What follows belongs to an exercise in optimizing a design on an open flow for small area, a short achievable clock period and few clock cycles per item; a production flow would make more cautious choices.
Only simulation tests tie the RTL to the original design; equivalence was not proved.
The series may have gaps, and a smaller design here may also do less where the tests do not look.
With no activity given, the tool overestimates toggling in this design, so its power and IR-drop figures are unreliable.

File: flow/run.sh
#!/bin/bash
# synth_recipe.tcl (not shown) runs the flow's synth.tcl, then flattens the netlist and writes it again
# the make line also repeats each setting of config.mk as NAME=value (left out here)
make -C /OpenROAD-flow-scripts/flow DESIGN_CONFIG=/design/flow/config.mk WORK_HOME=/design/flow/orfs CLKGATE_MAP_FILE= SYNTH_SCRIPT=/design/flow/synth_recipe.tcl finish
File: flow/config.mk
export PLATFORM = sky130hd
export DESIGN_NAME = MulDiv
export DESIGN_NICKNAME = MulDiv
export VERILOG_FILES = /design/flow/design.v
export SDC_FILE = /design/flow/constraint.sdc
export NUM_CORES = 4
export LEC_CHECK = 0
export CAP_MARGIN = 20
export CORE_MARGIN = 2
export CORE_UTILIZATION = 40
export SLEW_MARGIN = 20
File: flow/constraint.sdc
create_clock -name core_clock -period 30.0 [get_ports {clk}]
set_input_delay 6.0000 -clock core_clock [delete_from_list [all_inputs] [get_ports {clk}]]
set_output_delay 6.0000 -clock core_clock [all_outputs]
set_load 0.01 [all_outputs]
File: flow/design.v
module Multiplicador (A, B, resultHigh, resultLow, MultIn, MultOut, clk, Reset);
input [31:0] A, B;
input clk, Reset;
output reg [31:0] resultHigh, resultLow;
reg [64:0] Add, Sub, Produto;
reg [31:0] comp2;
output reg MultOut;
integer contador;
input MultIn;
always @(posedge clk) begin
if (Reset == 1) begin
resultHigh = 32'b0;
resultLow = 32'b0;
MultOut = 1'b0;
contador = -1;
end
if (MultIn == 1'b1) begin
Add = {A, 33'b0};
comp2 = (~A + 1'b1);
Sub = {comp2, 33'b0};
Produto = {32'b0, B, 1'b0};
contador = 32;
MultOut = 1'b0;
end
case (Produto[1:0])
2'b01: begin
 Produto = Produto + Add;
end
2'b10: begin
    Produto = Produto + Sub;
end
default: ;
endcase
Produto = Produto >> 1;
if (Produto[63] == 1'b1) begin
Produto[64] = 1'b1;
end
if (contador > 0) begin
contador = (contador - 1);
end
if (contador == 0) begin
resultHigh = Produto[64:33];
resultLow = Produto[32:1];
MultOut = 1'b1;
contador = -1;
end
if(contador == -1)begin
    Add = 65'd0;
    comp2 = 32'd0;
    Sub = 65'd0;
    Produto = 65'd0; 
end
end
endmodule
module Divisao (
input[31:0] Divisor, input[31:0] Dividendo,
output reg[31:0] Hi, output reg[31:0] Lo,
input divIn, output reg divOut, output reg divZero,
input clock, input reset );
reg signed[31:0] A, Q, M, Support;
reg working, select, signal, signalEnd;
reg[5:0] contador;
always@(negedge clock)
begin
if(reset == 0)
begin
    case(working)
    1'b0:
    begin
        Q = Dividendo;
        A = 32'b11111111111111111111111111111111;
        if(Q[31] == 0)
        begin
            A = 0;
        end
        M = Divisor;
        divOut <= 1'b0;
        if(divIn == 1)
        begin
            if(M == 0)
            begin
                divZero <= 1;
            end
            else
            begin
                divZero <= 0;
                working <= 1'b1;
                {A, Q} = {A, Q} << 1;
                Support = A^M;
                signalEnd = Support[31];
                signal = A[31];
                if(Support>=0)
                begin
                    A = A - M;
                    select = 0;
                end
                else
                begin
                    A = A + M;
                    select = 1;
                end
                if((((A < 0) && (signal == 1)) || ((A>=0) && (signal == 0))) || ((A == 0) && (Q == 0)))
                begin
                    Q = Q + 1;
                end
                else
                begin
                    if(select == 0)
                    begin
                        A = A + M;
                    end
                    else
                    begin
                        A = A - M;
                    end
                end
                contador = 31;
            end
        end
    end
    1'b1:
    begin
        {A, Q} = {A, Q} << 1;
        Support = A^M;
        signal = A[31];
        if(Support>=0)
        begin
            A = A - M;
            select = 0;
        end
        else
        begin
            A = A + M;
            select = 1;
        end
        if((((A < 0) && (signal == 1)) || ((A>=0) && (signal == 0))) || ((A == 0) && (Q == 0)))
        begin
            Q = Q + 1;
        end
        else
        begin
            if(select == 0)
            begin
                A = A + M;
            end
            else
            begin
                A = A - M;
            end
        end
        contador = contador - 1;
        if(contador == 0)
        begin
            working <= 1'b0;
            if(signalEnd ==1)
            begin
                Q = -Q;
            end
            if(A < 0)
            begin
                if(M < 0)
                begin
                    A = A - M;
                end
                else
                begin
                    A = A + M;
                end
                if(Q < 0)
                begin
                    Q = Q - 1;
                end
                else
                begin
                    Q = Q + 1;
                end
            end
            Lo <= Q;
            Hi <= A;
            divOut <= 1'b1;
        end
        else
        begin
            divOut <= 1'b0;
        end
    end
    endcase
end
else
begin
    A <= 0;
    Q <= 0;
    M <= 0;
    Support <= 0;
    working <= 0;
    select <= 0;
    signal <= 0;
    signalEnd <= 0;
    contador <= 0;
    Hi <= 0;
    Lo <= 0;
    divOut <= 0;
    divZero <= 0;
end    
end
endmodule
module MulDiv (
    input         clk,
    input         reset,
    input  [31:0] a,
    input  [31:0] b,
    input         start_mul,
    input         start_div,
    output [31:0] hi,
    output [31:0] lo,
    output        done,
    output        div_zero
);
wire [31:0] mul_hi, mul_lo, div_hi, div_lo;
wire mul_out, div_out, div_z;
reg  sel_div;
reg  div_done;
Multiplicador mult (a, b, mul_hi, mul_lo, start_mul, mul_out, clk, reset);
Divisao div (b, a, div_hi, div_lo, start_div, div_out, div_z, clk, reset);
always @(posedge clk) begin
    if (reset) begin
        sel_div  <= 1'b0;
        div_done <= 1'b0;
    end else begin
        if (start_mul)
            sel_div <= 1'b0;
        else if (start_div)
            sel_div <= 1'b1;
        if (start_div)
            div_done <= 1'b0;
        else if (div_out)
            div_done <= 1'b1;
    end
end
assign hi       = sel_div ? div_hi : mul_hi;
assign lo       = sel_div ? div_lo : mul_lo;
assign done     = sel_div ? (div_out | div_done | div_z) : mul_out;
assign div_zero = sel_div & div_z;
endmodule
**Run 1: signal wires by layer**

Two of the layers only.
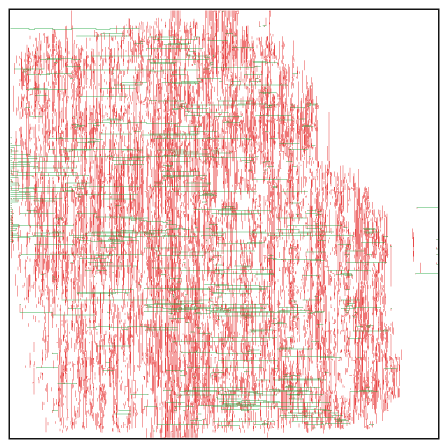
legend:
  green:
    layer: metal 3
    wire_length: 8,420 um
  red:
    layer: metal 2
    wire_length: 56.1 mm
Total GRT Usage: 0.269
via count: 35,476
DR WL/cell: 20.9 um
total wire length: 131,000 um

**Run 1: I/O nets highlighted**

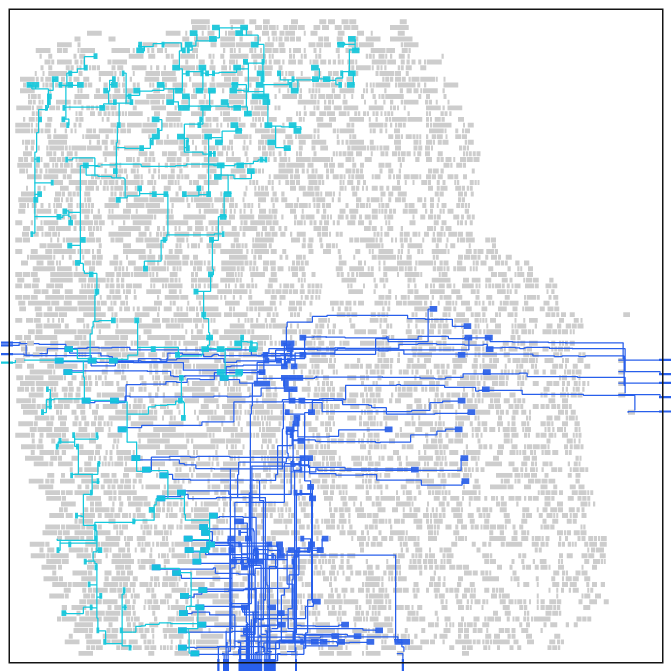
legend:
  blue:
    port: `b`
    direction: input
    end_cells: 130
    wire: 6,590 um
  cyan:
    port: `start_mul`
    direction: input
    end_cells: 231
    wire: 2,420 um
PortBufs: 133
io pins: 134

**Run 1: static IR drop**

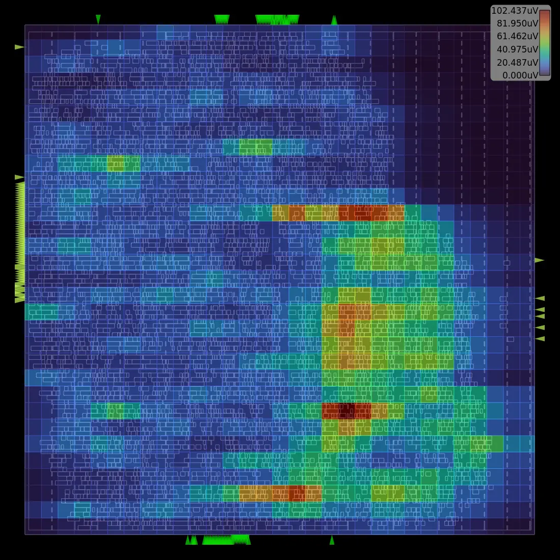

==> results.sh, run 1 <==
export IMPL_slew_violations=0
export IMPL_first_pass_iters=6
export IMPL_fin_worst_skew_ns=0.0310
export IMPL_synth_top_area_share=0.214
export IMPL_hold_buffers=0
export IMPL_synth_nets=5091
export IMPL_setup_viol_count_final=0
export IMPL_ys_warn_count=3
export IMPL_r2r_end="div_done"
export IMPL_cts_buffers=51
export IMPL_status="finished clean"
export IMPL_worstHoldPathCells=2
export IMPL_dieHeight_um=309
export IMPL_stdcell_area_mm2=0.0421
export IMPL_cp_arrival_ns=14.86
export IMPL_synthXorXnorAreaFrac=0.112
export IMPL_finalHoldViolations=0
export IMPL_avgSynthCellArea_um2=7.71
export IMPL_setup_tns_ns=0
export IMPL_final_cells=6263
export IMPL_hold_start="mult.MultOut"
export IMPL_ctsLongestPathBuffers=3
export IMPL_place_area_mm2=0.0396
export IMPL_reg2reg_depth=2
export IMPL_synthArstFlopShare=0
export IMPL_dp_cells=5998
export IMPL_final_nets=5245
export IMPL_nFillCells=9340
export IMPL_synthMuxAreaShare=0.0831
export IMPL_postLayoutCoreUtil=0.458
export IMPL_drc=0
export IMPL_hp_class="flop to flop"
export IMPL_synth_compound_gate_area_share=0.197
export IMPL_coreArea_mm2=0.0919
export IMPL_synth_edf_count=63
export IMPL_diodes=0
export IMPL_worst_skew_pair_late_latency_ns=0.67
export IMPL_grt_max_degree=86
export IMPL_antenna_left=0
export IMPL_max_cap_violations=0
export IMPL_synthTopCellsByArea="dfxtp_1 (21%), xnor2_1 (6.8%), ha_1 (6.6%)"
export IMPL_die_width_um=309
export IMPL_grt_pass1_wl_um=199000
export IMPL_multiInputGateArea_mm2=0.0257
export IMPL_yosys_area_top_type="dfxtp_1"
export IMPL_ys_types=96
export IMPL_areaGrowthSynthToFinish_pct=13.4
export IMPL_tightest_slew_ns=1.23
export IMPL_cts_sinks=461
export IMPL_rsz0062_at_grt="no"
export IMPL_clk_pin_slew_ns=0.07
export IMPL_path_max_fanout=34
export IMPL_synth_flop_cell="dfxtp_1"
export IMPL_cts_resized=0
export IMPL_via_per_inst=5.66
export IMPL_preCtsSetupSlack_ns=-0.00822
export IMPL_synth_fa_ha_area_frac=0.0724
export IMPL_yosysMostFrequentCell="nor2_1"
export IMPL_htreeDepth=2
export IMPL_cp_required_ns=15.48
export IMPL_drt_iter0_drc=3387
export IMPL_synthTopCellsByCount="nor2_1 (630), nand2_1 (468), dfxtp_1 (398)"
export IMPL_slew_headroom=0.169
export IMPL_hold_end="mult.MultOut"
export IMPL_grt_pass1_vias=33418
export IMPL_synthSimpleGateAreaFrac=0.226
export IMPL_gp_congestion=0.969
export IMPL_start_util=0.404
export IMPL_r2r_start="div.divOut"
export IMPL_rows=111
export IMPL_antenna_found_initial=2
export IMPL_cp_end_kind="flop"
export IMPL_syn_cell_area_mm2=0.0372
export IMPL_postCtsSetupRepairBufs=0
export IMPL_die_area_mm2=0.0954
export IMPL_cp_startpoint="a[0]"
export IMPL_synth_seq_area_share=0.265
export IMPL_clock_root_buffer="clkbuf_16"
export IMPL_layout_drive_gt1_share=0.0667
export IMPL_synth_top_family_by_area="simple AND/OR/NAND/NOR gates"
export IMPL_ff2ff_setup_slack_ns=14.30
export IMPL_timing_final_ws_setup_ns=0.619
export IMPL_critPathLaunchType="input port"
export IMPL_grt_ovfl_total=0
export IMPL_place_hpwl_um=101000
export IMPL_cts_tree="yes"
export IMPL_hold_slack_ns=0.448
export IMPL_register_area_mm2=0.00987
export IMPL_syn_instance_count=4824
export IMPL_synth_seq_cells=461
export IMPL_critPathCapture="div.A[12]"
export IMPL_setup_worst_path_class="input port to flop"
Testbench counts for the RTL of run 1, summed over its fixed seeds: cycles 61,440, items 1,920.
[run 1: metal layers]
| metal | GRT usage | wire [um] |
|---|---|---|
| met5 | 0 | 13 |
| met1 | 0.377 | 60800 |
| met2 | 0.413 | 56100 |
| met4 | 0.113 | 5600 |
| met3 | 0.0372 | 8420 |
[run 1: registers in the layout (all words and copies together) (netlist names)]
name	count
div.divZero	1
mult.Sub	65
div.A	31
div.Hi	32
div_done	1
mult.resultHigh	31
div.working	1
mult.resultLow	32
mult.Produto	64
div.Lo	32
div.M	32
mult.Add	65
div.divOut	1
div.Q	32
mult.MultOut	1
sel_div	1
div.signalEnd	1
div.contador	6
mult.contador	32
[run 1: cells in the final DEF, fill, tap and decap left out, types with 54 or more instances in the layout]
master	netlist	final
nand2_1	468	464
ha_1	196	195
and2_1	101	101
nand2b_1	57	57
a21oi_1	365	365
clkbuf_16	0	58
nor2b_1	68	68
nor2_1	630	626
nand3_1	84	84
o21ai_0	279	279
edfxtp_1	63	63
xor2_1	162	162
mux2i_1	185	185
dfxtp_1	398	396
nor3_1	121	120
xnor2_1	289	287
mux2_2	108	108
inv_1	157	325
a31oi_1	54	54
a21o_1	96	96
clkdlybuf4s50_1	0	130
buf_4	1	67
[run 1: cell type report]
type                            count  share of cell area
Tap cell                         1243              0.0369
Clock inverter                    200              0.0233
Multi-Input combinational cell   3931               0.611
Inverter                          162              0.0144
Sequential cell                   461               0.234
Timing Repair Buffer              202              0.0445
Clock buffer                       64              0.0358
[run 1: kinds of logic after synthesis]
group / after synthesis
AOI/OAI and AO/OA: 1171
xor gates and xnor gates: 460
adders and majority gates: 217
buffers and inverters: 432
DFF: 461
muxes: 294
and+or+nand+nor: 1789
[run 1: worst max-delay path, cell delays in order]
cell and delay [ns]:
clkdlybuf4s50_1 0.42, inv_1 0.09, ha_1 0.22, or4b_4 0.48
or4_4 0.44, or3_4 0.34, or3b_4 0.39, or4_4 0.49
or4_4 0.45, or3_4 0.37, or3b_4 0.47, nor3_1 0.23
nand3b_1 0.11, or4_1 0.41, or4_1 0.41, or4_1 0.42
or4_1 0.42, or4_1 0.42, or4_1 0.42, or4b_1 0.55
o21a_1 0.22, o21ai_4 0.15, buf_12 0.20, mux2_2 0.35
a221oi_1 0.26, o22ai_1 0.12
--- run 2 (changed files replaced; the others as in run 1) ---
==> flow/design.v <==
module Multiplicador (
    input  [33:0] P,       
    input  [32:0] X,       
    input  [8:0]  Y,       
    output [41:0] S        
);
function [33:0] pp;        
    input [32:0] x;
    input [2:0]  y;
    reg one, two, neg;
    begin
        one = y[1] ^ y[0];
        two = (y[2] & ~y[1] & ~y[0]) | (~y[2] & y[1] & y[0]);
        neg = y[2];
        pp  = (({34{one}} & {x[32], x}) | ({34{two}} & {x, 1'b0})) ^ {34{neg & (one | two)}};
    end
endfunction
wire [33:0] p0 = pp(X, Y[2:0]);
wire [33:0] p1 = pp(X, Y[4:2]);
wire [33:0] p2 = pp(X, Y[6:4]);
wire [33:0] p3 = pp(X, Y[8:6]);
wire n0 = Y[2] & ~(Y[1] & Y[0]);
wire n1 = Y[4] & ~(Y[3] & Y[2]);
wire n2 = Y[6] & ~(Y[5] & Y[4]);
wire n3 = Y[8] & ~(Y[7] & Y[6]);
wire [41:0] o0 = {{8{P[33]}}, P};
wire [41:0] o1 = {{8{p0[33]}}, p0};
wire [41:0] o2 = {{6{p1[33]}}, p1, 2'b0};
wire [41:0] o3 = {{4{p2[33]}}, p2, 4'b0};
wire [41:0] o4 = {{2{p3[33]}}, p3, 6'b0};
wire [41:0] o5 = {35'b0, n3, 1'b0, n2, 1'b0, n1, 1'b0, n0};
wire [41:0] s1a = o0 ^ o1 ^ o2;
wire [41:0] c1a = {((o0 & o1) | (o0 & o2) | (o1 & o2)), 1'b0};
wire [41:0] s1b = o3 ^ o4 ^ o5;
wire [41:0] c1b = {((o3 & o4) | (o3 & o5) | (o4 & o5)), 1'b0};
wire [41:0] s2  = s1a ^ c1a ^ s1b;
wire [41:0] c2  = {((s1a & c1a) | (s1a & s1b) | (c1a & s1b)), 1'b0};
wire [41:0] s3  = s2 ^ c2 ^ c1b;
wire [41:0] c3  = {((s2 & c2) | (s2 & c1b) | (c2 & c1b)), 1'b0};
assign S = s3 + c3;
endmodule
module Divisao (
    input  [31:0] R,       
    input  [33:0] D,       
    output [31:0] R2,      
    output        q1,      
    output        q2,      
    output [31:0] t1       
);
wire [34:0] d1 = {3'b0, R} - {1'b0, D};
assign q1 = ~d1[34];
assign t1 = d1[31:0];
wire [31:0] R1 = q1 ? d1[31:0] : R;
wire [34:0] d2 = {3'b0, R1} - {2'b0, D[33:1]};
assign q2 = ~d2[34];
assign R2 = q2 ? d2[31:0] : R1;
endmodule
module MulDiv (
    input         clk,
    input         reset,
    input  [31:0] a,
    input  [31:0] b,
    input         start_mul,
    input         start_div,
    output [31:0] hi,
    output [31:0] lo,
    output        done,
    output        div_zero
);
localparam IDLE = 3'd0, MUL = 3'd1, DPRE = 3'd2, DIV = 3'd3, DPOST = 3'd4;
reg [2:0]  st;
reg [4:0]  cnt;
reg [33:0] H;        
reg [31:0] L;        
reg [33:0] X;        
reg        e;        
reg        first;    
reg        sa, sb;   
reg        done_r, dz_r;
assign hi       = H[31:0];
assign lo       = L;
assign done     = done_r;
assign div_zero = dz_r;
wire [32:0] xm = {X[31] & (|X[30:0]), X[31:0]};    
wire [41:0] msum;
Multiplicador mstep (
    .P (first ? 34'd0 : H),
    .X (xm),
    .Y ({L[7:0], e & ~first}),
    .S (msum)
);
wire [31:0] r2, t1;
wire        q1, q2;
Divisao dstep (.R(H[31:0]), .D(X), .R2(r2), .q1(q1), .q2(q2), .t1(t1));
function [5:0] bitlen;
    input [31:0] v;
    integer i;
    begin
        bitlen = 6'd0;
        for (i = 0; i < 32; i = i + 1)
            if (v[i]) bitlen = i + 1;
    end
endfunction
wire        a_neg = X[31];
wire        b_neg = L[31];
wire [31:0] xa    = X[31:0] ^ {32{a_neg}};           
wire [31:0] xb    = L ^ {32{b_neg}};                  
wire [31:0] dabs  = b_neg ? (32'd0 - L) : L;          
wire [5:0]  la    = bitlen(xa);
wire [5:0]  lb    = bitlen(xb);
wire [6:0]  sdiff = {1'b0, la} - {1'b0, lb};          
wire        qzero = sdiff[6];                         
wire [4:0]  kk    = sdiff[5:1];                       
wire [33:0] dal   = qzero ? {2'b0, dabs} : ({1'b0, dabs, 1'b0} << {kk, 1'b0});
wire        bzero = ~|L;
wire        inv   = sa ^ sb;
wire        quirk = sa & ~sb & ~|L & ~&t1;            
wire [31:0] qfix  = quirk ? 32'd1 : ((L ^ {32{inv}}) + {31'd0, sb});
always @(posedge clk) begin
    if (reset) begin
        st     <= IDLE;
        done_r <= 1'b0;
        dz_r   <= 1'b0;
    end else begin
        case (st)
        IDLE: begin
            X <= {2'b0, a};
            if (start_mul | start_div) begin
                L      <= b;
                done_r <= 1'b0;
                dz_r   <= 1'b0;
            end
            first <= 1'b1;
            cnt   <= 5'd3;
            if (start_mul)      st <= MUL;
            else if (start_div) st <= DPRE;
        end
        MUL: begin
            H     <= msum[41:8];
            L     <= {msum[7:0], L[31:8]};
            e     <= L[7];
            first <= 1'b0;
            cnt   <= cnt - 5'd1;
            if (cnt == 5'd0) begin
                st     <= IDLE;
                done_r <= 1'b1;
            end
        end
        DPRE: begin
            sa  <= a_neg;
            sb  <= b_neg;
            H   <= {2'b0, xa};
            L   <= 32'd0;
            X   <= dal;
            cnt <= kk;
            if (bzero) begin
                st     <= IDLE;
                done_r <= 1'b1;
                dz_r   <= 1'b1;
            end else if (qzero) begin
                if (a_neg) st <= DPOST;
                else begin
                    st     <= IDLE;
                    done_r <= 1'b1;
                end
            end else
                st <= DIV;
        end
        DIV: begin
            H   <= {2'b0, r2};
            L   <= {L[29:0], q1, q2};
            cnt <= cnt - 5'd1;
            if (cnt == 5'd0) begin
                X <= {1'b0, X[33:1]};
                if (sa | sb) st <= DPOST;
                else begin
                    st     <= IDLE;
                    done_r <= 1'b1;
                end
            end else
                X <= {2'b0, X[33:2]};
        end
        DPOST: begin
            if (sa) H <= {2'b0, ~t1};
            L      <= qfix;
            st     <= IDLE;
            done_r <= 1'b1;
        end
        default: st <= IDLE;
        endcase
    end
end
endmodule
**Run 2: static IR drop**

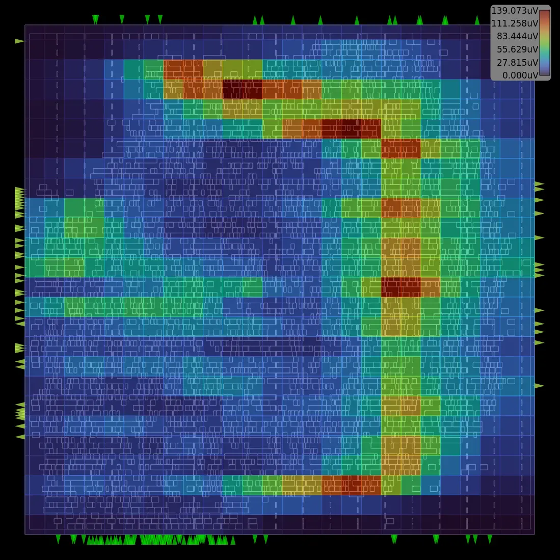

**Run 2: I/O nets highlighted**

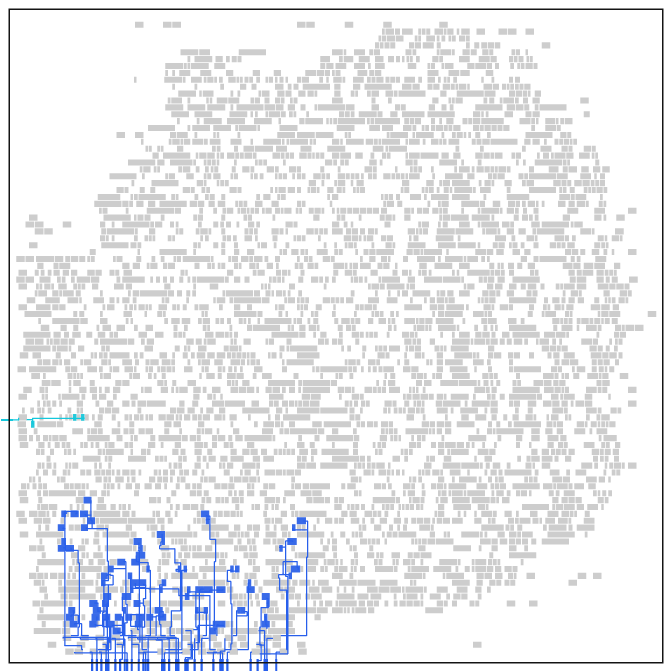
legend:
  blue:
    port: `b`
    direction: input
    end_cells: 79
    wire: 1,540 um
  cyan:
    port: `start_mul`
    direction: input
    end_cells: 3
    wire: 29.4 um

==> run 2 against run 1 <==
Effect of this change: clock-buffer cell count is 47 lower; critical endpoint is now lo[1]; critical path depth is 24 lower; routed wire length is 21% lower; first-iteration DRC count rose by 8.2%; still clean; design area decreased by 34%; final cell count shrank 31%; synthesized cell count fell by 26%.
==> results.sh, run 2 <==
export IMPL_drc=0
export IMPL_synth_edf_count=109
export IMPL_avgSynthCellArea_um2=7.18
export IMPL_pin_count=134
export IMPL_nFillCells=6537
export IMPL_fin_worst_skew_ns=0.0246
export IMPL_hp_class="flop to flop"
export IMPL_synth_top_family_by_area="compound AO/OA/AOI/OAI gates"
export IMPL_cts_buffers=17
export IMPL_cts_sinks=114
export IMPL_htreeDepth=4
export IMPL_synth_seq_area_share=0.131
export IMPL_final_nets=3817
export IMPL_status="finished clean"
export IMPL_rows=92
export IMPL_io_buffer_count=133
export IMPL_wire_per_inst_um=24.0
export IMPL_finalHoldViolations=0
export IMPL_areaGrowthSynthToFinish_pct=8.71
export IMPL_synthXorXnorAreaFrac=0.0655
export IMPL_synthTopCellsByCount="a21oi_1 (435), nand2_1 (324), nor2_1 (309)"
export IMPL_cp_required_ns=24.00
export IMPL_max_cap_violations=0
export IMPL_critPathLaunchType="flop"
export IMPL_grt_max_degree=86
export IMPL_num_vias=27672
export IMPL_diodes=0
export IMPL_synth_seq_cells=114
export IMPL_grt_ovfl_total=0
export IMPL_wl_um=104000
export IMPL_setup_viol_count_final=0
export IMPL_antenna_left=0
export IMPL_yosys_area_top_type="edfxtp_1"
export IMPL_yosysMostFrequentCell="a21oi_1"
export IMPL_gp_congestion=0.986
export IMPL_postCtsSetupRepairBufs=0
export IMPL_first_pass_iters=7
export IMPL_syn_instance_count=3579
export IMPL_hold_slack_ns=0.581
export IMPL_ys_types=91
export IMPL_place_hpwl_um=75300
export IMPL_worst_skew_pair_late_latency_ns=0.51
export IMPL_synthSimpleGateAreaFrac=0.180
export IMPL_grt_usage=0.305
export IMPL_start_util=0.406
export IMPL_coreArea_mm2=0.0633
export IMPL_setup_worst_path_class="flop to primary output"
export IMPL_synth_flop_cell="edfxtp_1"
export IMPL_drt_iter0_drc=3664
export IMPL_grt_pass1_vias=25057
export IMPL_ys_warn_count=2
export IMPL_cts_resized=0
export IMPL_dieHeight_um=257
export IMPL_grt_pass1_wl_um=158000
export IMPL_antenna_found_initial=1
export IMPL_slew_headroom=0.212
export IMPL_hold_buffers=0
export IMPL_synth_nets=3925
export IMPL_slew_violations=0
export IMPL_worstHoldPathCells=2
export IMPL_synthArstFlopShare=0
export IMPL_layout_commonest_cell="a21oi_1"
export IMPL_cp_end_kind="primary output"
export IMPL_die_area_mm2=0.0663
export IMPL_layout_drive_gt1_share=0.0626
export IMPL_clock_root_buffer="clkbuf_16"
export IMPL_cp_arrival_ns=2.23
export IMPL_rsz0062_at_grt="no"
export IMPL_die_width_um=257
export IMPL_syn_cell_area_mm2=0.0257
export IMPL_synth_top_area_share=0.127
export IMPL_post_route_period_util=0.274
export IMPL_tightest_slew_ns=1.18
export IMPL_path_max_fanout=80
export IMPL_ctsLongestPathBuffers=2
export IMPL_via_per_inst=6.39
export IMPL_synthMuxAreaShare=0.0336
export IMPL_synth_compound_gate_area_share=0.331
export IMPL_cts_tree="yes"
Testbench counts for the RTL of run 2, summed over its fixed seeds: cycles 10,268, items 1,920.
==> run 2: layer usage <==
metal  GRT usage  wire, um
met2       0.462     45100
met4       0.120      3910
met5           0         0
met1       0.432     45400
met3      0.0490      9590
==> run 2: final timing paths <==
| check | slack [ns] | to | start |
|---|---|---|---|
| worst min-delay path | 0.58 | done_r | done_r |
| worst max-delay path | 21.77 | lo[1] | L[1] |
| worst min register to register | 0.58 | done_r | done_r |
| worst max register to register | 21.78 | H[26] | X[15] |
==> run 2: stage by stage <==
stage	utilization	worst slack [ns]	area, um^2	instances
global placement	0.432	22.01	27400	4298
global route	0.441	21.39	27900	4330
finish	0.441	21.77	27900	4330
CTS	0.441	21.76	27900	4330
detailed placement	0.432	22.05	27400	4298
floorplan	-	20.92	25700	3579
==> run 2: area by class of cell <==
class                           count  area [um^2]  area share
Tap cell                          846         1060      0.0379
Inverter                          245          920      0.0329
Clock inverter                     15          135     0.00484
Sequential cell                   114         3380       0.121
Timing Repair Buffer              214         1940      0.0695
Clock buffer                       17          425      0.0152
Multi-Input combinational cell   2879        20100       0.719
==> run 2: kinds of logic after synthesis <==
family / after synthesis
DFF: 114
xor gates and xnor gates: 192
and+or+nand+nor: 1009
adders and majority gates: 278
buffers and inverters: 586
muxes: 80
AOI/OAI and AO/OA: 1320
==> run 2: worst max-delay path, stage by stage (launching register included) <==
cell             delay [ns]
edfxtp_1               0.35
buf_4                  0.67
clkdlybuf4s50_1        0.70
## Run 3: files that changed since run 2, shown whole
==> flow/design.v <==
module Multiplicador (
    input  [33:0] P,       
    input  [32:0] X,       
    input  [8:0]  Y,       
    output [41:0] S        
);
function [33:0] pp;        
    input [32:0] x;
    input [2:0]  y;
    reg one, two, neg;
    begin
        one = y[1] ^ y[0];
        two = (y[2] & ~y[1] & ~y[0]) | (~y[2] & y[1] & y[0]);
        neg = y[2];
        pp  = (({34{one}} & {x[32], x}) | ({34{two}} & {x, 1'b0})) ^ {34{neg & (one | two)}};
    end
endfunction
wire [33:0] p0 = pp(X, Y[2:0]);
wire [33:0] p1 = pp(X, Y[4:2]);
wire [33:0] p2 = pp(X, Y[6:4]);
wire [33:0] p3 = pp(X, Y[8:6]);
wire n0 = Y[2] & ~(Y[1] & Y[0]);
wire n1 = Y[4] & ~(Y[3] & Y[2]);
wire n2 = Y[6] & ~(Y[5] & Y[4]);
wire n3 = Y[8] & ~(Y[7] & Y[6]);
wire [41:0] o0 = {{8{P[33]}}, P};
wire [41:0] o1 = {{8{p0[33]}}, p0};
wire [41:0] o2 = {{6{p1[33]}}, p1, 2'b0};
wire [41:0] o3 = {{4{p2[33]}}, p2, 4'b0};
wire [41:0] o4 = {{2{p3[33]}}, p3, 6'b0};
wire [41:0] o5 = {35'b0, n3, 1'b0, n2, 1'b0, n1, 1'b0, n0};
wire [41:0] s1a = o0 ^ o1 ^ o2;
wire [41:0] c1a = {((o0 & o1) | (o0 & o2) | (o1 & o2)), 1'b0};
wire [41:0] s1b = o3 ^ o4 ^ o5;
wire [41:0] c1b = {((o3 & o4) | (o3 & o5) | (o4 & o5)), 1'b0};
wire [41:0] s2  = s1a ^ c1a ^ s1b;
wire [41:0] c2  = {((s1a & c1a) | (s1a & s1b) | (c1a & s1b)), 1'b0};
wire [41:0] s3  = s2 ^ c2 ^ c1b;
wire [41:0] c3  = {((s2 & c2) | (s2 & c1b) | (c2 & c1b)), 1'b0};
assign S = s3 + c3;
endmodule
module Divisao (
    input  [31:0] R,       
    input  [34:0] N,       
    input         cin,
    output [31:0] R2,      
    output        q1,      
    output        q2,      
    output [31:0] t1       
);
wire [34:0] d1 = {3'b0, R} + N + {34'd0, cin};
assign q1 = ~d1[34];
assign t1 = d1[31:0];
wire [31:0] R1 = q1 ? d1[31:0] : R;
wire [34:0] d2 = {3'b0, R1} + {N[34], N[34:1]} + {34'd0, cin};
assign q2 = ~d2[34];
assign R2 = q2 ? d2[31:0] : R1;
endmodule
module MulDiv (
    input         clk,
    input         reset,
    input  [31:0] a,
    input  [31:0] b,
    input         start_mul,
    input         start_div,
    output [31:0] hi,
    output [31:0] lo,
    output        done,
    output        div_zero
);
localparam IDLE = 3'd0, MUL = 3'd1, DPRE = 3'd2, DIV = 3'd3, DPOST = 3'd4;
reg [2:0]  st;
reg [4:0]  cnt;
reg [33:0] H;        
reg [31:0] L;        
reg [34:0] X;        
reg        e;        
reg        first;    
reg [1:0]  skip;     
reg        sa, sb;   
reg        done_r, dz_r;
assign hi       = H[31:0];
assign lo       = L;
assign done     = done_r;
assign div_zero = dz_r;
wire [32:0] xm = {X[31] & (|X[30:0]), X[31:0]};    
wire [41:0] ms;
Multiplicador mstep (
    .P (first ? 34'd0 : H),
    .X (xm),
    .Y ({L[7:0], e & ~first}),
    .S (ms)
);
wire fit8  = (&L[31:7])  | ~|L[31:7];
wire fit16 = (&L[31:15]) | ~|L[31:15];
wire fit24 = (&L[31:23]) | ~|L[31:23];
wire [1:0] skip0 = fit8 ? 2'd3 : fit16 ? 2'd2 : fit24 ? 2'd1 : 2'd0;
wire       mlast = first ? fit8 : (cnt == 5'd0);
wire [1:0] sk    = ~mlast ? 2'd0 : first ? skip0 : skip;
reg [33:0] mh;
reg [31:0] ml;
always @(*) begin
    case (sk)
    2'd0: begin mh = ms[41:8];                   ml = {ms[7:0],  L[31:8]};  end
    2'd1: begin mh = {{8{ms[41]}},  ms[41:16]};  ml = {ms[15:0], L[31:16]}; end
    2'd2: begin mh = {{16{ms[41]}}, ms[41:24]};  ml = {ms[23:0], L[31:24]}; end
    default: begin mh = {{24{ms[41]}}, ms[41:32]}; ml = ms[31:0];          end
    endcase
end
wire [31:0] r2, t1;
wire        q1, q2;
Divisao dstep (.R(H[31:0]), .N(X), .cin(~sb), .R2(r2), .q1(q1), .q2(q2), .t1(t1));
function [5:0] bitlen;
    input [31:0] v;
    integer i;
    begin
        bitlen = 6'd0;
        for (i = 0; i < 32; i = i + 1)
            if (v[i]) bitlen = i + 1;
    end
endfunction
wire        a_neg = X[31];
wire        b_neg = L[31];
wire [31:0] xa    = X[31:0] ^ {32{a_neg}};           
wire [31:0] xb    = L ^ {32{b_neg}};                  
wire [5:0]  la    = bitlen(xa);
wire [5:0]  lb    = bitlen(xb);                       
wire [6:0]  sdiff = {1'b0, la} - {1'b0, lb};          
wire        qzero = sdiff[6];                         
wire [4:0]  kk    = sdiff[5:1];                       
wire [34:0] bx    = {{3{b_neg}}, L};
wire [34:0] bsh   = qzero ? bx : ({bx[33:0], 1'b0} << {kk, 1'b0});
wire [34:0] nd    = bsh ^ {35{~b_neg}};               
wire        bzero = ~|L;
wire        inv   = sa ^ sb;
wire        quirk = sa & ~sb & ~|L & ~&t1;            
wire [31:0] qfix  = quirk ? 32'd1 : ((L ^ {32{inv}}) + {31'd0, sb});
always @(posedge clk) begin
    if (reset) begin
        st     <= IDLE;
        done_r <= 1'b0;
        dz_r   <= 1'b0;
    end else begin
        case (st)
        IDLE: begin
            X <= {3'b0, a};
            if (start_mul | start_div) begin
                L      <= b;
                done_r <= 1'b0;
                dz_r   <= 1'b0;
            end
            first <= 1'b1;
            if (start_mul)      st <= MUL;
            else if (start_div) st <= DPRE;
        end
        MUL: begin
            H     <= mh;
            L     <= ml;
            e     <= L[7];
            first <= 1'b0;
            if (first) begin
                skip <= skip0;
                cnt  <= {3'b0, 2'd2 - skip0};
            end else
                cnt  <= cnt - 5'd1;
            if (mlast) begin
                st     <= IDLE;
                done_r <= 1'b1;
            end
        end
        DPRE: begin
            sa  <= a_neg;
            sb  <= b_neg;
            H   <= {2'b0, xa};
            L   <= 32'd0;
            X   <= nd;
            cnt <= kk;
            if (bzero) begin
                st     <= IDLE;
                done_r <= 1'b1;
                dz_r   <= 1'b1;
            end else if (qzero) begin
                if (a_neg) st <= DPOST;
                else begin
                    st     <= IDLE;
                    done_r <= 1'b1;
                end
            end else
                st <= DIV;
        end
        DIV: begin
            H   <= {2'b0, r2};
            L   <= {L[29:0], q1, q2};
            cnt <= cnt - 5'd1;
            if (cnt == 5'd0) begin
                X <= {X[34], X[34:1]};
                if (sa | sb) st <= DPOST;
                else begin
                    st     <= IDLE;
                    done_r <= 1'b1;
                end
            end else
                X <= {{2{X[34]}}, X[34:2]};
        end
        DPOST: begin
            if (sa) H <= {2'b0, ~t1};
            L      <= qfix;
            st     <= IDLE;
            done_r <= 1'b1;
        end
        default: st <= IDLE;
        endcase
    end
end
endmodule
**Run 3: gate families picked out**

The bar under the picture is 100 um long.
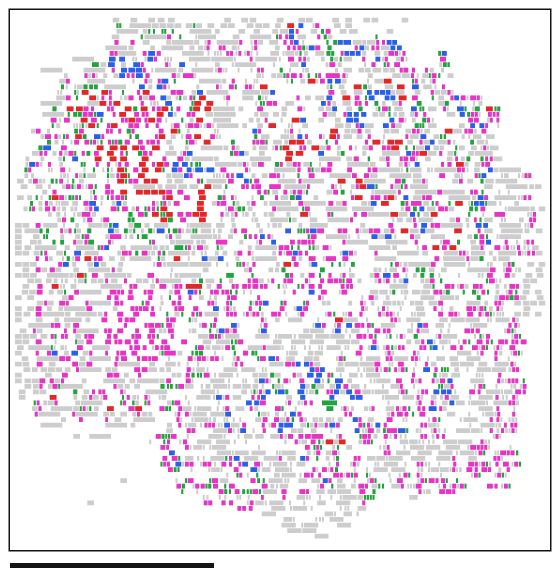
legend:
  blue:
    family: non-inverting ao/oa cells
    cells: 197
    most_used: a21o_1
  magenta:
    family: aoi and oai cells
    cells: 1,146
    most_used: a21oi_1
    where: widely spread
  green:
    family: nor cells
    cells: 442
    most_used: nor2_1
    where: widely spread
  red:
    family: mux cells
    cells: 121
    most_used: mux2i_1
multi-input combinational area share: 0.726
fin cells: 4,575

**Run 3: signal wires by layer**

Two of the layers only.
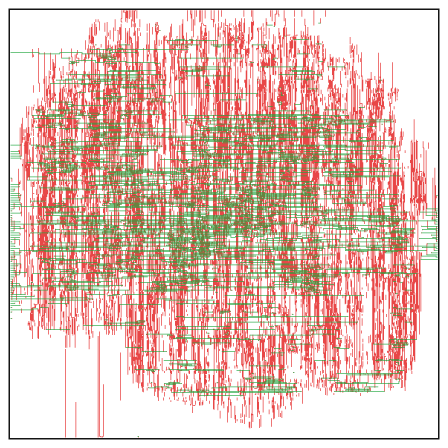
legend:
  green:
    layer: metal 3
    wire_length: 17,400 um
  red:
    layer: metal 2
    wire_length: 51.3 mm
DR WL/cell: 27.3 um
total wire length: 125,000 um

==> run 3 against run 2 <==
Effect of this change: largest cell class unchanged; clock-buffer cell count stayed put; worst setup slack worse by 0.65 ns; worst hold slack worse by 0.036 ns; core utilization is 0.23 points lower; critical path depth is 23 higher; non-clock buffer count is 20 higher; design area is 5.7% higher; area after synthesis is 5.9% higher.
==> results.sh, run 3 <==
export IMPL_status="finished clean"
export IMPL_final_nets=4028
export IMPL_post_route_period_util=0.296
export IMPL_drc=0
export IMPL_hold_start="done_r"
export IMPL_yosysMostFrequentCell="nand2_1"
export IMPL_synth_edf_count=112
export IMPL_slew_violations=0
export IMPL_synth_seq_cells=117
export IMPL_die_width_um=265
export IMPL_ff2ff_setup_slack_ns=21.12
export IMPL_multiInputGateArea_mm2=0.0214
export IMPL_largest_reg_flops=35
export IMPL_cts_resized=0
export IMPL_cp_arrival_ns=9.22
export IMPL_io_buffer_count=133
export IMPL_crit_slowest_cell="edfxtp_1"
export IMPL_grt_pass1_vias=27860
export IMPL_syn_instance_count=3815
export IMPL_via_per_inst=6.74
export IMPL_clock_root_buffer="clkbuf_16"
export IMPL_cp_end_kind="flop"
export IMPL_critPathLaunchType="flop"
export IMPL_areaGrowthSynthToFinish_pct=8.53
export IMPL_pin_count=134
export IMPL_postCtsSetupRepairBufs=0
export IMPL_antenna_found_initial=3
export IMPL_layout_drive_gt1_share=0.0667
export IMPL_synth_top_area_share=0.124
export IMPL_num_vias=30821
export IMPL_synth_nets=4155
export IMPL_final_cell_mix="nand2_1 (441), a21oi_1 (375), nor2_1 (306)"
export IMPL_critPathCapture="H[10]"
export IMPL_die_area_mm2=0.0701
export IMPL_gp_congestion=1.03
export IMPL_setup_tns_ns=0
export IMPL_setup_viol_count_final=0
export IMPL_synthArstFlopShare=0
export IMPL_cts_tree="yes"
export IMPL_tightest_slew_ns=1.14
export IMPL_path_common_cell="fa_1"
export IMPL_drt_iter0_drc=4641
export IMPL_max_cap_violations=0
export IMPL_synthTopCellsByCount="nand2_1 (441), a21oi_1 (379), nor2_1 (308)"
export IMPL_place_hpwl_um=91100
export IMPL_synthTopCellsByArea="edfxtp_1 (12%), fa_1 (8.3%), ha_1 (7.3%)"
export IMPL_clk_pin_slew_ns=0.07
export IMPL_yosys_area_top_type="edfxtp_1"
export IMPL_first_pass_iters=11
export IMPL_register_area_mm2=0.00346
export IMPL_coreArea_mm2=0.0673
export IMPL_ctsLongestPathBuffers=2
export IMPL_worst_skew_pair_late_latency_ns=0.50
export IMPL_place_area_mm2=0.0289
export IMPL_hold_buffers=0
export IMPL_grt_usage=0.347
export IMPL_nFillCells=6995
export IMPL_r2r_start="X[0]"
export IMPL_cp_required_ns=30.34
export IMPL_cts_sinks=117
export IMPL_cp_startpoint="X[0]"
export IMPL_slew_headroom=0.233
export IMPL_max_flop_register="X"
export IMPL_syn_cell_area_mm2=0.0272
export IMPL_rows=95
export IMPL_r2r_end="H[10]"
export IMPL_htreeDepth=4
export IMPL_ys_warn_count=2
export IMPL_fin_worst_skew_ns=0.0224
export IMPL_antenna_left=0
export IMPL_cts_buffers=17
Testbench counts for the RTL of run 3, summed over its fixed seeds: cycles 8,909, items 1,920.
run 3: cell types whose count changed in the layout (fill, tap and decap cells not counted), moves of 20 or more:
cell      delta
a211oi_1    +20
a21oi_1     -59
a31oi_1     +50
buf_4       +20
mux2_2      +20
mux2i_1     +40
nand2_1    +118
nand3_1     +40
o21ai_0     +28
o21ai_1     -54
o22ai_1     +26
o31ai_1     -57
run 3: critical path, delay by kind of cell (launching register included):
kind,cells,cell delay (ns)
compound gates,15,3.75
buf+inv,2,0.79
mux,1,0.21
flops,1,0.80
fa+ha+maj,4,1.85
simple gates,3,1.28
run 3: per-stage QoR:
step                      hold slack (ns)  utilization  cells  setup slack [ns]
after detailed placement            0.520        0.429   4541             21.33
after floorplan                     0.506            -   3815             21.68
after global placement              0.530        0.429   4541             21.46
after CTS                           0.542        0.438   4573             21.29
after global routing                0.571        0.439   4574             20.60
final                               0.545        0.439   4575             21.12
run 3: cell type report:
class / count / area share
diodes: 1 / 0.0000848
clock buffers: 17 / 0.0144
clock inverters: 15 / 0.00606
inverters: 224 / 0.0285
multi-input cells: 3094 / 0.726
flip-flops and latches: 117 / 0.117
well taps: 873 / 0.0370
repair buffers: 234 / 0.0708
run 3: logic make-up after synthesis:
| group | synth area share |
|---|---|
| AO/OA/AOI/OAI | 0.324 |
| XOR/XNOR | 0.0551 |
| adder cells (fa/ha/maj) | 0.156 |
| buffers and inverters | 0.0904 |
| flip-flops | 0.127 |
| multiplexers | 0.0460 |
| AND/OR/NAND/NOR | 0.200 |
run 3: routing by layer:
layer,up-vias,share of wire,GRT usage
met5,-,0.00066,0.00762
li1,13672,-,-
met2,2236,0.41,0.512
met4,4,0.060,0.173
met3,431,0.14,0.111
met1,14478,0.39,0.454
run 3: how the worst min path moves through the flow:
stage | slack [ns] | depth (start not counted) | endpoint
finish | 0.54 | 2 | done_r
global route | 0.57 | 2 | done_r
CTS | 0.54 | 2 | done_r
detailed placement | 0.52 | 2 | dz_r
global placement | 0.53 | 2 | done_r
floorplan | 0.51 | 0 | sa
==> run 4: changes to the inputs <==
--- a/flow/design.v
+++ b/flow/design.v
@@ -23,12 +23,12 @@
 wire n1 = Y[4] & ~(Y[3] & Y[2]);
 wire n2 = Y[6] & ~(Y[5] & Y[4]);
 wire n3 = Y[8] & ~(Y[7] & Y[6]);
-wire [41:0] o0 = {{8{P[33]}}, P};
-wire [41:0] o1 = {{8{p0[33]}}, p0};
-wire [41:0] o2 = {{6{p1[33]}}, p1, 2'b0};
-wire [41:0] o3 = {{4{p2[33]}}, p2, 4'b0};
-wire [41:0] o4 = {{2{p3[33]}}, p3, 6'b0};
-wire [41:0] o5 = {35'b0, n3, 1'b0, n2, 1'b0, n1, 1'b0, n0};
+wire [41:0] o0 = {8'b0, ~P[33],  P[32:0]};
+wire [41:0] o1 = {8'b0, ~p0[33], p0[32:0]};
+wire [41:0] o2 = {6'b0, ~p1[33], p1[32:0], 2'b0};
+wire [41:0] o3 = {4'b0, ~p2[33], p2[32:0], 4'b0};
+wire [41:0] o4 = {2'b0, ~p3[33], p3[32:0], 6'b0};
+wire [41:0] o5 = {8'b11010101, 27'b0, n3, 1'b0, n2, 1'b0, n1, 1'b0, n0};
 wire [41:0] s1a = o0 ^ o1 ^ o2;
 wire [41:0] c1a = {((o0 & o1) | (o0 & o2) | (o1 & o2)), 1'b0};
 wire [41:0] s1b = o3 ^ o4 ^ o5;
==> flow/flow/run.sh (new file) <==
#!/bin/bash
# Standard layout, with repair_timing aiming for extra setup slack so that
# the critical paths get sized for a shorter period than the 30 ns clock.
set -euo pipefail
bash standard.sh SETUP_SLACK_MARGIN=22.5 finish > standard.log 2>&1
==> flow/standard.sh (new file) <==
#!/bin/bash
# synth_recipe.tcl (not shown) runs the flow's synth.tcl, then flattens the netlist and writes it again
# the make line also repeats each setting of config.mk as NAME=value (left out here)
make -C /OpenROAD-flow-scripts/flow DESIGN_CONFIG=/design/flow/config.mk WORK_HOME=/design/flow/orfs CLKGATE_MAP_FILE= SYNTH_SCRIPT=/design/flow/synth_recipe.tcl "${@:-finish}"
--- a/flow/config.mk
+++ b/flow/config.mk
@@ -7,5 +7,5 @@
 export LEC_CHECK = 0
 export CAP_MARGIN = 20
 export CORE_MARGIN = 2
-export CORE_UTILIZATION = 40
+export CORE_UTILIZATION = 45
 export SLEW_MARGIN = 20
removed: flow/run.sh
**Run 4: gate families picked out**

The bar under the picture is 50 um long.
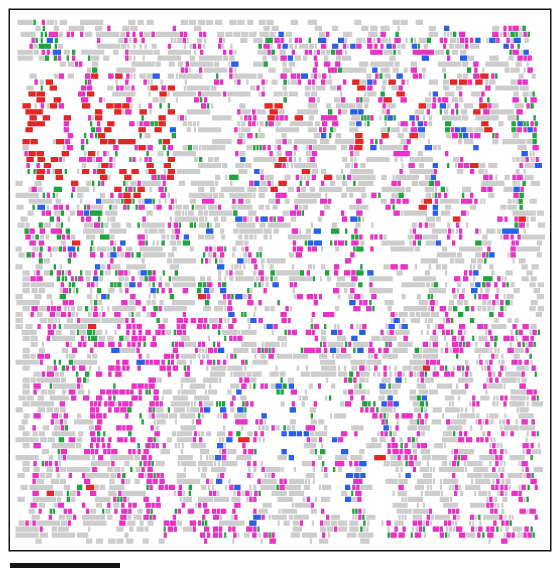
legend:
  red:
    family: mux cells
    cells: 118
    most_used: mux2i_1
    where: a band across the top
  green:
    family: nor cells
    cells: 430
    most_used: nor2_1
    where: widely spread
  blue:
    family: non-inverting ao/oa cells
    cells: 140
    most_used: a21o_1
    where: widely spread
  magenta:
    family: aoi and oai cells
    cells: 1,194
    most_used: a21oi_1
    where: widely spread
commonest non-fill, non-tap cell in the layout: nand2_1
fin cells: 4,478
multi-input combinational area share: 0.704

**Run 4: placement density heat map**

The die is cut into 25 by 25 equal tiles; black is low, pale yellow is high, 0 to 100% covered.
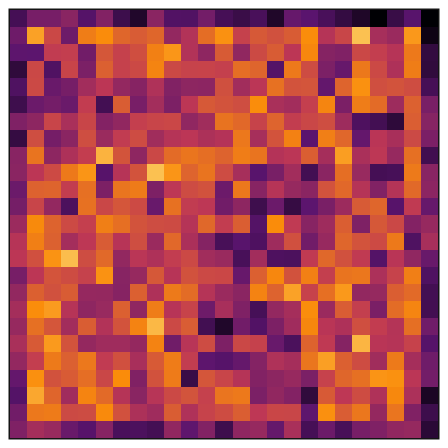
mean over tiles: 48%
tiles over 75% full: 5.0%
fullest tile: 87%
nearly empty tiles: 0.30%
Std-Cell Core Area: 0.0579 mm^2
Initial Util: 0.457
Final Util: 0.519

==> run 4 against run 3 <==
Effect of this change: fmax increased by 19%; critical path type is now flop to primary output; register-to-register slack improved by 1.5 ns; global-route usage increased by 8.6 points; still clean.
==> results.sh, run 4 <==
export IMPL_synth_top_area_share=0.127
export IMPL_hold_buffers=0
export IMPL_period_needed_ns=7.49
export IMPL_die_width_um=246
export IMPL_synth_compound_gate_area_share=0.320
export IMPL_dieHeight_um=246
export IMPL_ctsLongestPathBuffers=2
export IMPL_tightest_slew_ns=1.19
export IMPL_slew_violations=0
export IMPL_setup_tns_ns=0
export IMPL_htreeDepth=4
export IMPL_synth_nets=4053
export IMPL_grt_max_degree=60
export IMPL_final_cell_mix="nand2_1 (397), a21oi_1 (375), o21ai_0 (315)"
export IMPL_via_per_inst=6.95
export IMPL_cp_arrival_ns=1.49
export IMPL_synth_seq_cells=117
export IMPL_r2r_end="H[2]"
export IMPL_grt_use_met2=0.654
export IMPL_final_nets=4031
export IMPL_wl_met3_um=16500
export IMPL_path_max_fanout=2
export IMPL_synth_top_family_by_area="compound AO/OA/AOI/OAI gates"
export IMPL_areaGrowthSynthToFinish_pct=13.6
export IMPL_avgSynthCellArea_um2=7.10
export IMPL_diodes=0
export IMPL_largest_reg_flops=35
export IMPL_dp_cells=4358
export IMPL_layout_drive_gt1_share=0.106
export IMPL_post_route_period_util=0.250
export IMPL_worst_path_buf_inv=1
export IMPL_multiInputGateArea_mm2=0.0212
export IMPL_worstHoldPathCells=2
export IMPL_synthTopCellsByCount="nand2_1 (404), a21oi_1 (383), o21ai_0 (320)"
export IMPL_hp_class="flop to flop"
export IMPL_wl_um=135000
export IMPL_cp_required_ns=24.00
export IMPL_fmax_ghz=0.133
export IMPL_setup_viol_count_final=0
export IMPL_drt_iter0_drc=4544
export IMPL_cts_buffers=17
export IMPL_wire_per_inst_um=30.1
export IMPL_synthSimpleGateAreaFrac=0.193
export IMPL_synthMuxAreaShare=0.0473
export IMPL_use_met1=0.555
export IMPL_syn_cell_area_mm2=0.0264
export IMPL_antenna_left=0
export IMPL_ff2ff_setup_slack_ns=22.63
export IMPL_max_cap_violations=0
export IMPL_ys_warn_count=2
export IMPL_io_buffer_count=133
export IMPL_pin_count=134
export IMPL_gp_congestion=1.02
export IMPL_slew_headroom=0.204
export IMPL_crit_family="buffers and inverters"
export IMPL_die_area_mm2=0.0607
export IMPL_fin_worst_skew_ns=0.0162
export IMPL_ys_types=91
export IMPL_synth_flop_cell="edfxtp_1"
export IMPL_finalHoldViolations=0
export IMPL_register_area_mm2=0.00346
export IMPL_synth_seq_area_share=0.131
export IMPL_top_layer="met5"
export IMPL_rsz0062_at_grt="yes"
export IMPL_synthTopCellsByArea="edfxtp_1 (13%), fa_1 (7.8%), ha_1 (7.6%)"
export IMPL_cp_startpoint="H[1]"
export IMPL_rows=88
export IMPL_cpPeakStageDelay_ns=0.58
export IMPL_yosys_area_top_type="edfxtp_1"
export IMPL_grt_usage=0.433
export IMPL_first_pass_iters=8
export IMPL_setup_worst_path_class="flop to primary output"
export IMPL_status="finished clean"
export IMPL_max_flop_register="X"
export IMPL_cts_sinks=117
export IMPL_synth_edf_count=112
export IMPL_hold_start="dz_r"
export IMPL_synthXorXnorAreaFrac=0.0665
export IMPL_place_hpwl_um=96500
export IMPL_antenna_found_initial=5
export IMPL_clk_pin_slew_ns=0.07
export IMPL_grtUsageMet3=0.107
export IMPL_grt_pass1_wl_um=194000
export IMPL_drc=0
export IMPL_clock_root_buffer="clkbuf_16"
export IMPL_met1_length_um=51500
export IMPL_hold_end="dz_r"
export IMPL_grt_pass1_vias=28718
export IMPL_path_cells="clkdlybuf4s50_1"
export IMPL_crit_slowest_cell="clkdlybuf4s50_1"
export IMPL_nFillCells=5764
export IMPL_worst_skew_pair_late_latency_ns=0.48
export IMPL_cts_tree="yes"
export IMPL_grt_ovfl_total=0
export IMPL_r2r_start="L[1]"
export IMPL_critPathLaunchType="flop"
export IMPL_met2_wirelength_um=57000
export IMPL_yosysMostFrequentCell="nand2_1"
export IMPL_gr_max_usage_layer="met2"
export IMPL_synth_fa_ha_area_frac=0.154
export IMPL_num_vias=31101
export IMPL_syn_instance_count=3722
export IMPL_synthArstFlopShare=0
export IMPL_reg2reg_depth=27
export IMPL_cp_end_kind="primary output"
Testbench counts for the RTL of run 4, summed over its fixed seeds: cycles 8,909, items 1,920.
run 4: cell count changes after synthesis, moves of 18 or more:
cell | previous run | this run
xnor2_1 | 112 | 136
a31oi_1 | 119 | 82
o21ai_0 | 222 | 320
a22oi_1 | 41 | 70
nand2_1 | 441 | 404
o22ai_1 | 60 | 33
nand2b_1 | 76 | 58
run 4: cell type report:
| type | instances | share of cell area |
|---|---|---|
| sequential | 117 | 0.115 |
| clock buffer | 21 | 0.0175 |
| multi-input combinational | 3026 | 0.704 |
| timing repair buffer | 326 | 0.101 |
| clock inverter | 11 | 0.00325 |
| inverter | 212 | 0.0267 |
| tap | 765 | 0.0319 |
run 4: timing repair:
item | CTS | global route
setup buffers | 63 | 19
gates resized for setup | 87 | 56
gates cloned | 5 | 1
endpoints found under the setup margin | 203 | 93
hold endpoints to repair | 0 | 0
pin swaps | 3 | 10
run 4: worst max-delay path by stage:
stage,endpoint,slack (ns),depth (start not counted)
2_1_floorplan,st[0],22.63,3
3_3_place_gp,H[24],21.05,26
3_5_place_dp,H[24],20.94,26
4_1_cts,H[2],22.39,24
5_1_grt,H[10],22.38,28
6_report,hi[1],22.51,1
run 4: cell families (layout without fill, tap and decap cells):
group | Yosys count | count (layout)
AOI/OAI and AO/OA | 1333 | 1334
xor gates and xnor gates | 199 | 199
adders and majority gates | 264 | 264
buffers and inverters | 582 | 570
DFF | 117 | 117
muxes | 117 | 118
and+or+nand+nor | 1110 | 1111
run 4: stage by stage:
stage / area [um^2] / utilization / hold WS (ns) / worst slack, ns
final: 30000 / 0.519 / 0.480 / 22.51
after global routing: 30000 / 0.519 / 0.557 / 22.38
after CTS: 29600 / 0.511 / 0.481 / 22.39
after detailed placement: 28100 / 0.486 / 0.472 / 20.94
after global placement: 28100 / 0.486 / 0.465 / 21.05
after floorplan: 26500 / - / 0.495 / 22.63
run 4: tightest hold or removal path: stages, from the launching register on:
cell and delay [ns]:
dfxtp_1 0.31, o21ai_0 0.06, a21oi_1 0.06
==> run 5: changes to the inputs <==
==> flow/flow/run.sh (replaced) <==
#!/bin/bash
# Standard layout, with repair_timing aiming for extra setup slack so that
# the critical paths get sized for a shorter period than the 30 ns clock.
set -euo pipefail
bash standard.sh SETUP_SLACK_MARGIN=23 finish > standard.log 2>&1
--- a/flow/config.mk
+++ b/flow/config.mk
@@ -7,5 +7,5 @@
 export LEC_CHECK = 0
 export CAP_MARGIN = 20
 export CORE_MARGIN = 2
-export CORE_UTILIZATION = 45
+export CORE_UTILIZATION = 50
 export SLEW_MARGIN = 20
**Run 5: I/O nets highlighted**

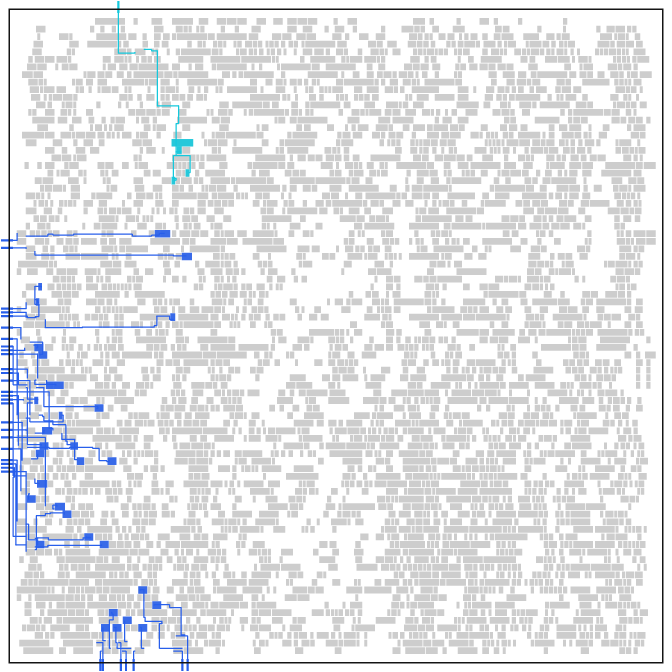
legend:
  blue:
    port: `b`
    direction: input
    end_cells: 33
    wire: 1,060 um
  cyan:
    port: `start_mul`
    direction: input
    end_cells: 4
    wire: 97.8 um

**Run 5: placement density heat map**

The die is cut into 23 by 23 equal tiles; black is low, pale yellow is high, 0 to 100% covered.
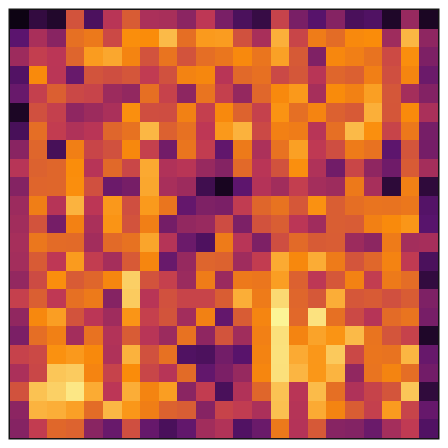
tiles over 75% full: 16%
mean over tiles: 56%
fullest tile: 98%
Std-Cell Core Area: 0.0524 mm^2
Initial Util: 0.504

==> run 5 against run 4 <==
Effect of this change: still clean; design area increased by 5.5%; area after synthesis unchanged; final cell count is 1.1% higher; first-iteration DRC count grew 28%; fmax rose by 3.3%; critical path depth unchanged; sequential share of layout area shrank 0.58 points; routed wire length grew 5.6%; worst hold slack better by 0.073 ns; critical endpoint is now hi[14].
==> results.sh, run 5 <==
export IMPL_cp_required_ns=24.00
export IMPL_finalHoldViolations=0
export IMPL_avgSynthCellArea_um2=7.10
export IMPL_period_needed_ns=7.25
export IMPL_ys_types=91
export IMPL_die_width_um=234
export IMPL_grt_pass1_vias=29958
export IMPL_synthTopCellsByCount="nand2_1 (404), a21oi_1 (383), o21ai_0 (320)"
export IMPL_clock_root_buffer="clkbuf_16"
export IMPL_areaGrowthSynthToFinish_pct=19.9
export IMPL_largest_reg_flops=35
export IMPL_path_cells="buf_2"
export IMPL_syn_instance_count=3722
export IMPL_grt_max_degree=70
export IMPL_io_buffer_count=133
export IMPL_multiInputGateArea_mm2=0.0218
export IMPL_synthArstFlopShare=0
export IMPL_final_cell_mix="nand2_1 (396), a21oi_1 (361), o21ai_0 (297)"
export IMPL_via_per_inst=7.32
export IMPL_drt_iter0_drc=5809
export IMPL_synth_flop_cell="edfxtp_1"
export IMPL_final_nets=4156
export IMPL_critPathLaunchType="flop"
export IMPL_cts_tree="yes"
export IMPL_antenna_left=0
export IMPL_rows=84
export IMPL_setup_worst_path_class="flop to primary output"
export IMPL_wl_um=143000
export IMPL_slew_headroom=0.145
export IMPL_worst_path_buf_inv=1
export IMPL_synth_seq_cells=117
export IMPL_grt_usage=0.491
export IMPL_synth_edf_count=112
export IMPL_syn_cell_area_mm2=0.0264
export IMPL_cts_sinks=117
export IMPL_nFillCells=4805
export IMPL_place_hpwl_um=92800
export IMPL_setup_viol_count_final=0
export IMPL_yosys_area_top_type="edfxtp_1"
export IMPL_first_pass_iters=10
export IMPL_rsz0062_at_grt="yes"
export IMPL_wire_per_inst_um=31.5
export IMPL_pin_count=134
export IMPL_register_area_mm2=0.00347
export IMPL_clk_pin_slew_ns=0.07
export IMPL_hold_buffers=0
export IMPL_fin_worst_skew_ns=0.0261
export IMPL_synthTopCellsByArea="edfxtp_1 (13%), fa_1 (7.8%), ha_1 (7.6%)"
export IMPL_ctsLongestPathBuffers=2
export IMPL_synth_nets=4053
export IMPL_crit_slowest_cell="edfxtp_1"
export IMPL_cp_end_kind="primary output"
export IMPL_hp_class="flop to flop"
export IMPL_fmax_ghz=0.138
export IMPL_cp_arrival_ns=1.25
export IMPL_drc=0
export IMPL_antenna_found_initial=2
export IMPL_status="finished clean"
export IMPL_worst_skew_pair_late_latency_ns=0.50
export IMPL_layout_commonest_cell="nand2_1"
export IMPL_timing_final_ws_setup_ns=22.75
export IMPL_postCtsSetupRepairBufs=127
export IMPL_layout_drive_gt1_share=0.170
export IMPL_setup_tns_ns=0
export IMPL_post_route_period_util=0.242
export IMPL_cts_buffers=17
export IMPL_synth_seq_area_share=0.131
export IMPL_slew_violations=0
export IMPL_postLayoutCoreUtil=0.604
export IMPL_gp_congestion=1.11
export IMPL_tightest_slew_ns=1.27
export IMPL_hold_slack_ns=0.553
export IMPL_die_area_mm2=0.0547
export IMPL_ys_warn_count=2
export IMPL_grt_ovfl_total=0
export IMPL_path_max_fanout=2
export IMPL_synth_top_area_share=0.127
export IMPL_max_flop_register="X"
export IMPL_cts_resized=420
export IMPL_preCtsSetupSlack_ns=21.03
export IMPL_num_vias=33132
export IMPL_dieHeight_um=234
export IMPL_crit_family="flip-flops"
export IMPL_max_cap_violations=0
export IMPL_yosysMostFrequentCell="nand2_1"
export IMPL_htreeDepth=4
export IMPL_grt_pass1_wl_um=197000
export IMPL_cpPeakStageDelay_ns=0.55
-- run 5: cell types whose count changed in the layout (fill, tap and decap cells not counted), moves of 6 or more --
cell,change
buf_2,+51
clkbuf_16,+7
a21oi_2,+11
buf_6,+12
clkdlybuf4s50_1,-38
buf_12,+12
a21oi_1,-14
buf_4,+97
o21ai_1,+14
dlygate4sd2_1,-29
ha_1,-6
o21ai_0,-18
-- run 5: worst paths after layout --
check / start / end / slack [ns] / cells past startpoint
worst max register to register: H[0] / H[17] / 22.84 / 29
worst max-delay path: H[14] / hi[14] / 22.75 / 1
worst min register to register: dz_r / dz_r / 0.55 / 2
worst min-delay path: dz_r / dz_r / 0.55 / 2
-- run 5: worst reg2reg max path: cells and delay by family, from the launching register on --
family	cells	cell delay, ns
adder cells (fa/ha/maj)	3	0.82
AO/OA/AOI/OAI	13	2.96
XOR/XNOR	1	0.33
multiplexers	1	0.38
flip-flops	1	0.40
AND/OR/NAND/NOR	3	0.78
buffers and inverters	8	1.24
-- run 5: cell families (layout without fill, tap and decap cells) --
kind of cell,count (synthesis),count (layout),synth area share
AO/OA/AOI/OAI,1333,1334,0.320
XOR/XNOR,199,199,0.0665
adder cells (fa/ha/maj),264,264,0.154
buffers and inverters,582,691,0.0879
flip-flops,117,117,0.131
multiplexers,117,120,0.0473
other,0,2,0
AND/OR/NAND/NOR,1110,1113,0.193
-- run 5: per-stage QoR --
stage / instance area [um^2] / instances
after floorplan: 26500 / 3722
after global placement: 28000 / 4271
after detailed placement: 28000 / 4271
after CTS: 30200 / 4442
after global routing: 31700 / 4526
final: 31700 / 4528
-- run 5: area by class of cell --
cell class | count | area share
multi-input cells | 3030 | 0.687
repair buffers | 447 | 0.132
well taps | 688 | 0.0272
flip-flops and latches | 117 | 0.109
clock inverters | 15 | 0.00501
inverters | 212 | 0.0259
diodes | 2 | 0.000158
clock buffers | 17 | 0.0134
-- run 5: layer usage --
metal  global-route usage  up-vias  part of all wire
li1                     -    13741                 -
met1                0.600    15512              0.35
met2                0.722     3060              0.41
met3                0.161      817              0.15
met4                0.358        2             0.091
met5                    0        -           0.00011
--- run 6 (changed files replaced; the others as in run 5) ---
==> flow/design.v <==
module Multiplicador (
    input  [31:0] P,       
    input  [32:0] X,       
    input  [8:0]  Y,       
    output [39:0] S        
);
function [33:0] pp;        
    input [32:0] x;
    input [2:0]  y;
    reg one, two, neg;
    begin
        one = y[1] ^ y[0];
        two = (y[2] & ~y[1] & ~y[0]) | (~y[2] & y[1] & y[0]);
        neg = y[2];
        pp  = (({34{one}} & {x[32], x}) | ({34{two}} & {x, 1'b0})) ^ {34{neg & (one | two)}};
    end
endfunction
wire [33:0] p0 = pp(X, Y[2:0]);
wire [33:0] p1 = pp(X, Y[4:2]);
wire [33:0] p2 = pp(X, Y[6:4]);
wire [33:0] p3 = pp(X, Y[8:6]);
wire n0 = Y[2] & ~(Y[1] & Y[0]);
wire n1 = Y[4] & ~(Y[3] & Y[2]);
wire n2 = Y[6] & ~(Y[5] & Y[4]);
wire n3 = Y[8] & ~(Y[7] & Y[6]);
wire [39:0] o0 = {8'b0, ~P[31],  P[30:0]};
wire [39:0] o1 = {6'b0, ~p0[33], p0[32:0]};
wire [39:0] o2 = {4'b0, ~p1[33], p1[32:0], 2'b0};
wire [39:0] o3 = {2'b0, ~p2[33], p2[32:0], 4'b0};
wire [39:0] o4 = {~p3[33], p3[32:0], 6'b0};
wire [39:0] o5 = {9'b010101011, 24'b0, n3, 1'b0, n2, 1'b0, n1, 1'b0, n0};
wire [39:0] s1a = o0 ^ o1 ^ o2;
wire [39:0] c1a = {((o0 & o1) | (o0 & o2) | (o1 & o2)), 1'b0};
wire [39:0] s1b = o3 ^ o4 ^ o5;
wire [39:0] c1b = {((o3 & o4) | (o3 & o5) | (o4 & o5)), 1'b0};
wire [39:0] s2  = s1a ^ c1a ^ s1b;
wire [39:0] c2  = {((s1a & c1a) | (s1a & s1b) | (c1a & s1b)), 1'b0};
wire [39:0] s3  = s2 ^ c2 ^ c1b;
wire [39:0] c3  = {((s2 & c2) | (s2 & c1b) | (c2 & c1b)), 1'b0};
assign S = s3 + c3;
endmodule
module Divisao (
    input  [31:0] R,       
    input  [34:0] N,       
    input         cin,
    output [31:0] R2,      
    output        q1,      
    output        q2,      
    output [31:0] t1       
);
wire [34:0] d1 = {3'b0, R} + N + {34'd0, cin};
assign q1 = ~d1[34];
assign t1 = d1[31:0];
wire [31:0] R1 = q1 ? d1[31:0] : R;
wire [34:0] d2 = {3'b0, R1} + {N[34], N[34:1]} + {34'd0, cin};
assign q2 = ~d2[34];
assign R2 = q2 ? d2[31:0] : R1;
endmodule
module MulDiv (
    input         clk,
    input         reset,
    input  [31:0] a,
    input  [31:0] b,
    input         start_mul,
    input         start_div,
    output [31:0] hi,
    output [31:0] lo,
    output        done,
    output        div_zero
);
localparam IDLE = 3'd0, MUL = 3'd1, DPRE = 3'd2, DIV = 3'd3, DPOST = 3'd4;
reg [2:0]  st;
reg [4:0]  cnt;
reg [31:0] H;        
reg [31:0] L;        
reg [34:0] X;        
reg        e;        
reg        first;    
reg [1:0]  skip;     
reg        sa, sb;   
reg        done_r, dz_r;
assign hi       = H;
assign lo       = L;
assign done     = done_r;
assign div_zero = dz_r;
wire [32:0] xm = {X[31] & (|X[30:0]), X[31:0]};    
wire [39:0] ms;
Multiplicador mstep (
    .P (first ? 32'd0 : H),
    .X (xm),
    .Y ({L[7:0], e & ~first}),
    .S (ms)
);
wire fit8  = (&L[31:7])  | ~|L[31:7];
wire fit16 = (&L[31:15]) | ~|L[31:15];
wire fit24 = (&L[31:23]) | ~|L[31:23];
wire [1:0] skip0 = fit8 ? 2'd3 : fit16 ? 2'd2 : fit24 ? 2'd1 : 2'd0;
wire       mlast = first ? fit8 : (cnt == 5'd0);
wire [1:0] sk    = ~mlast ? 2'd0 : first ? skip0 : skip;
reg [31:0] mh;
reg [31:0] ml;
always @(*) begin
    case (sk)
    2'd0: begin mh = ms[39:8];                   ml = {ms[7:0],  L[31:8]};  end
    2'd1: begin mh = {{8{ms[39]}},  ms[39:16]};  ml = {ms[15:0], L[31:16]}; end
    2'd2: begin mh = {{16{ms[39]}}, ms[39:24]};  ml = {ms[23:0], L[31:24]}; end
    default: begin mh = {{24{ms[39]}}, ms[39:32]}; ml = ms[31:0];          end
    endcase
end
wire [31:0] r2, t1;
wire        q1, q2;
Divisao dstep (.R(H), .N(X), .cin(~sb), .R2(r2), .q1(q1), .q2(q2), .t1(t1));
function [5:0] bitlen;
    input [31:0] v;
    integer i;
    begin
        bitlen = 6'd0;
        for (i = 0; i < 32; i = i + 1)
            if (v[i]) bitlen = i + 1;
    end
endfunction
wire        a_neg = X[31];
wire        b_neg = L[31];
wire [31:0] xa    = X[31:0] ^ {32{a_neg}};           
wire [31:0] xb    = L ^ {32{b_neg}};                  
wire [5:0]  la    = bitlen(xa);
wire [5:0]  lb    = bitlen(xb);                       
wire [6:0]  sdiff = {1'b0, la} - {1'b0, lb};          
wire        qzero = sdiff[6];                         
wire [4:0]  kk    = sdiff[5:1];                       
wire [34:0] bx    = {{3{b_neg}}, L};
wire [34:0] bsh   = qzero ? bx : ({bx[33:0], 1'b0} << {kk, 1'b0});
wire [34:0] nd    = bsh ^ {35{~b_neg}};               
wire        bzero = ~|L;
wire        inv   = sa ^ sb;
wire        quirk = sa & ~sb & ~|L & ~&t1;            
wire [31:0] qfix  = quirk ? 32'd1 : ((L ^ {32{inv}}) + {31'd0, sb});
always @(posedge clk) begin
    if (reset) begin
        st     <= IDLE;
        done_r <= 1'b0;
        dz_r   <= 1'b0;
    end else begin
        case (st)
        IDLE: begin
            X <= {3'b0, a};
            if (start_mul | start_div) begin
                L      <= b;
                done_r <= 1'b0;
                dz_r   <= 1'b0;
            end
            first <= 1'b1;
            if (start_mul)      st <= MUL;
            else if (start_div) st <= DPRE;
        end
        MUL: begin
            H     <= mh;
            L     <= ml;
            e     <= L[7];
            first <= 1'b0;
            if (first) begin
                skip <= skip0;
                cnt  <= {3'b0, 2'd2 - skip0};
            end else
                cnt  <= cnt - 5'd1;
            if (mlast) begin
                st     <= IDLE;
                done_r <= 1'b1;
            end
        end
        DPRE: begin
            sa  <= a_neg;
            sb  <= b_neg;
            H   <= xa;
            L   <= 32'd0;
            X   <= nd;
            cnt <= kk;
            if (bzero) begin
                st     <= IDLE;
                done_r <= 1'b1;
                dz_r   <= 1'b1;
            end else if (qzero) begin
                if (a_neg) st <= DPOST;
                else begin
                    st     <= IDLE;
                    done_r <= 1'b1;
                end
            end else
                st <= DIV;
        end
        DIV: begin
            H   <= r2;
            L   <= {L[29:0], q1, q2};
            cnt <= cnt - 5'd1;
            if (cnt == 5'd0) begin
                X <= {X[34], X[34:1]};
                if (sa | sb) st <= DPOST;
                else begin
                    st     <= IDLE;
                    done_r <= 1'b1;
                end
            end else
                X <= {{2{X[34]}}, X[34:2]};
        end
        DPOST: begin
            if (sa) H <= ~t1;
            L      <= qfix;
            st     <= IDLE;
            done_r <= 1'b1;
        end
        default: st <= IDLE;
        endcase
    end
end
endmodule
==> flow/flow/run.sh <==
#!/bin/bash
# Standard layout, with repair_timing aiming for extra setup slack so that
# the critical paths get sized for a shorter period than the 30 ns clock.
set -euo pipefail
bash standard.sh SETUP_SLACK_MARGIN=22.75 finish > standard.log 2>&1
**Run 6: gate families picked out**

The bar under the picture is 50 um long.
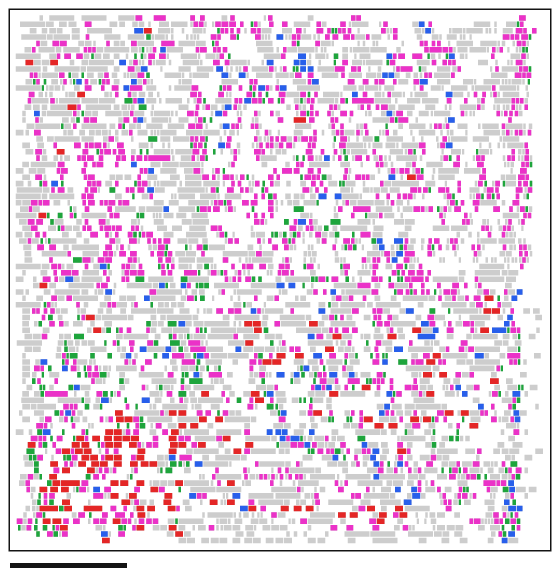
legend:
  magenta:
    family: aoi and oai cells
    cells: 1,129
    most_used: a21oi_1
    where: widely spread
  blue:
    family: non-inverting ao/oa cells
    cells: 145
    most_used: a21o_1
    where: widely spread
  red:
    family: mux cells
    cells: 147
    most_used: mux2i_1
  green:
    family: nor cells
    cells: 363
    most_used: nor2_1
    where: widely spread
multi-input combinational area share: 0.694
fin cells: 4,314

**Run 6: static IR drop**

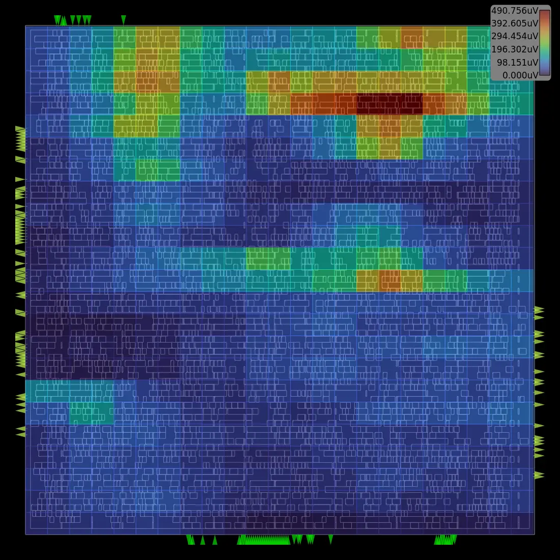

==> run 6 against run 5 <==
Effect of this change: clock-buffer cell count is 1 higher; synthesized cell count decreased by 4.7%; worst hold slack better by 0.0053 ns; fmax decreased by 0.20%; critical path type unchanged; critical endpoint is now lo[28].
==> results.sh, run 6 <==
export IMPL_tightest_slew_ns=1.22
export IMPL_grt_ovfl_total=0
export IMPL_synth_edf_count=110
export IMPL_start_util=0.503
export IMPL_gp_congestion=0.994
export IMPL_wire_per_inst_um=29.4
export IMPL_yosysMostFrequentCell="nand2_1"
export IMPL_cts_buffers=17
export IMPL_place_area_mm2=0.0274
export IMPL_critPathCapture="lo[28]"
export IMPL_r2r_start="L[5]"
export IMPL_grt_max_degree=71
export IMPL_first_pass_iters=10
export IMPL_max_flop_register="X"
export IMPL_grt_pass1_wl_um=181000
export IMPL_critPathLaunchType="flop"
export IMPL_post_route_period_util=0.242
export IMPL_drc=0
export IMPL_largest_reg_flops=35
export IMPL_synthTopCellsByCount="nand2_1 (423), a21oi_1 (353), clkbuf_1 (250), o21ai_0 (250), nor2_1 (249)"
export IMPL_path_depth=1
export IMPL_layout_drive_gt1_share=0.136
export IMPL_layout_commonest_cell="nand2_1"
export IMPL_finalHoldViolations=0
export IMPL_fin_worst_skew_ns=0.00965
export IMPL_path_max_fanout=2
export IMPL_slew_headroom=0.181
export IMPL_via_per_inst=7.09
export IMPL_synthTopCellsByArea="edfxtp_1 (13%), fa_1 (7.8%), ha_1 (7.8%)"
export IMPL_wl_um=127000
export IMPL_synth_top_area_share=0.129
export IMPL_ys_warn_count=2
export IMPL_coreArea_mm2=0.0510
export IMPL_rows=83
export IMPL_ff2ff_setup_slack_ns=22.77
export IMPL_cp_arrival_ns=1.26
export IMPL_synth_flop_cell="edfxtp_1"
export IMPL_synthArstFlopShare=0
export IMPL_avgSynthCellArea_um2=7.23
export IMPL_ys_types=105
export IMPL_syn_cell_area_mm2=0.0257
export IMPL_crit_family="flip-flops"
export IMPL_period_needed_ns=7.26
export IMPL_setup_tns_ns=0
export IMPL_rsz0062_at_grt="yes"
export IMPL_synth_seq_area_share=0.133
export IMPL_worst_skew_pair_late_latency_ns=0.49
export IMPL_synth_seq_cells=115
export IMPL_setup_worst_path_class="flop to primary output"
export IMPL_die_width_um=231
export IMPL_crit_slowest_cell="edfxtp_1"
export IMPL_ctsLongestPathBuffers=2
export IMPL_cp_startpoint="L[28]"
export IMPL_cpPeakStageDelay_ns=0.49
export IMPL_synth_nets=3876
export IMPL_max_cap_violations=0
export IMPL_dieHeight_um=231
export IMPL_htreeDepth=4
export IMPL_slew_violations=0
export IMPL_yosys_area_top_type="edfxtp_1"
export IMPL_io_buffer_count=133
export IMPL_final_cell_mix="nand2_1 (417), a21oi_1 (340), o21ai_0 (244)"
export IMPL_hp_class="flop to flop"
export IMPL_path_cells="clkdlybuf4s15_1"
export IMPL_cp_end_kind="primary output"
export IMPL_drt_iter0_drc=4545
export IMPL_fmax_ghz=0.138
export IMPL_grt_usage=0.455
export IMPL_antenna_left=0
export IMPL_worst_path_buf_inv=1
export IMPL_num_vias=30569
export IMPL_status="finished clean"
export IMPL_clk_pin_slew_ns=0.06
export IMPL_pin_count=134
export IMPL_hold_buffers=0
export IMPL_cts_tree="yes"
export IMPL_grt_pass1_vias=27771
export IMPL_cp_required_ns=24.00
export IMPL_setup_viol_count_final=0
export IMPL_die_area_mm2=0.0531
export IMPL_cts_sinks=115
export IMPL_areaGrowthSynthToFinish_pct=16.6
export IMPL_r2r_end="L[19]"
export IMPL_place_hpwl_um=86800
export IMPL_antenna_found_initial=5
export IMPL_syn_instance_count=3548
export IMPL_clock_root_buffer="clkbuf_16"
Testbench counts for the RTL of run 6, summed over its fixed seeds: cycles 8,909, items 1,920.
[run 6: final cells by class]
type                       count  area, um^2
multi-input combinational   2894       20800
inverter                     219         826
fill                        4762       21100
timing repair buffer         368        3440
clock inverter                14         179
clock buffer                  18         429
antenna                        6        15.0
tap                          680         851
sequential                   115        3400
[run 6: how the worst min path moves through the flow]
stage / start / endpoint / slack (ns) / cells past startpoint
after floorplan: X[31] / sa / 0.51 / 0
after global placement: done_r / done_r / 0.53 / 2
after detailed placement: done_r / done_r / 0.53 / 2
after CTS: done_r / done_r / 0.55 / 2
after global routing: done_r / done_r / 0.58 / 2
final: done_r / done_r / 0.56 / 2
[run 6: kinds of logic after synthesis]
kind of cell	count (synthesis)	share of synthesized area
simple gates	1023	0.182
buf+inv	543	0.0831
compound gates	1272	0.321
mux	146	0.0599
flops	115	0.133
xor+xnor	188	0.0649
fa+ha+maj	261	0.156
[run 6: routing by layer]
metal / part of all wire / track usage
met1: 0.37 / 0.561
met2: 0.42 / 0.695
met3: 0.13 / 0.123
met4: 0.083 / 0.305
met5: 0.00094 / 0.00643
[run 6: repair_timing]
action                     CTS  global route
pin swaps                    6            19
buffers inserted            91            41
gates cloned                 5             7
setup endpoints to repair  214            67
resized for setup          259            95
[run 6: through the flow]
step                      hold WS [ns]  setup slack [ns]  cells  utilization
after floorplan                  0.506             22.75   3548            -
after CTS                        0.549             22.70   4260        0.570
after detailed placement         0.526             21.45   4132        0.537
after global placement           0.533             21.59   4130        0.536
after global routing             0.575             22.70   4308        0.586
final                            0.558             22.74   4314        0.587
==> run 7: changes to the inputs <==
==> flow/flow/run.sh (replaced) <==
#!/bin/bash
# Standard layout, with repair_timing aiming for extra setup slack so that
# the critical paths get sized for a shorter period than the 30 ns clock.
set -euo pipefail
bash standard.sh SETUP_SLACK_MARGIN=22.5 finish > standard.log 2>&1
--- a/flow/config.mk
+++ b/flow/config.mk
@@ -7,5 +7,5 @@
 export LEC_CHECK = 0
 export CAP_MARGIN = 20
 export CORE_MARGIN = 2
-export CORE_UTILIZATION = 50
+export CORE_UTILIZATION = 45
 export SLEW_MARGIN = 20
**Run 7: I/O nets highlighted**

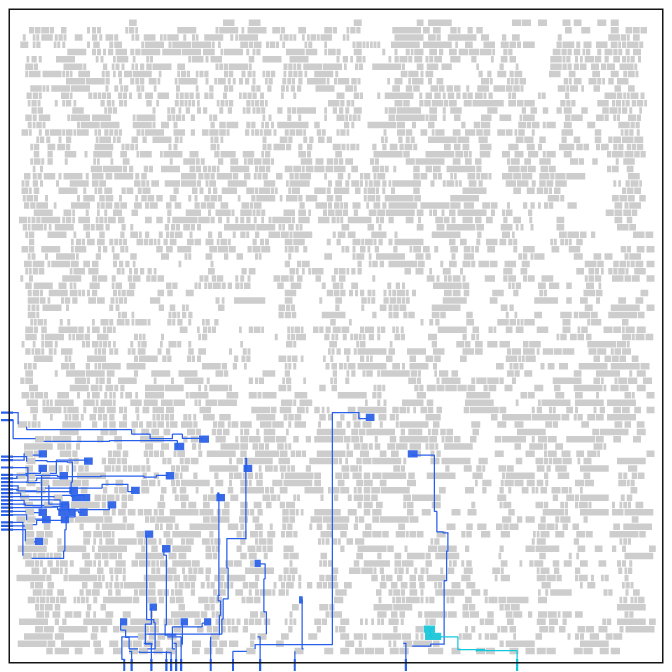
legend:
  cyan:
    port: `start_mul`
    direction: input
    end_cells: 3
    wire: 45.4 um
  blue:
    port: `b`
    direction: input
    end_cells: 32
    wire: 1,330 um

**Run 7: gate families picked out**

The bar under the picture is 50 um long.
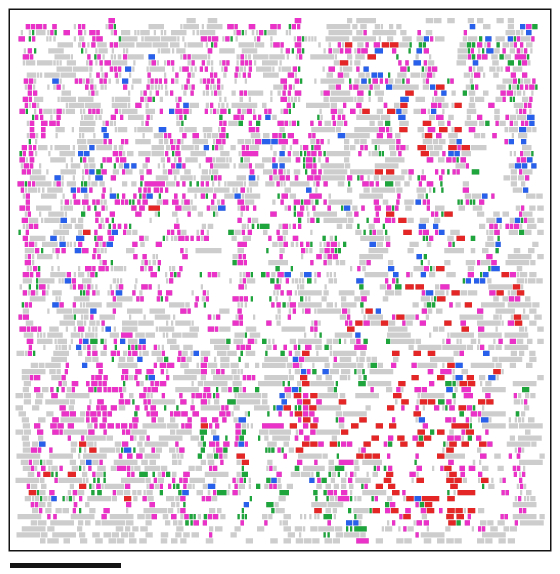
legend:
  blue:
    family: non-inverting ao/oa cells
    cells: 143
    most_used: a21o_1
    where: widely spread
  magenta:
    family: aoi and oai cells
    cells: 1,129
    most_used: a21oi_1
    where: widely spread
  red:
    family: mux cells
    cells: 146
    most_used: mux2i_1
  green:
    family: nor cells
    cells: 363
    most_used: nor2_1
    where: widely spread
multi-input combinational area share: 0.699
fin cells: 4,339

==> run 7 against run 6 <==
Effect of this change: routed wire length rose by 6.9%; fmax fell by 2.8%; clock skew rose by 0.014 ns; non-clock buffer count fell by 44; first-iteration DRC count rose by 4.3%; critical endpoint is now hi[1]; critical path depth did not move; worst hold slack got worse by 0.053 ns.
==> results.sh, run 7 <==
export IMPL_place_area_mm2=0.0275
export IMPL_synth_seq_cells=115
export IMPL_cts_tree="yes"
export IMPL_tightest_slew_ns=1.20
export IMPL_synth_top_area_share=0.129
export IMPL_start_util=0.455
export IMPL_crit_slowest_cell="clkdlybuf4s50_1"
export IMPL_path_cells="clkdlybuf4s50_1"
export IMPL_layout_commonest_cell="nand2_1"
export IMPL_drt_iter0_drc=4742
export IMPL_antenna_left=0
export IMPL_pin_count=134
export IMPL_grt_usage=0.443
export IMPL_grt_ovfl_total=0
export IMPL_wl_um=135000
export IMPL_coreArea_mm2=0.0564
export IMPL_postCtsSetupRepairBufs=66
export IMPL_slew_violations=0
export IMPL_max_flop_register="X"
export IMPL_areaGrowthSynthToFinish_pct=14.0
export IMPL_cts_resized=80
export IMPL_layout_drive_gt1_share=0.105
export IMPL_io_buffer_count=133
export IMPL_grt_pass1_vias=28144
export IMPL_ys_warn_count=2
export IMPL_r2r_end="L[31]"
export IMPL_first_pass_iters=9
export IMPL_status="finished clean"
export IMPL_synth_flop_cell="edfxtp_1"
export IMPL_setup_viol_count_final=0
export IMPL_cp_end_kind="primary output"
export IMPL_dieHeight_um=243
export IMPL_rsz0062_at_grt="no"
export IMPL_ff2ff_setup_slack_ns=22.63
export IMPL_r2r_start="L[0]"
export IMPL_via_per_inst=7.04
export IMPL_max_cap_violations=0
export IMPL_cts_buffers=17
export IMPL_period_needed_ns=7.47
export IMPL_grt_max_degree=62
export IMPL_setup_tns_ns=0
export IMPL_synthTopCellsByCount="nand2_1 (423), a21oi_1 (353), clkbuf_1 (250), o21ai_0 (250), nor2_1 (249)"
export IMPL_fmax_ghz=0.134
export IMPL_path_max_fanout=2
export IMPL_place_hpwl_um=94700
export IMPL_yosys_area_top_type="edfxtp_1"
export IMPL_synth_nets=3876
export IMPL_worstHoldPathCells=2
export IMPL_htreeDepth=4
export IMPL_drc=0
export IMPL_cts_sinks=115
export IMPL_hold_buffers=0
export IMPL_cpPeakStageDelay_ns=0.56
export IMPL_dp_cells=4214
export IMPL_synthArstFlopShare=0
export IMPL_stdcell_area_mm2=0.0293
export IMPL_synthTopCellsByArea="edfxtp_1 (13%), fa_1 (7.8%), ha_1 (7.8%)"
export IMPL_die_area_mm2=0.0589
export IMPL_worst_path_buf_inv=1
export IMPL_hold_slack_ns=0.506
export IMPL_rows=87
export IMPL_cp_required_ns=24.00
export IMPL_grt_pass1_wl_um=194000
export IMPL_nFillCells=5670
export IMPL_finalHoldViolations=0
export IMPL_post_route_period_util=0.249
export IMPL_worst_skew_pair_late_latency_ns=0.50
export IMPL_reg2reg_depth=25
export IMPL_crit_family="buffers and inverters"
export IMPL_clock_root_buffer="clkbuf_16"
[run 7: changes by cell type in the layout (fill, tap and decap cells not counted), sizes merged, moves of 4 or more]
| cell | delta |
|---|---|
| buf | -73 |
| clkdlybuf4s15 | -20 |
| dlygate4sd2 | +26 |
| diode | -4 |
| clkbuf | -5 |
| clkdlybuf4s50 | +27 |
[run 7: how the worst max path moves through the flow]
stage               cells past startpoint   from  slack [ns]     to
floorplan                               3  reset       22.66   L[0]
finish                                  1   H[1]       22.53  hi[1]
global route                           25   X[0]       22.47  H[19]
global placement                       26   X[0]       21.58   H[6]
detailed placement                     26   X[0]       21.44   H[6]
CTS                                    27   L[5]       22.32  H[22]
[run 7: per-stage QoR]
step                      setup WS, ns  utilization
after floorplan                  22.66            -
after global placement           21.58        0.487
after detailed placement         21.44        0.487
after CTS                        22.32        0.512
after global routing             22.47        0.519
final                            22.53        0.519
[run 7: kinds of logic (layout without fill, tap and decap cells)]
group / after synthesis / count (layout) / share of synthesized area
buf+inv: 543 / 575 / 0.0831
simple gates: 1023 / 1024 / 0.182
xor+xnor: 188 / 188 / 0.0649
flops: 115 / 115 / 0.133
mux: 146 / 146 / 0.0599
fa+ha+maj: 261 / 261 / 0.156
compound gates: 1272 / 1272 / 0.321
other cells: 0 / 2 / 0
[run 7: worst min-delay path, cell delays in order, from the launching register on]
cell and delay [ns]:
dfxtp_1 0.34, a21oi_1 0.07, nor2_1 0.07
[run 7: routing by layer]
layer / global-route usage / part of all wire / up-vias
li1: - / - / 13015
met1: 0.598 / 0.39 / 14586
met2: 0.634 / 0.40 / 2416
met3: 0.136 / 0.14 / 501
met4: 0.226 / 0.063 / 14
met5: 0 / 0.00059 / -
[run 7: area by class of cell]
type                    instances  area [um^2]  share of cell area
diodes                          2         5.00            0.000171
clock buffers                  17          425              0.0145
clock inverters                15          204             0.00697
inverters                     219          822              0.0281
multi-input cells            2891        20400               0.699
flip-flops and latches        115         3400               0.116
well taps                     756          946              0.0323
repair buffers                324         3010               0.103
==> run 8: changes to the inputs <==
--- a/flow/design.v
+++ b/flow/design.v
@@ -127,7 +127,7 @@
 wire [5:0]  lb    = bitlen(xb);                       
 wire [6:0]  sdiff = {1'b0, la} - {1'b0, lb};          
 wire        qzero = sdiff[6];                         
-wire [4:0]  kk    = sdiff[5:1];                       
+wire [3:0]  kk    = sdiff[5] ? 4'd15 : sdiff[4:1];
 wire [34:0] bx    = {{3{b_neg}}, L};
 wire [34:0] bsh   = qzero ? bx : ({bx[33:0], 1'b0} << {kk, 1'b0});
 wire [34:0] nd    = bsh ^ {35{~b_neg}};               
@@ -174,7 +174,7 @@
             H   <= xa;
             L   <= 32'd0;
             X   <= nd;
-            cnt <= kk;
+            cnt <= {1'b0, kk};
             if (bzero) begin
                 st     <= IDLE;
                 done_r <= 1'b1;
**Run 8: gate families picked out**

The bar under the picture is 50 um long.
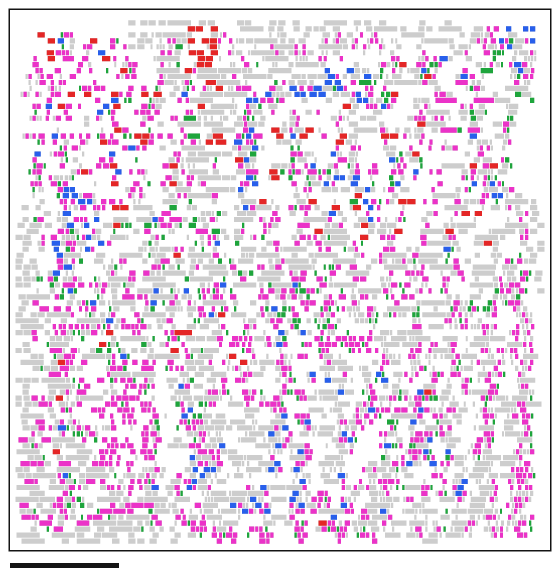
legend:
  green:
    family: nor cells
    cells: 382
    most_used: nor2_1
    where: widely spread
  red:
    family: mux cells
    cells: 95
    most_used: mux2i_1
  magenta:
    family: aoi and oai cells
    cells: 1,263
    most_used: a21oi_1
    where: widely spread
  blue:
    family: non-inverting ao/oa cells
    cells: 165
    most_used: a21o_1
    where: widely spread
fin cells: 4,510
multi-input combinational area share: 0.708

**Run 8: static IR drop**

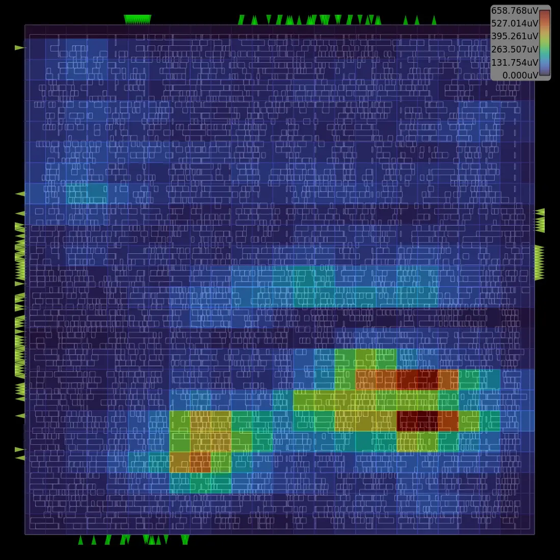

==> run 8 against run 7 <==
Effect of this change: design area increased by 3.1%; final cell count up 3.9%; fmax down 0.29%; non-clock buffer count decreased by 5; core utilization is 0.18 points higher; routed wire length is essentially flat; worst setup slack worse by 0.022 ns; global-route usage shrank 0.72 points; sequential share of layout area fell by 0.35 points; clock-buffer cell count grew 3; synthesized cell count increased by 5.2%; critical endpoint is now hi[15].
==> results.sh, run 8 <==
export IMPL_cp_end_kind="primary output"
export IMPL_setup_tns_ns=0
export IMPL_cts_sinks=115
export IMPL_grt_pass1_wl_um=197000
export IMPL_synth_top_area_share=0.125
export IMPL_synthArstFlopShare=0
export IMPL_hold_buffers=0
export IMPL_clk_pin_slew_ns=0.06
export IMPL_nFillCells=5812
export IMPL_cts_tree="yes"
export IMPL_dieHeight_um=247
export IMPL_tightest_slew_ns=1.22
export IMPL_avgSynthCellArea_um2=7.10
export IMPL_ys_warn_count=2
export IMPL_layout_drive_gt1_share=0.107
export IMPL_ctsLongestPathBuffers=2
export IMPL_rows=88
export IMPL_grt_usage=0.436
export IMPL_synthTopCellsByCount="nand2_1 (443), a21oi_1 (389), clkbuf_1 (305)"
export IMPL_grt_pass1_vias=29523
export IMPL_io_buffer_count=133
export IMPL_path_max_fanout=2
export IMPL_die_area_mm2=0.0608
export IMPL_period_needed_ns=7.49
export IMPL_dp_cells=4400
export IMPL_wire_per_inst_um=30.0
export IMPL_htreeDepth=4
export IMPL_cp_arrival_ns=1.49
export IMPL_syn_cell_area_mm2=0.0265
export IMPL_antenna_left=0
export IMPL_grt_ovfl_total=0
export IMPL_post_route_period_util=0.250
export IMPL_start_util=0.457
export IMPL_rsz0062_at_grt="yes"
export IMPL_status="finished clean"
export IMPL_multiInputGateArea_mm2=0.0213
export IMPL_final_cell_mix="nand2_1 (438), a21oi_1 (383), o21ai_0 (270)"
export IMPL_wl_um=135000
export IMPL_drt_iter0_drc=4616
export IMPL_syn_instance_count=3732
export IMPL_synth_seq_cells=115
export IMPL_drc=0
export IMPL_via_per_inst=7.05
export IMPL_worst_skew_pair_late_latency_ns=0.48
export IMPL_crit_slowest_cell="clkdlybuf4s50_1"
export IMPL_clock_root_buffer="clkbuf_16"
export IMPL_fin_worst_skew_ns=0.0149
export IMPL_setup_viol_count_final=0
export IMPL_synth_flop_cell="edfxtp_1"
export IMPL_grt_max_degree=69
export IMPL_path_cells="clkdlybuf4s50_1"
export IMPL_areaGrowthSynthToFinish_pct=13.8
export IMPL_synthTopCellsByArea="edfxtp_1 (12%), fa_1 (7.6%), ha_1 (7.6%)"
export IMPL_fmax_ghz=0.133
export IMPL_crit_family="buffers and inverters"
export IMPL_gp_congestion=1.05
export IMPL_synth_seq_area_share=0.128
export IMPL_setup_worst_path_class="flop to primary output"
export IMPL_first_pass_iters=9
export IMPL_slew_violations=0
export IMPL_die_width_um=247
export IMPL_hp_class="flop to flop"
export IMPL_num_vias=31799
export IMPL_cpPeakStageDelay_ns=0.57
export IMPL_finalHoldViolations=0
export IMPL_max_flop_register="X"
export IMPL_register_area_mm2=0.00340
export IMPL_pin_count=134
export IMPL_ys_types=91
export IMPL_cp_required_ns=24.00
export IMPL_synth_edf_count=110
export IMPL_worst_path_buf_inv=1
export IMPL_antenna_found_initial=2
export IMPL_yosysMostFrequentCell="nand2_1"
export IMPL_place_hpwl_um=96200
export IMPL_largest_reg_flops=35
export IMPL_synth_nets=4060
export IMPL_cts_buffers=17
export IMPL_critPathLaunchType="flop"
export IMPL_coreArea_mm2=0.0579
export IMPL_slew_headroom=0.178
export IMPL_yosys_area_top_type="edfxtp_1"
export IMPL_max_cap_violations=0
export IMPL_layout_commonest_cell="nand2_1"
export IMPL_final_nets=4056
Testbench counts for the RTL of run 8, summed over its fixed seeds: cycles 8,909, items 1,920.
-- run 8: tightest hold or removal path, cell delays in order (launching register included) --
cell and delay, ns:
dfxtp_1 0.34, nor2_1 0.11, nor3_1 0.05
-- run 8: cells by family (layout without fill, tap and decap cells) --
| kind of cell | after synthesis | after routing | synth area share |
|---|---|---|---|
| buffers and inverters | 560 | 568 | 0.0808 |
| xor gates and xnor gates | 175 | 175 | 0.0579 |
| muxes | 95 | 95 | 0.0373 |
| adders and majority gates | 260 | 260 | 0.151 |
| AOI/OAI and AO/OA | 1427 | 1428 | 0.356 |
| DFF | 115 | 115 | 0.128 |
| and+or+nand+nor | 1100 | 1100 | 0.188 |
| other | 0 | 4 | 0 |
-- run 8: area by class of cell --
cell class | count | share of cell area
Multi-Input combinational cell | 3058 | 0.708
Sequential cell | 115 | 0.113
Timing Repair Buffer | 319 | 0.101
Tap cell | 765 | 0.0317
Inverter | 217 | 0.0273
Clock buffer | 20 | 0.0145
Clock inverter | 12 | 0.00440
Antenna cell | 4 | 0.000332
-- run 8: worst paths after layout --
check	startpoint	end	slack, ns	depth (start not counted)
worst max register to register	L[0]	L[25]	22.63	24
worst max-delay path	H[15]	hi[15]	22.51	1
worst min register to register	dz_r	dz_r	0.56	2
worst min-delay path	dz_r	dz_r	0.56	2
-- run 8: through the flow --
stage	worst slack [ns]	instance area [um^2]	utilization	hold WS [ns]
after detailed placement	21.22	28400	0.491	0.532
after floorplan	22.45	26500	-	0.446
after global placement	21.52	28400	0.491	0.537
after global routing	22.49	30100	0.521	0.570
after CTS	22.42	29800	0.515	0.546
final	22.51	30200	0.521	0.558
-- run 8: timing repair --
item	4_1_cts	5_1_grt
endpoints found under the setup margin	159	164
buffers inserted	55	13
pin swaps	2	3
resized for setup	109	47
cloned	6	0
-- run 8: routing by layer --
layer,part of all wire,global-route usage,vias up
met5,0,0,-
met4,0.085,0.290,0
met3,0.12,0.102,607
met2,0.43,0.672,2348
met1,0.37,0.542,15104
li1,-,-,13740
==> run 9: changes to the inputs <==
--- a/flow/config.mk
+++ b/flow/config.mk
@@ -7,5 +7,5 @@
 export LEC_CHECK = 0
 export CAP_MARGIN = 20
 export CORE_MARGIN = 2
-export CORE_UTILIZATION = 45
+export CORE_UTILIZATION = 40
 export SLEW_MARGIN = 20
**Run 9: static IR drop**

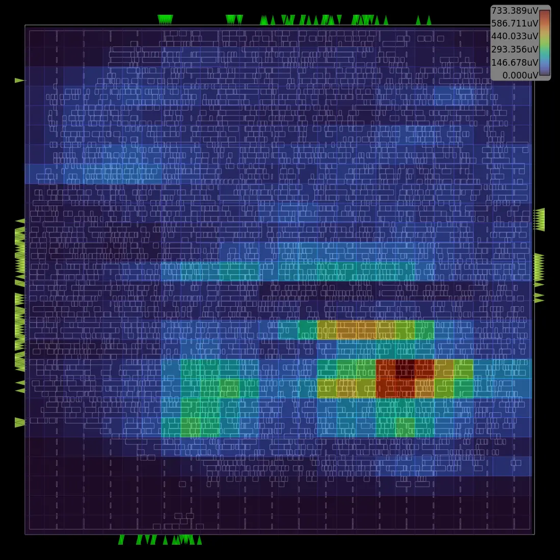

**Run 9: placement density heat map**

The die is cut into 26 by 26 equal tiles; black is low, pale yellow is high, 0 to 100% covered.
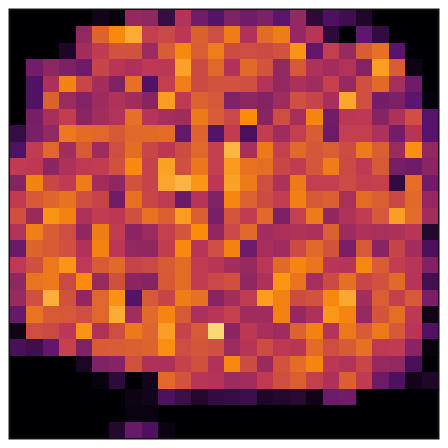
fullest tile: 92%
emptiest ninth of the die: south-west
mean over tiles: 43%
tiles over 75% full: 4.3%
Final Util: 0.459
Initial Util: 0.404
Std-Cell Core Area: 0.0656 mm^2

==> run 9 against run 8 <==
Effect of this change: still clean; design area about the same; worst hold slack lost 0.055 ns; die area up 12%; routed wire length down 6.2%; register-to-register slack improved by 0.07 ns; core utilization decreased by 6.1 points; global-route usage decreased by 7.5 points; critical endpoint is now H[30].
==> results.sh, run 9 <==
export IMPL_syn_instance_count=3732
export IMPL_setup_worst_path_class="input port to flop"
export IMPL_max_cap_violations=0
export IMPL_preCtsSetupSlack_ns=21.36
export IMPL_grt_ovfl_total=0
export IMPL_grt_max_degree=85
export IMPL_tightest_slew_ns=1.15
export IMPL_grt_pass1_wl_um=185000
export IMPL_status="finished clean"
export IMPL_synthTopCellsByArea="edfxtp_1 (12%), fa_1 (7.6%), ha_1 (7.6%)"
export IMPL_ys_warn_count=2
export IMPL_path_max_fanout=20
export IMPL_num_vias=31009
export IMPL_stdcell_area_mm2=0.0301
export IMPL_syn_cell_area_mm2=0.0265
export IMPL_antenna_left=0
export IMPL_layout_drive_gt1_share=0.106
export IMPL_synthArstFlopShare=0
export IMPL_drc=0
export IMPL_timing_final_ws_setup_ns=22.50
export IMPL_synth_top_area_share=0.125
export IMPL_yosysMostFrequentCell="nand2_1"
export IMPL_clock_root_buffer="clkbuf_16"
export IMPL_synth_seq_area_share=0.128
export IMPL_gp_congestion=1.01
export IMPL_finalHoldViolations=0
export IMPL_die_width_um=261
export IMPL_final_nets=4044
export IMPL_cts_buffers=17
export IMPL_cp_arrival_ns=7.70
export IMPL_clk_pin_slew_ns=0.06
export IMPL_dieHeight_um=261
export IMPL_yosys_area_top_type="edfxtp_1"
export IMPL_wl_um=127000
export IMPL_cp_end_kind="flop"
export IMPL_fin_worst_skew_ns=0.0210
export IMPL_post_route_period_util=0.250
export IMPL_cp_required_ns=30.20
export IMPL_worst_skew_pair_late_latency_ns=0.51
export IMPL_rows=94
export IMPL_layout_commonest_cell="nand2_1"
export IMPL_io_buffer_count=133
export IMPL_setup_viol_count_final=0
export IMPL_setup_tns_ns=0
export IMPL_ctsLongestPathBuffers=2
export IMPL_max_flop_register="X"
export IMPL_drt_iter0_drc=4529
export IMPL_rsz0062_at_grt="yes"
export IMPL_slew_violations=0
export IMPL_ys_types=91
export IMPL_pin_count=134
export IMPL_fmax_ghz=0.133
export IMPL_synth_edf_count=110
export IMPL_wire_per_inst_um=27.6
export IMPL_antenna_found_initial=12
export IMPL_final_cells=4595
export IMPL_htreeDepth=4
export IMPL_dp_cells=4490
export IMPL_avgSynthCellArea_um2=7.10
export IMPL_slew_headroom=0.228
export IMPL_nFillCells=6660
export IMPL_largest_reg_flops=35
export IMPL_multiInputGateArea_mm2=0.0214
export IMPL_die_area_mm2=0.0683
export IMPL_synth_flop_cell="edfxtp_1"
export IMPL_synthTopCellsByCount="nand2_1 (443), a21oi_1 (389), clkbuf_1 (305)"
export IMPL_grt_usage=0.361
export IMPL_final_cell_mix="nand2_1 (438), a21oi_1 (383), o21ai_0 (271)"
export IMPL_register_area_mm2=0.00340
export IMPL_synth_seq_cells=115
export IMPL_hp_class="flop to flop"
export IMPL_synth_nets=4060
export IMPL_period_needed_ns=7.50
export IMPL_via_per_inst=6.75
export IMPL_first_pass_iters=9
export IMPL_grt_pass1_vias=28001
export IMPL_areaGrowthSynthToFinish_pct=13.8
export IMPL_place_area_mm2=0.0285
export IMPL_cts_sinks=115
export IMPL_cts_tree="yes"
export IMPL_critPathLaunchType="input port"
export IMPL_place_hpwl_um=88600
-- run 9: cell counts after synthesis --
Identical to the previous run, type by type.
-- run 9: kinds of logic (layout without fill, tap and decap cells) --
kind of cell,after synthesis,in the layout,synth area share
flops,115,115,0.128
fa+ha+maj,260,260,0.151
compound gates,1427,1427,0.356
buf+inv,560,556,0.0808
simple gates,1100,1100,0.188
mux,95,95,0.0373
xor+xnor,175,175,0.0579
other cells,0,3,0
-- run 9: path summary, 6_finish.rpt --
kind,endpoint,cells past startpoint,slack [ns],startpoint
setup / recovery,H[30],3,22.50,reset
hold / removal,done_r,2,0.50,done_r
setup reg to reg,H[7],23,22.70,L[1]
hold reg to reg,done_r,2,0.50,done_r
-- run 9: critical path, stage by stage --
cell	delay, ns
clkdlybuf4s50_1	0.77
a21oi_4	0.65
buf_16	0.24
-- run 9: repair_timing --
action | 4_1_cts | 5_1_grt
cloned | 4 | 1
setup buffers | 59 | 5
gates resized for setup | 100 | 54
setup endpoints to repair | 150 | 97
hold buffers | 0 | 0
pin swaps | 1 | 3
-- run 9: cell type report --
class,instances,area share
multi-input combinational,3057,0.709
timing repair buffer,308,0.0974
clock inverter,14,0.00386
inverter,217,0.0271
clock buffer,17,0.0141
sequential,115,0.113
antenna,3,0.000249
tap,864,0.0359
-- run 9: metrics by stage --
step / utilization / hold WS [ns]
floorplan: - / 0.446
global placement: 0.434 / 0.487
detailed placement: 0.434 / 0.488
CTS: 0.454 / 0.509
global route: 0.459 / 0.554
finish: 0.459 / 0.503
-- run 9: routing by layer --
metal / vias to the layer above / global-route usage / part of all wire
met5: - / 0 / 0.0013
met4: 18 / 0.213 / 0.072
met3: 530 / 0.0896 / 0.12
met2: 2267 / 0.546 / 0.42
met1: 14486 / 0.467 / 0.38
li1: 13708 / - / -

## Gallery

Placement density heat map.
(a)
The die is cut into 26 by 26 equal tiles; black is low, pale yellow is high, 0 to 100% covered.
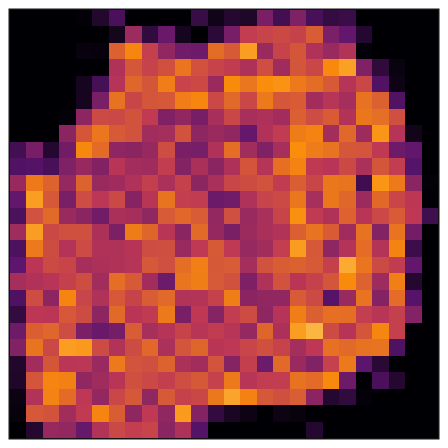
(b)
The die is cut into 31 by 31 equal tiles; black is low, pale yellow is high, 0 to 100% covered.
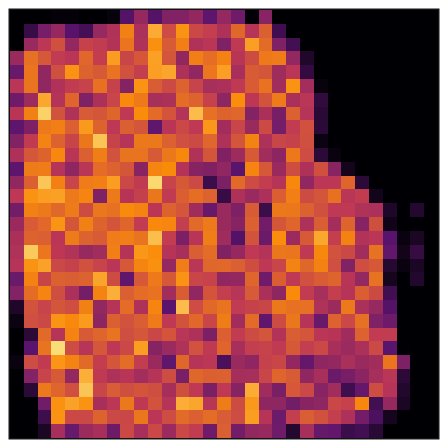
(c)
The die is cut into 26 by 26 equal tiles; black is low, pale yellow is high, 0 to 100% covered.
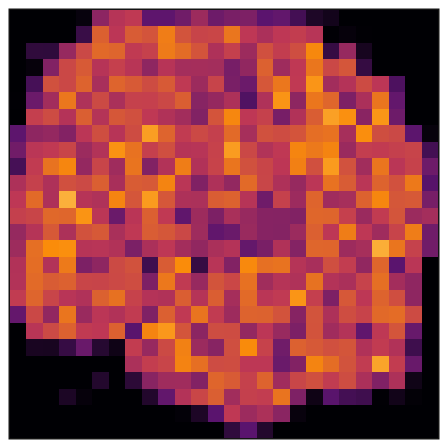
(d)
The die is cut into 24 by 24 equal tiles; black is low, pale yellow is high, 0 to 100% covered.
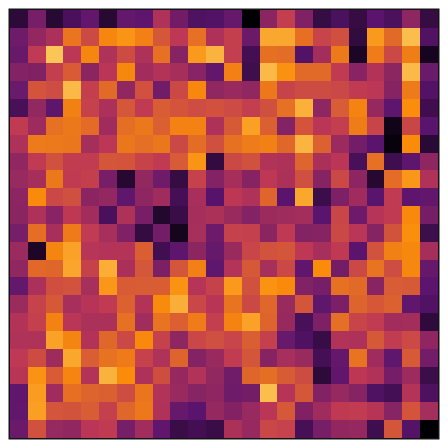
(e)
The die is cut into 25 by 25 equal tiles; black is low, pale yellow is high, 0 to 100% covered.
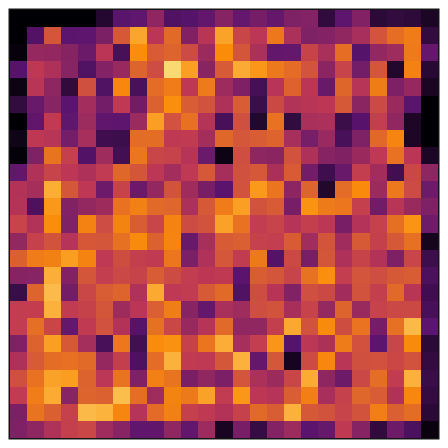
(f)
The die is cut into 23 by 23 equal tiles; black is low, pale yellow is high, 0 to 100% covered.
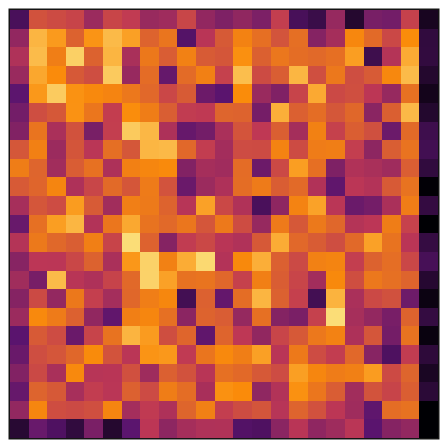
(a) is run 2.
(c) is run 3.
(e) is run 8.
(f) is run 6.
(d) is run 7.
(b) is run 1.

Key to (d):
tiles over 75% full: 6.2%
fullest tile: 88%
mean over tiles: 48%


## Gallery

Static IR drop.
picture 1
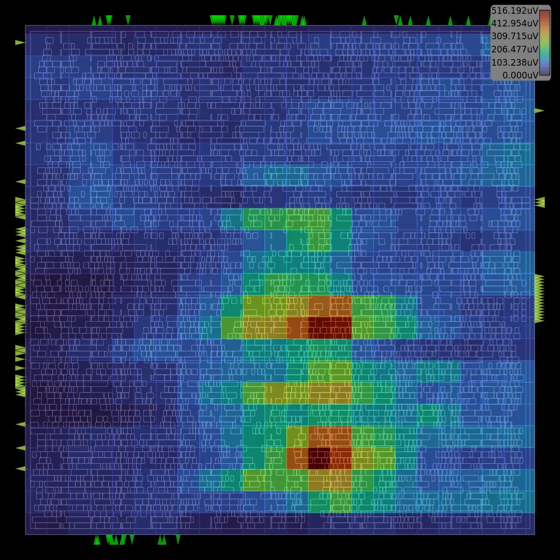
picture 2
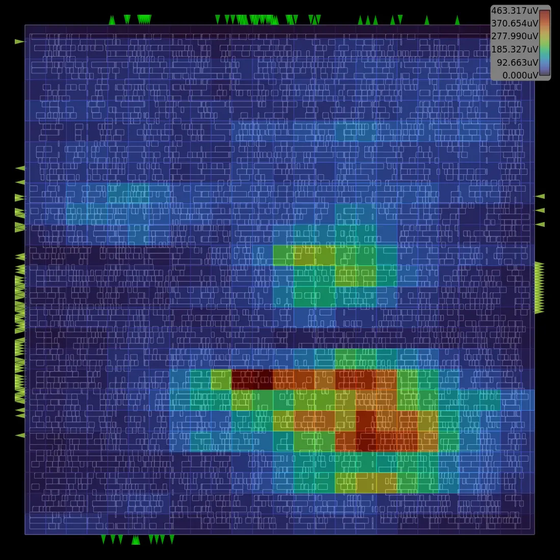
picture 3
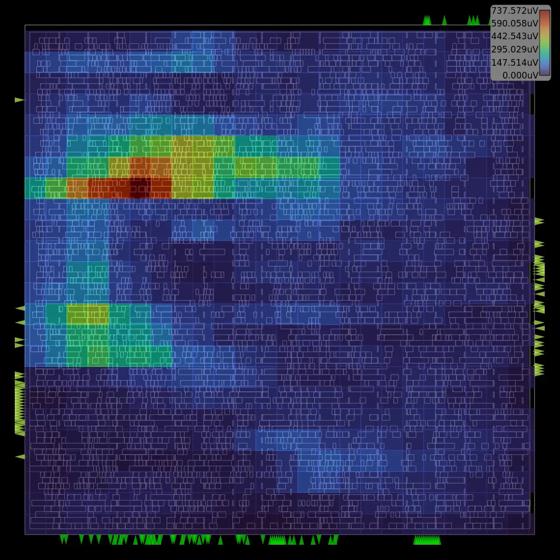
Picture 1 comes from run 5.
Picture 3 comes from run 7.
Picture 2 comes from run 4.

## what the ideal ports hide
Ports are ideal in the flow. The routed layouts listed here were re-timed in OpenROAD.
Step 1, drivers: a clkbuf_16 drives clk and a buf_2 each remaining input, both assumed.
Step 2 times the ports against the registers' clock, not the clock port: input delays grow and output delays shrink by t, the midpoint of the rising clock arrivals with the driver on.
Slacks: ideal / step 1 / step 2; pairs: ideal / step 1.
run | t, ns | setup slack, ns | latest minus earliest clock arrival (ns) | pins driven straight from the clock port
run 2 | 0.557 | 21.767 / 21.706 / 21.784 | 0.025 / 0.025 | 1
run 3 | 0.555 | 21.118 / 21.118 / 21.118 | 0.022 / 0.022 | 1
run 4 | 0.540 | 22.508 / 22.444 / 22.185 | 0.016 / 0.017 | 1
run 5 | 0.556 | 22.750 / 22.684 / 22.448 | 0.026 / 0.026 | 1
run 6 | 0.544 | 22.735 / 22.679 / 22.326 | 0.010 / 0.010 | 1
run 7 | 0.549 | 22.528 / 22.468 / 22.032 | 0.024 / 0.024 | 1
run 8 | 0.538 | 22.506 / 22.440 / 22.086 | 0.015 / 0.015 | 1
run 9 | 0.557 | 22.503 / 22.473 / 21.981 | 0.021 / 0.021 | 1
After both steps every run listed still meets setup and hold. The setup slack of run 9, which loses most, moves by -0.030 ns with the drivers and by -0.522 ns with both steps.
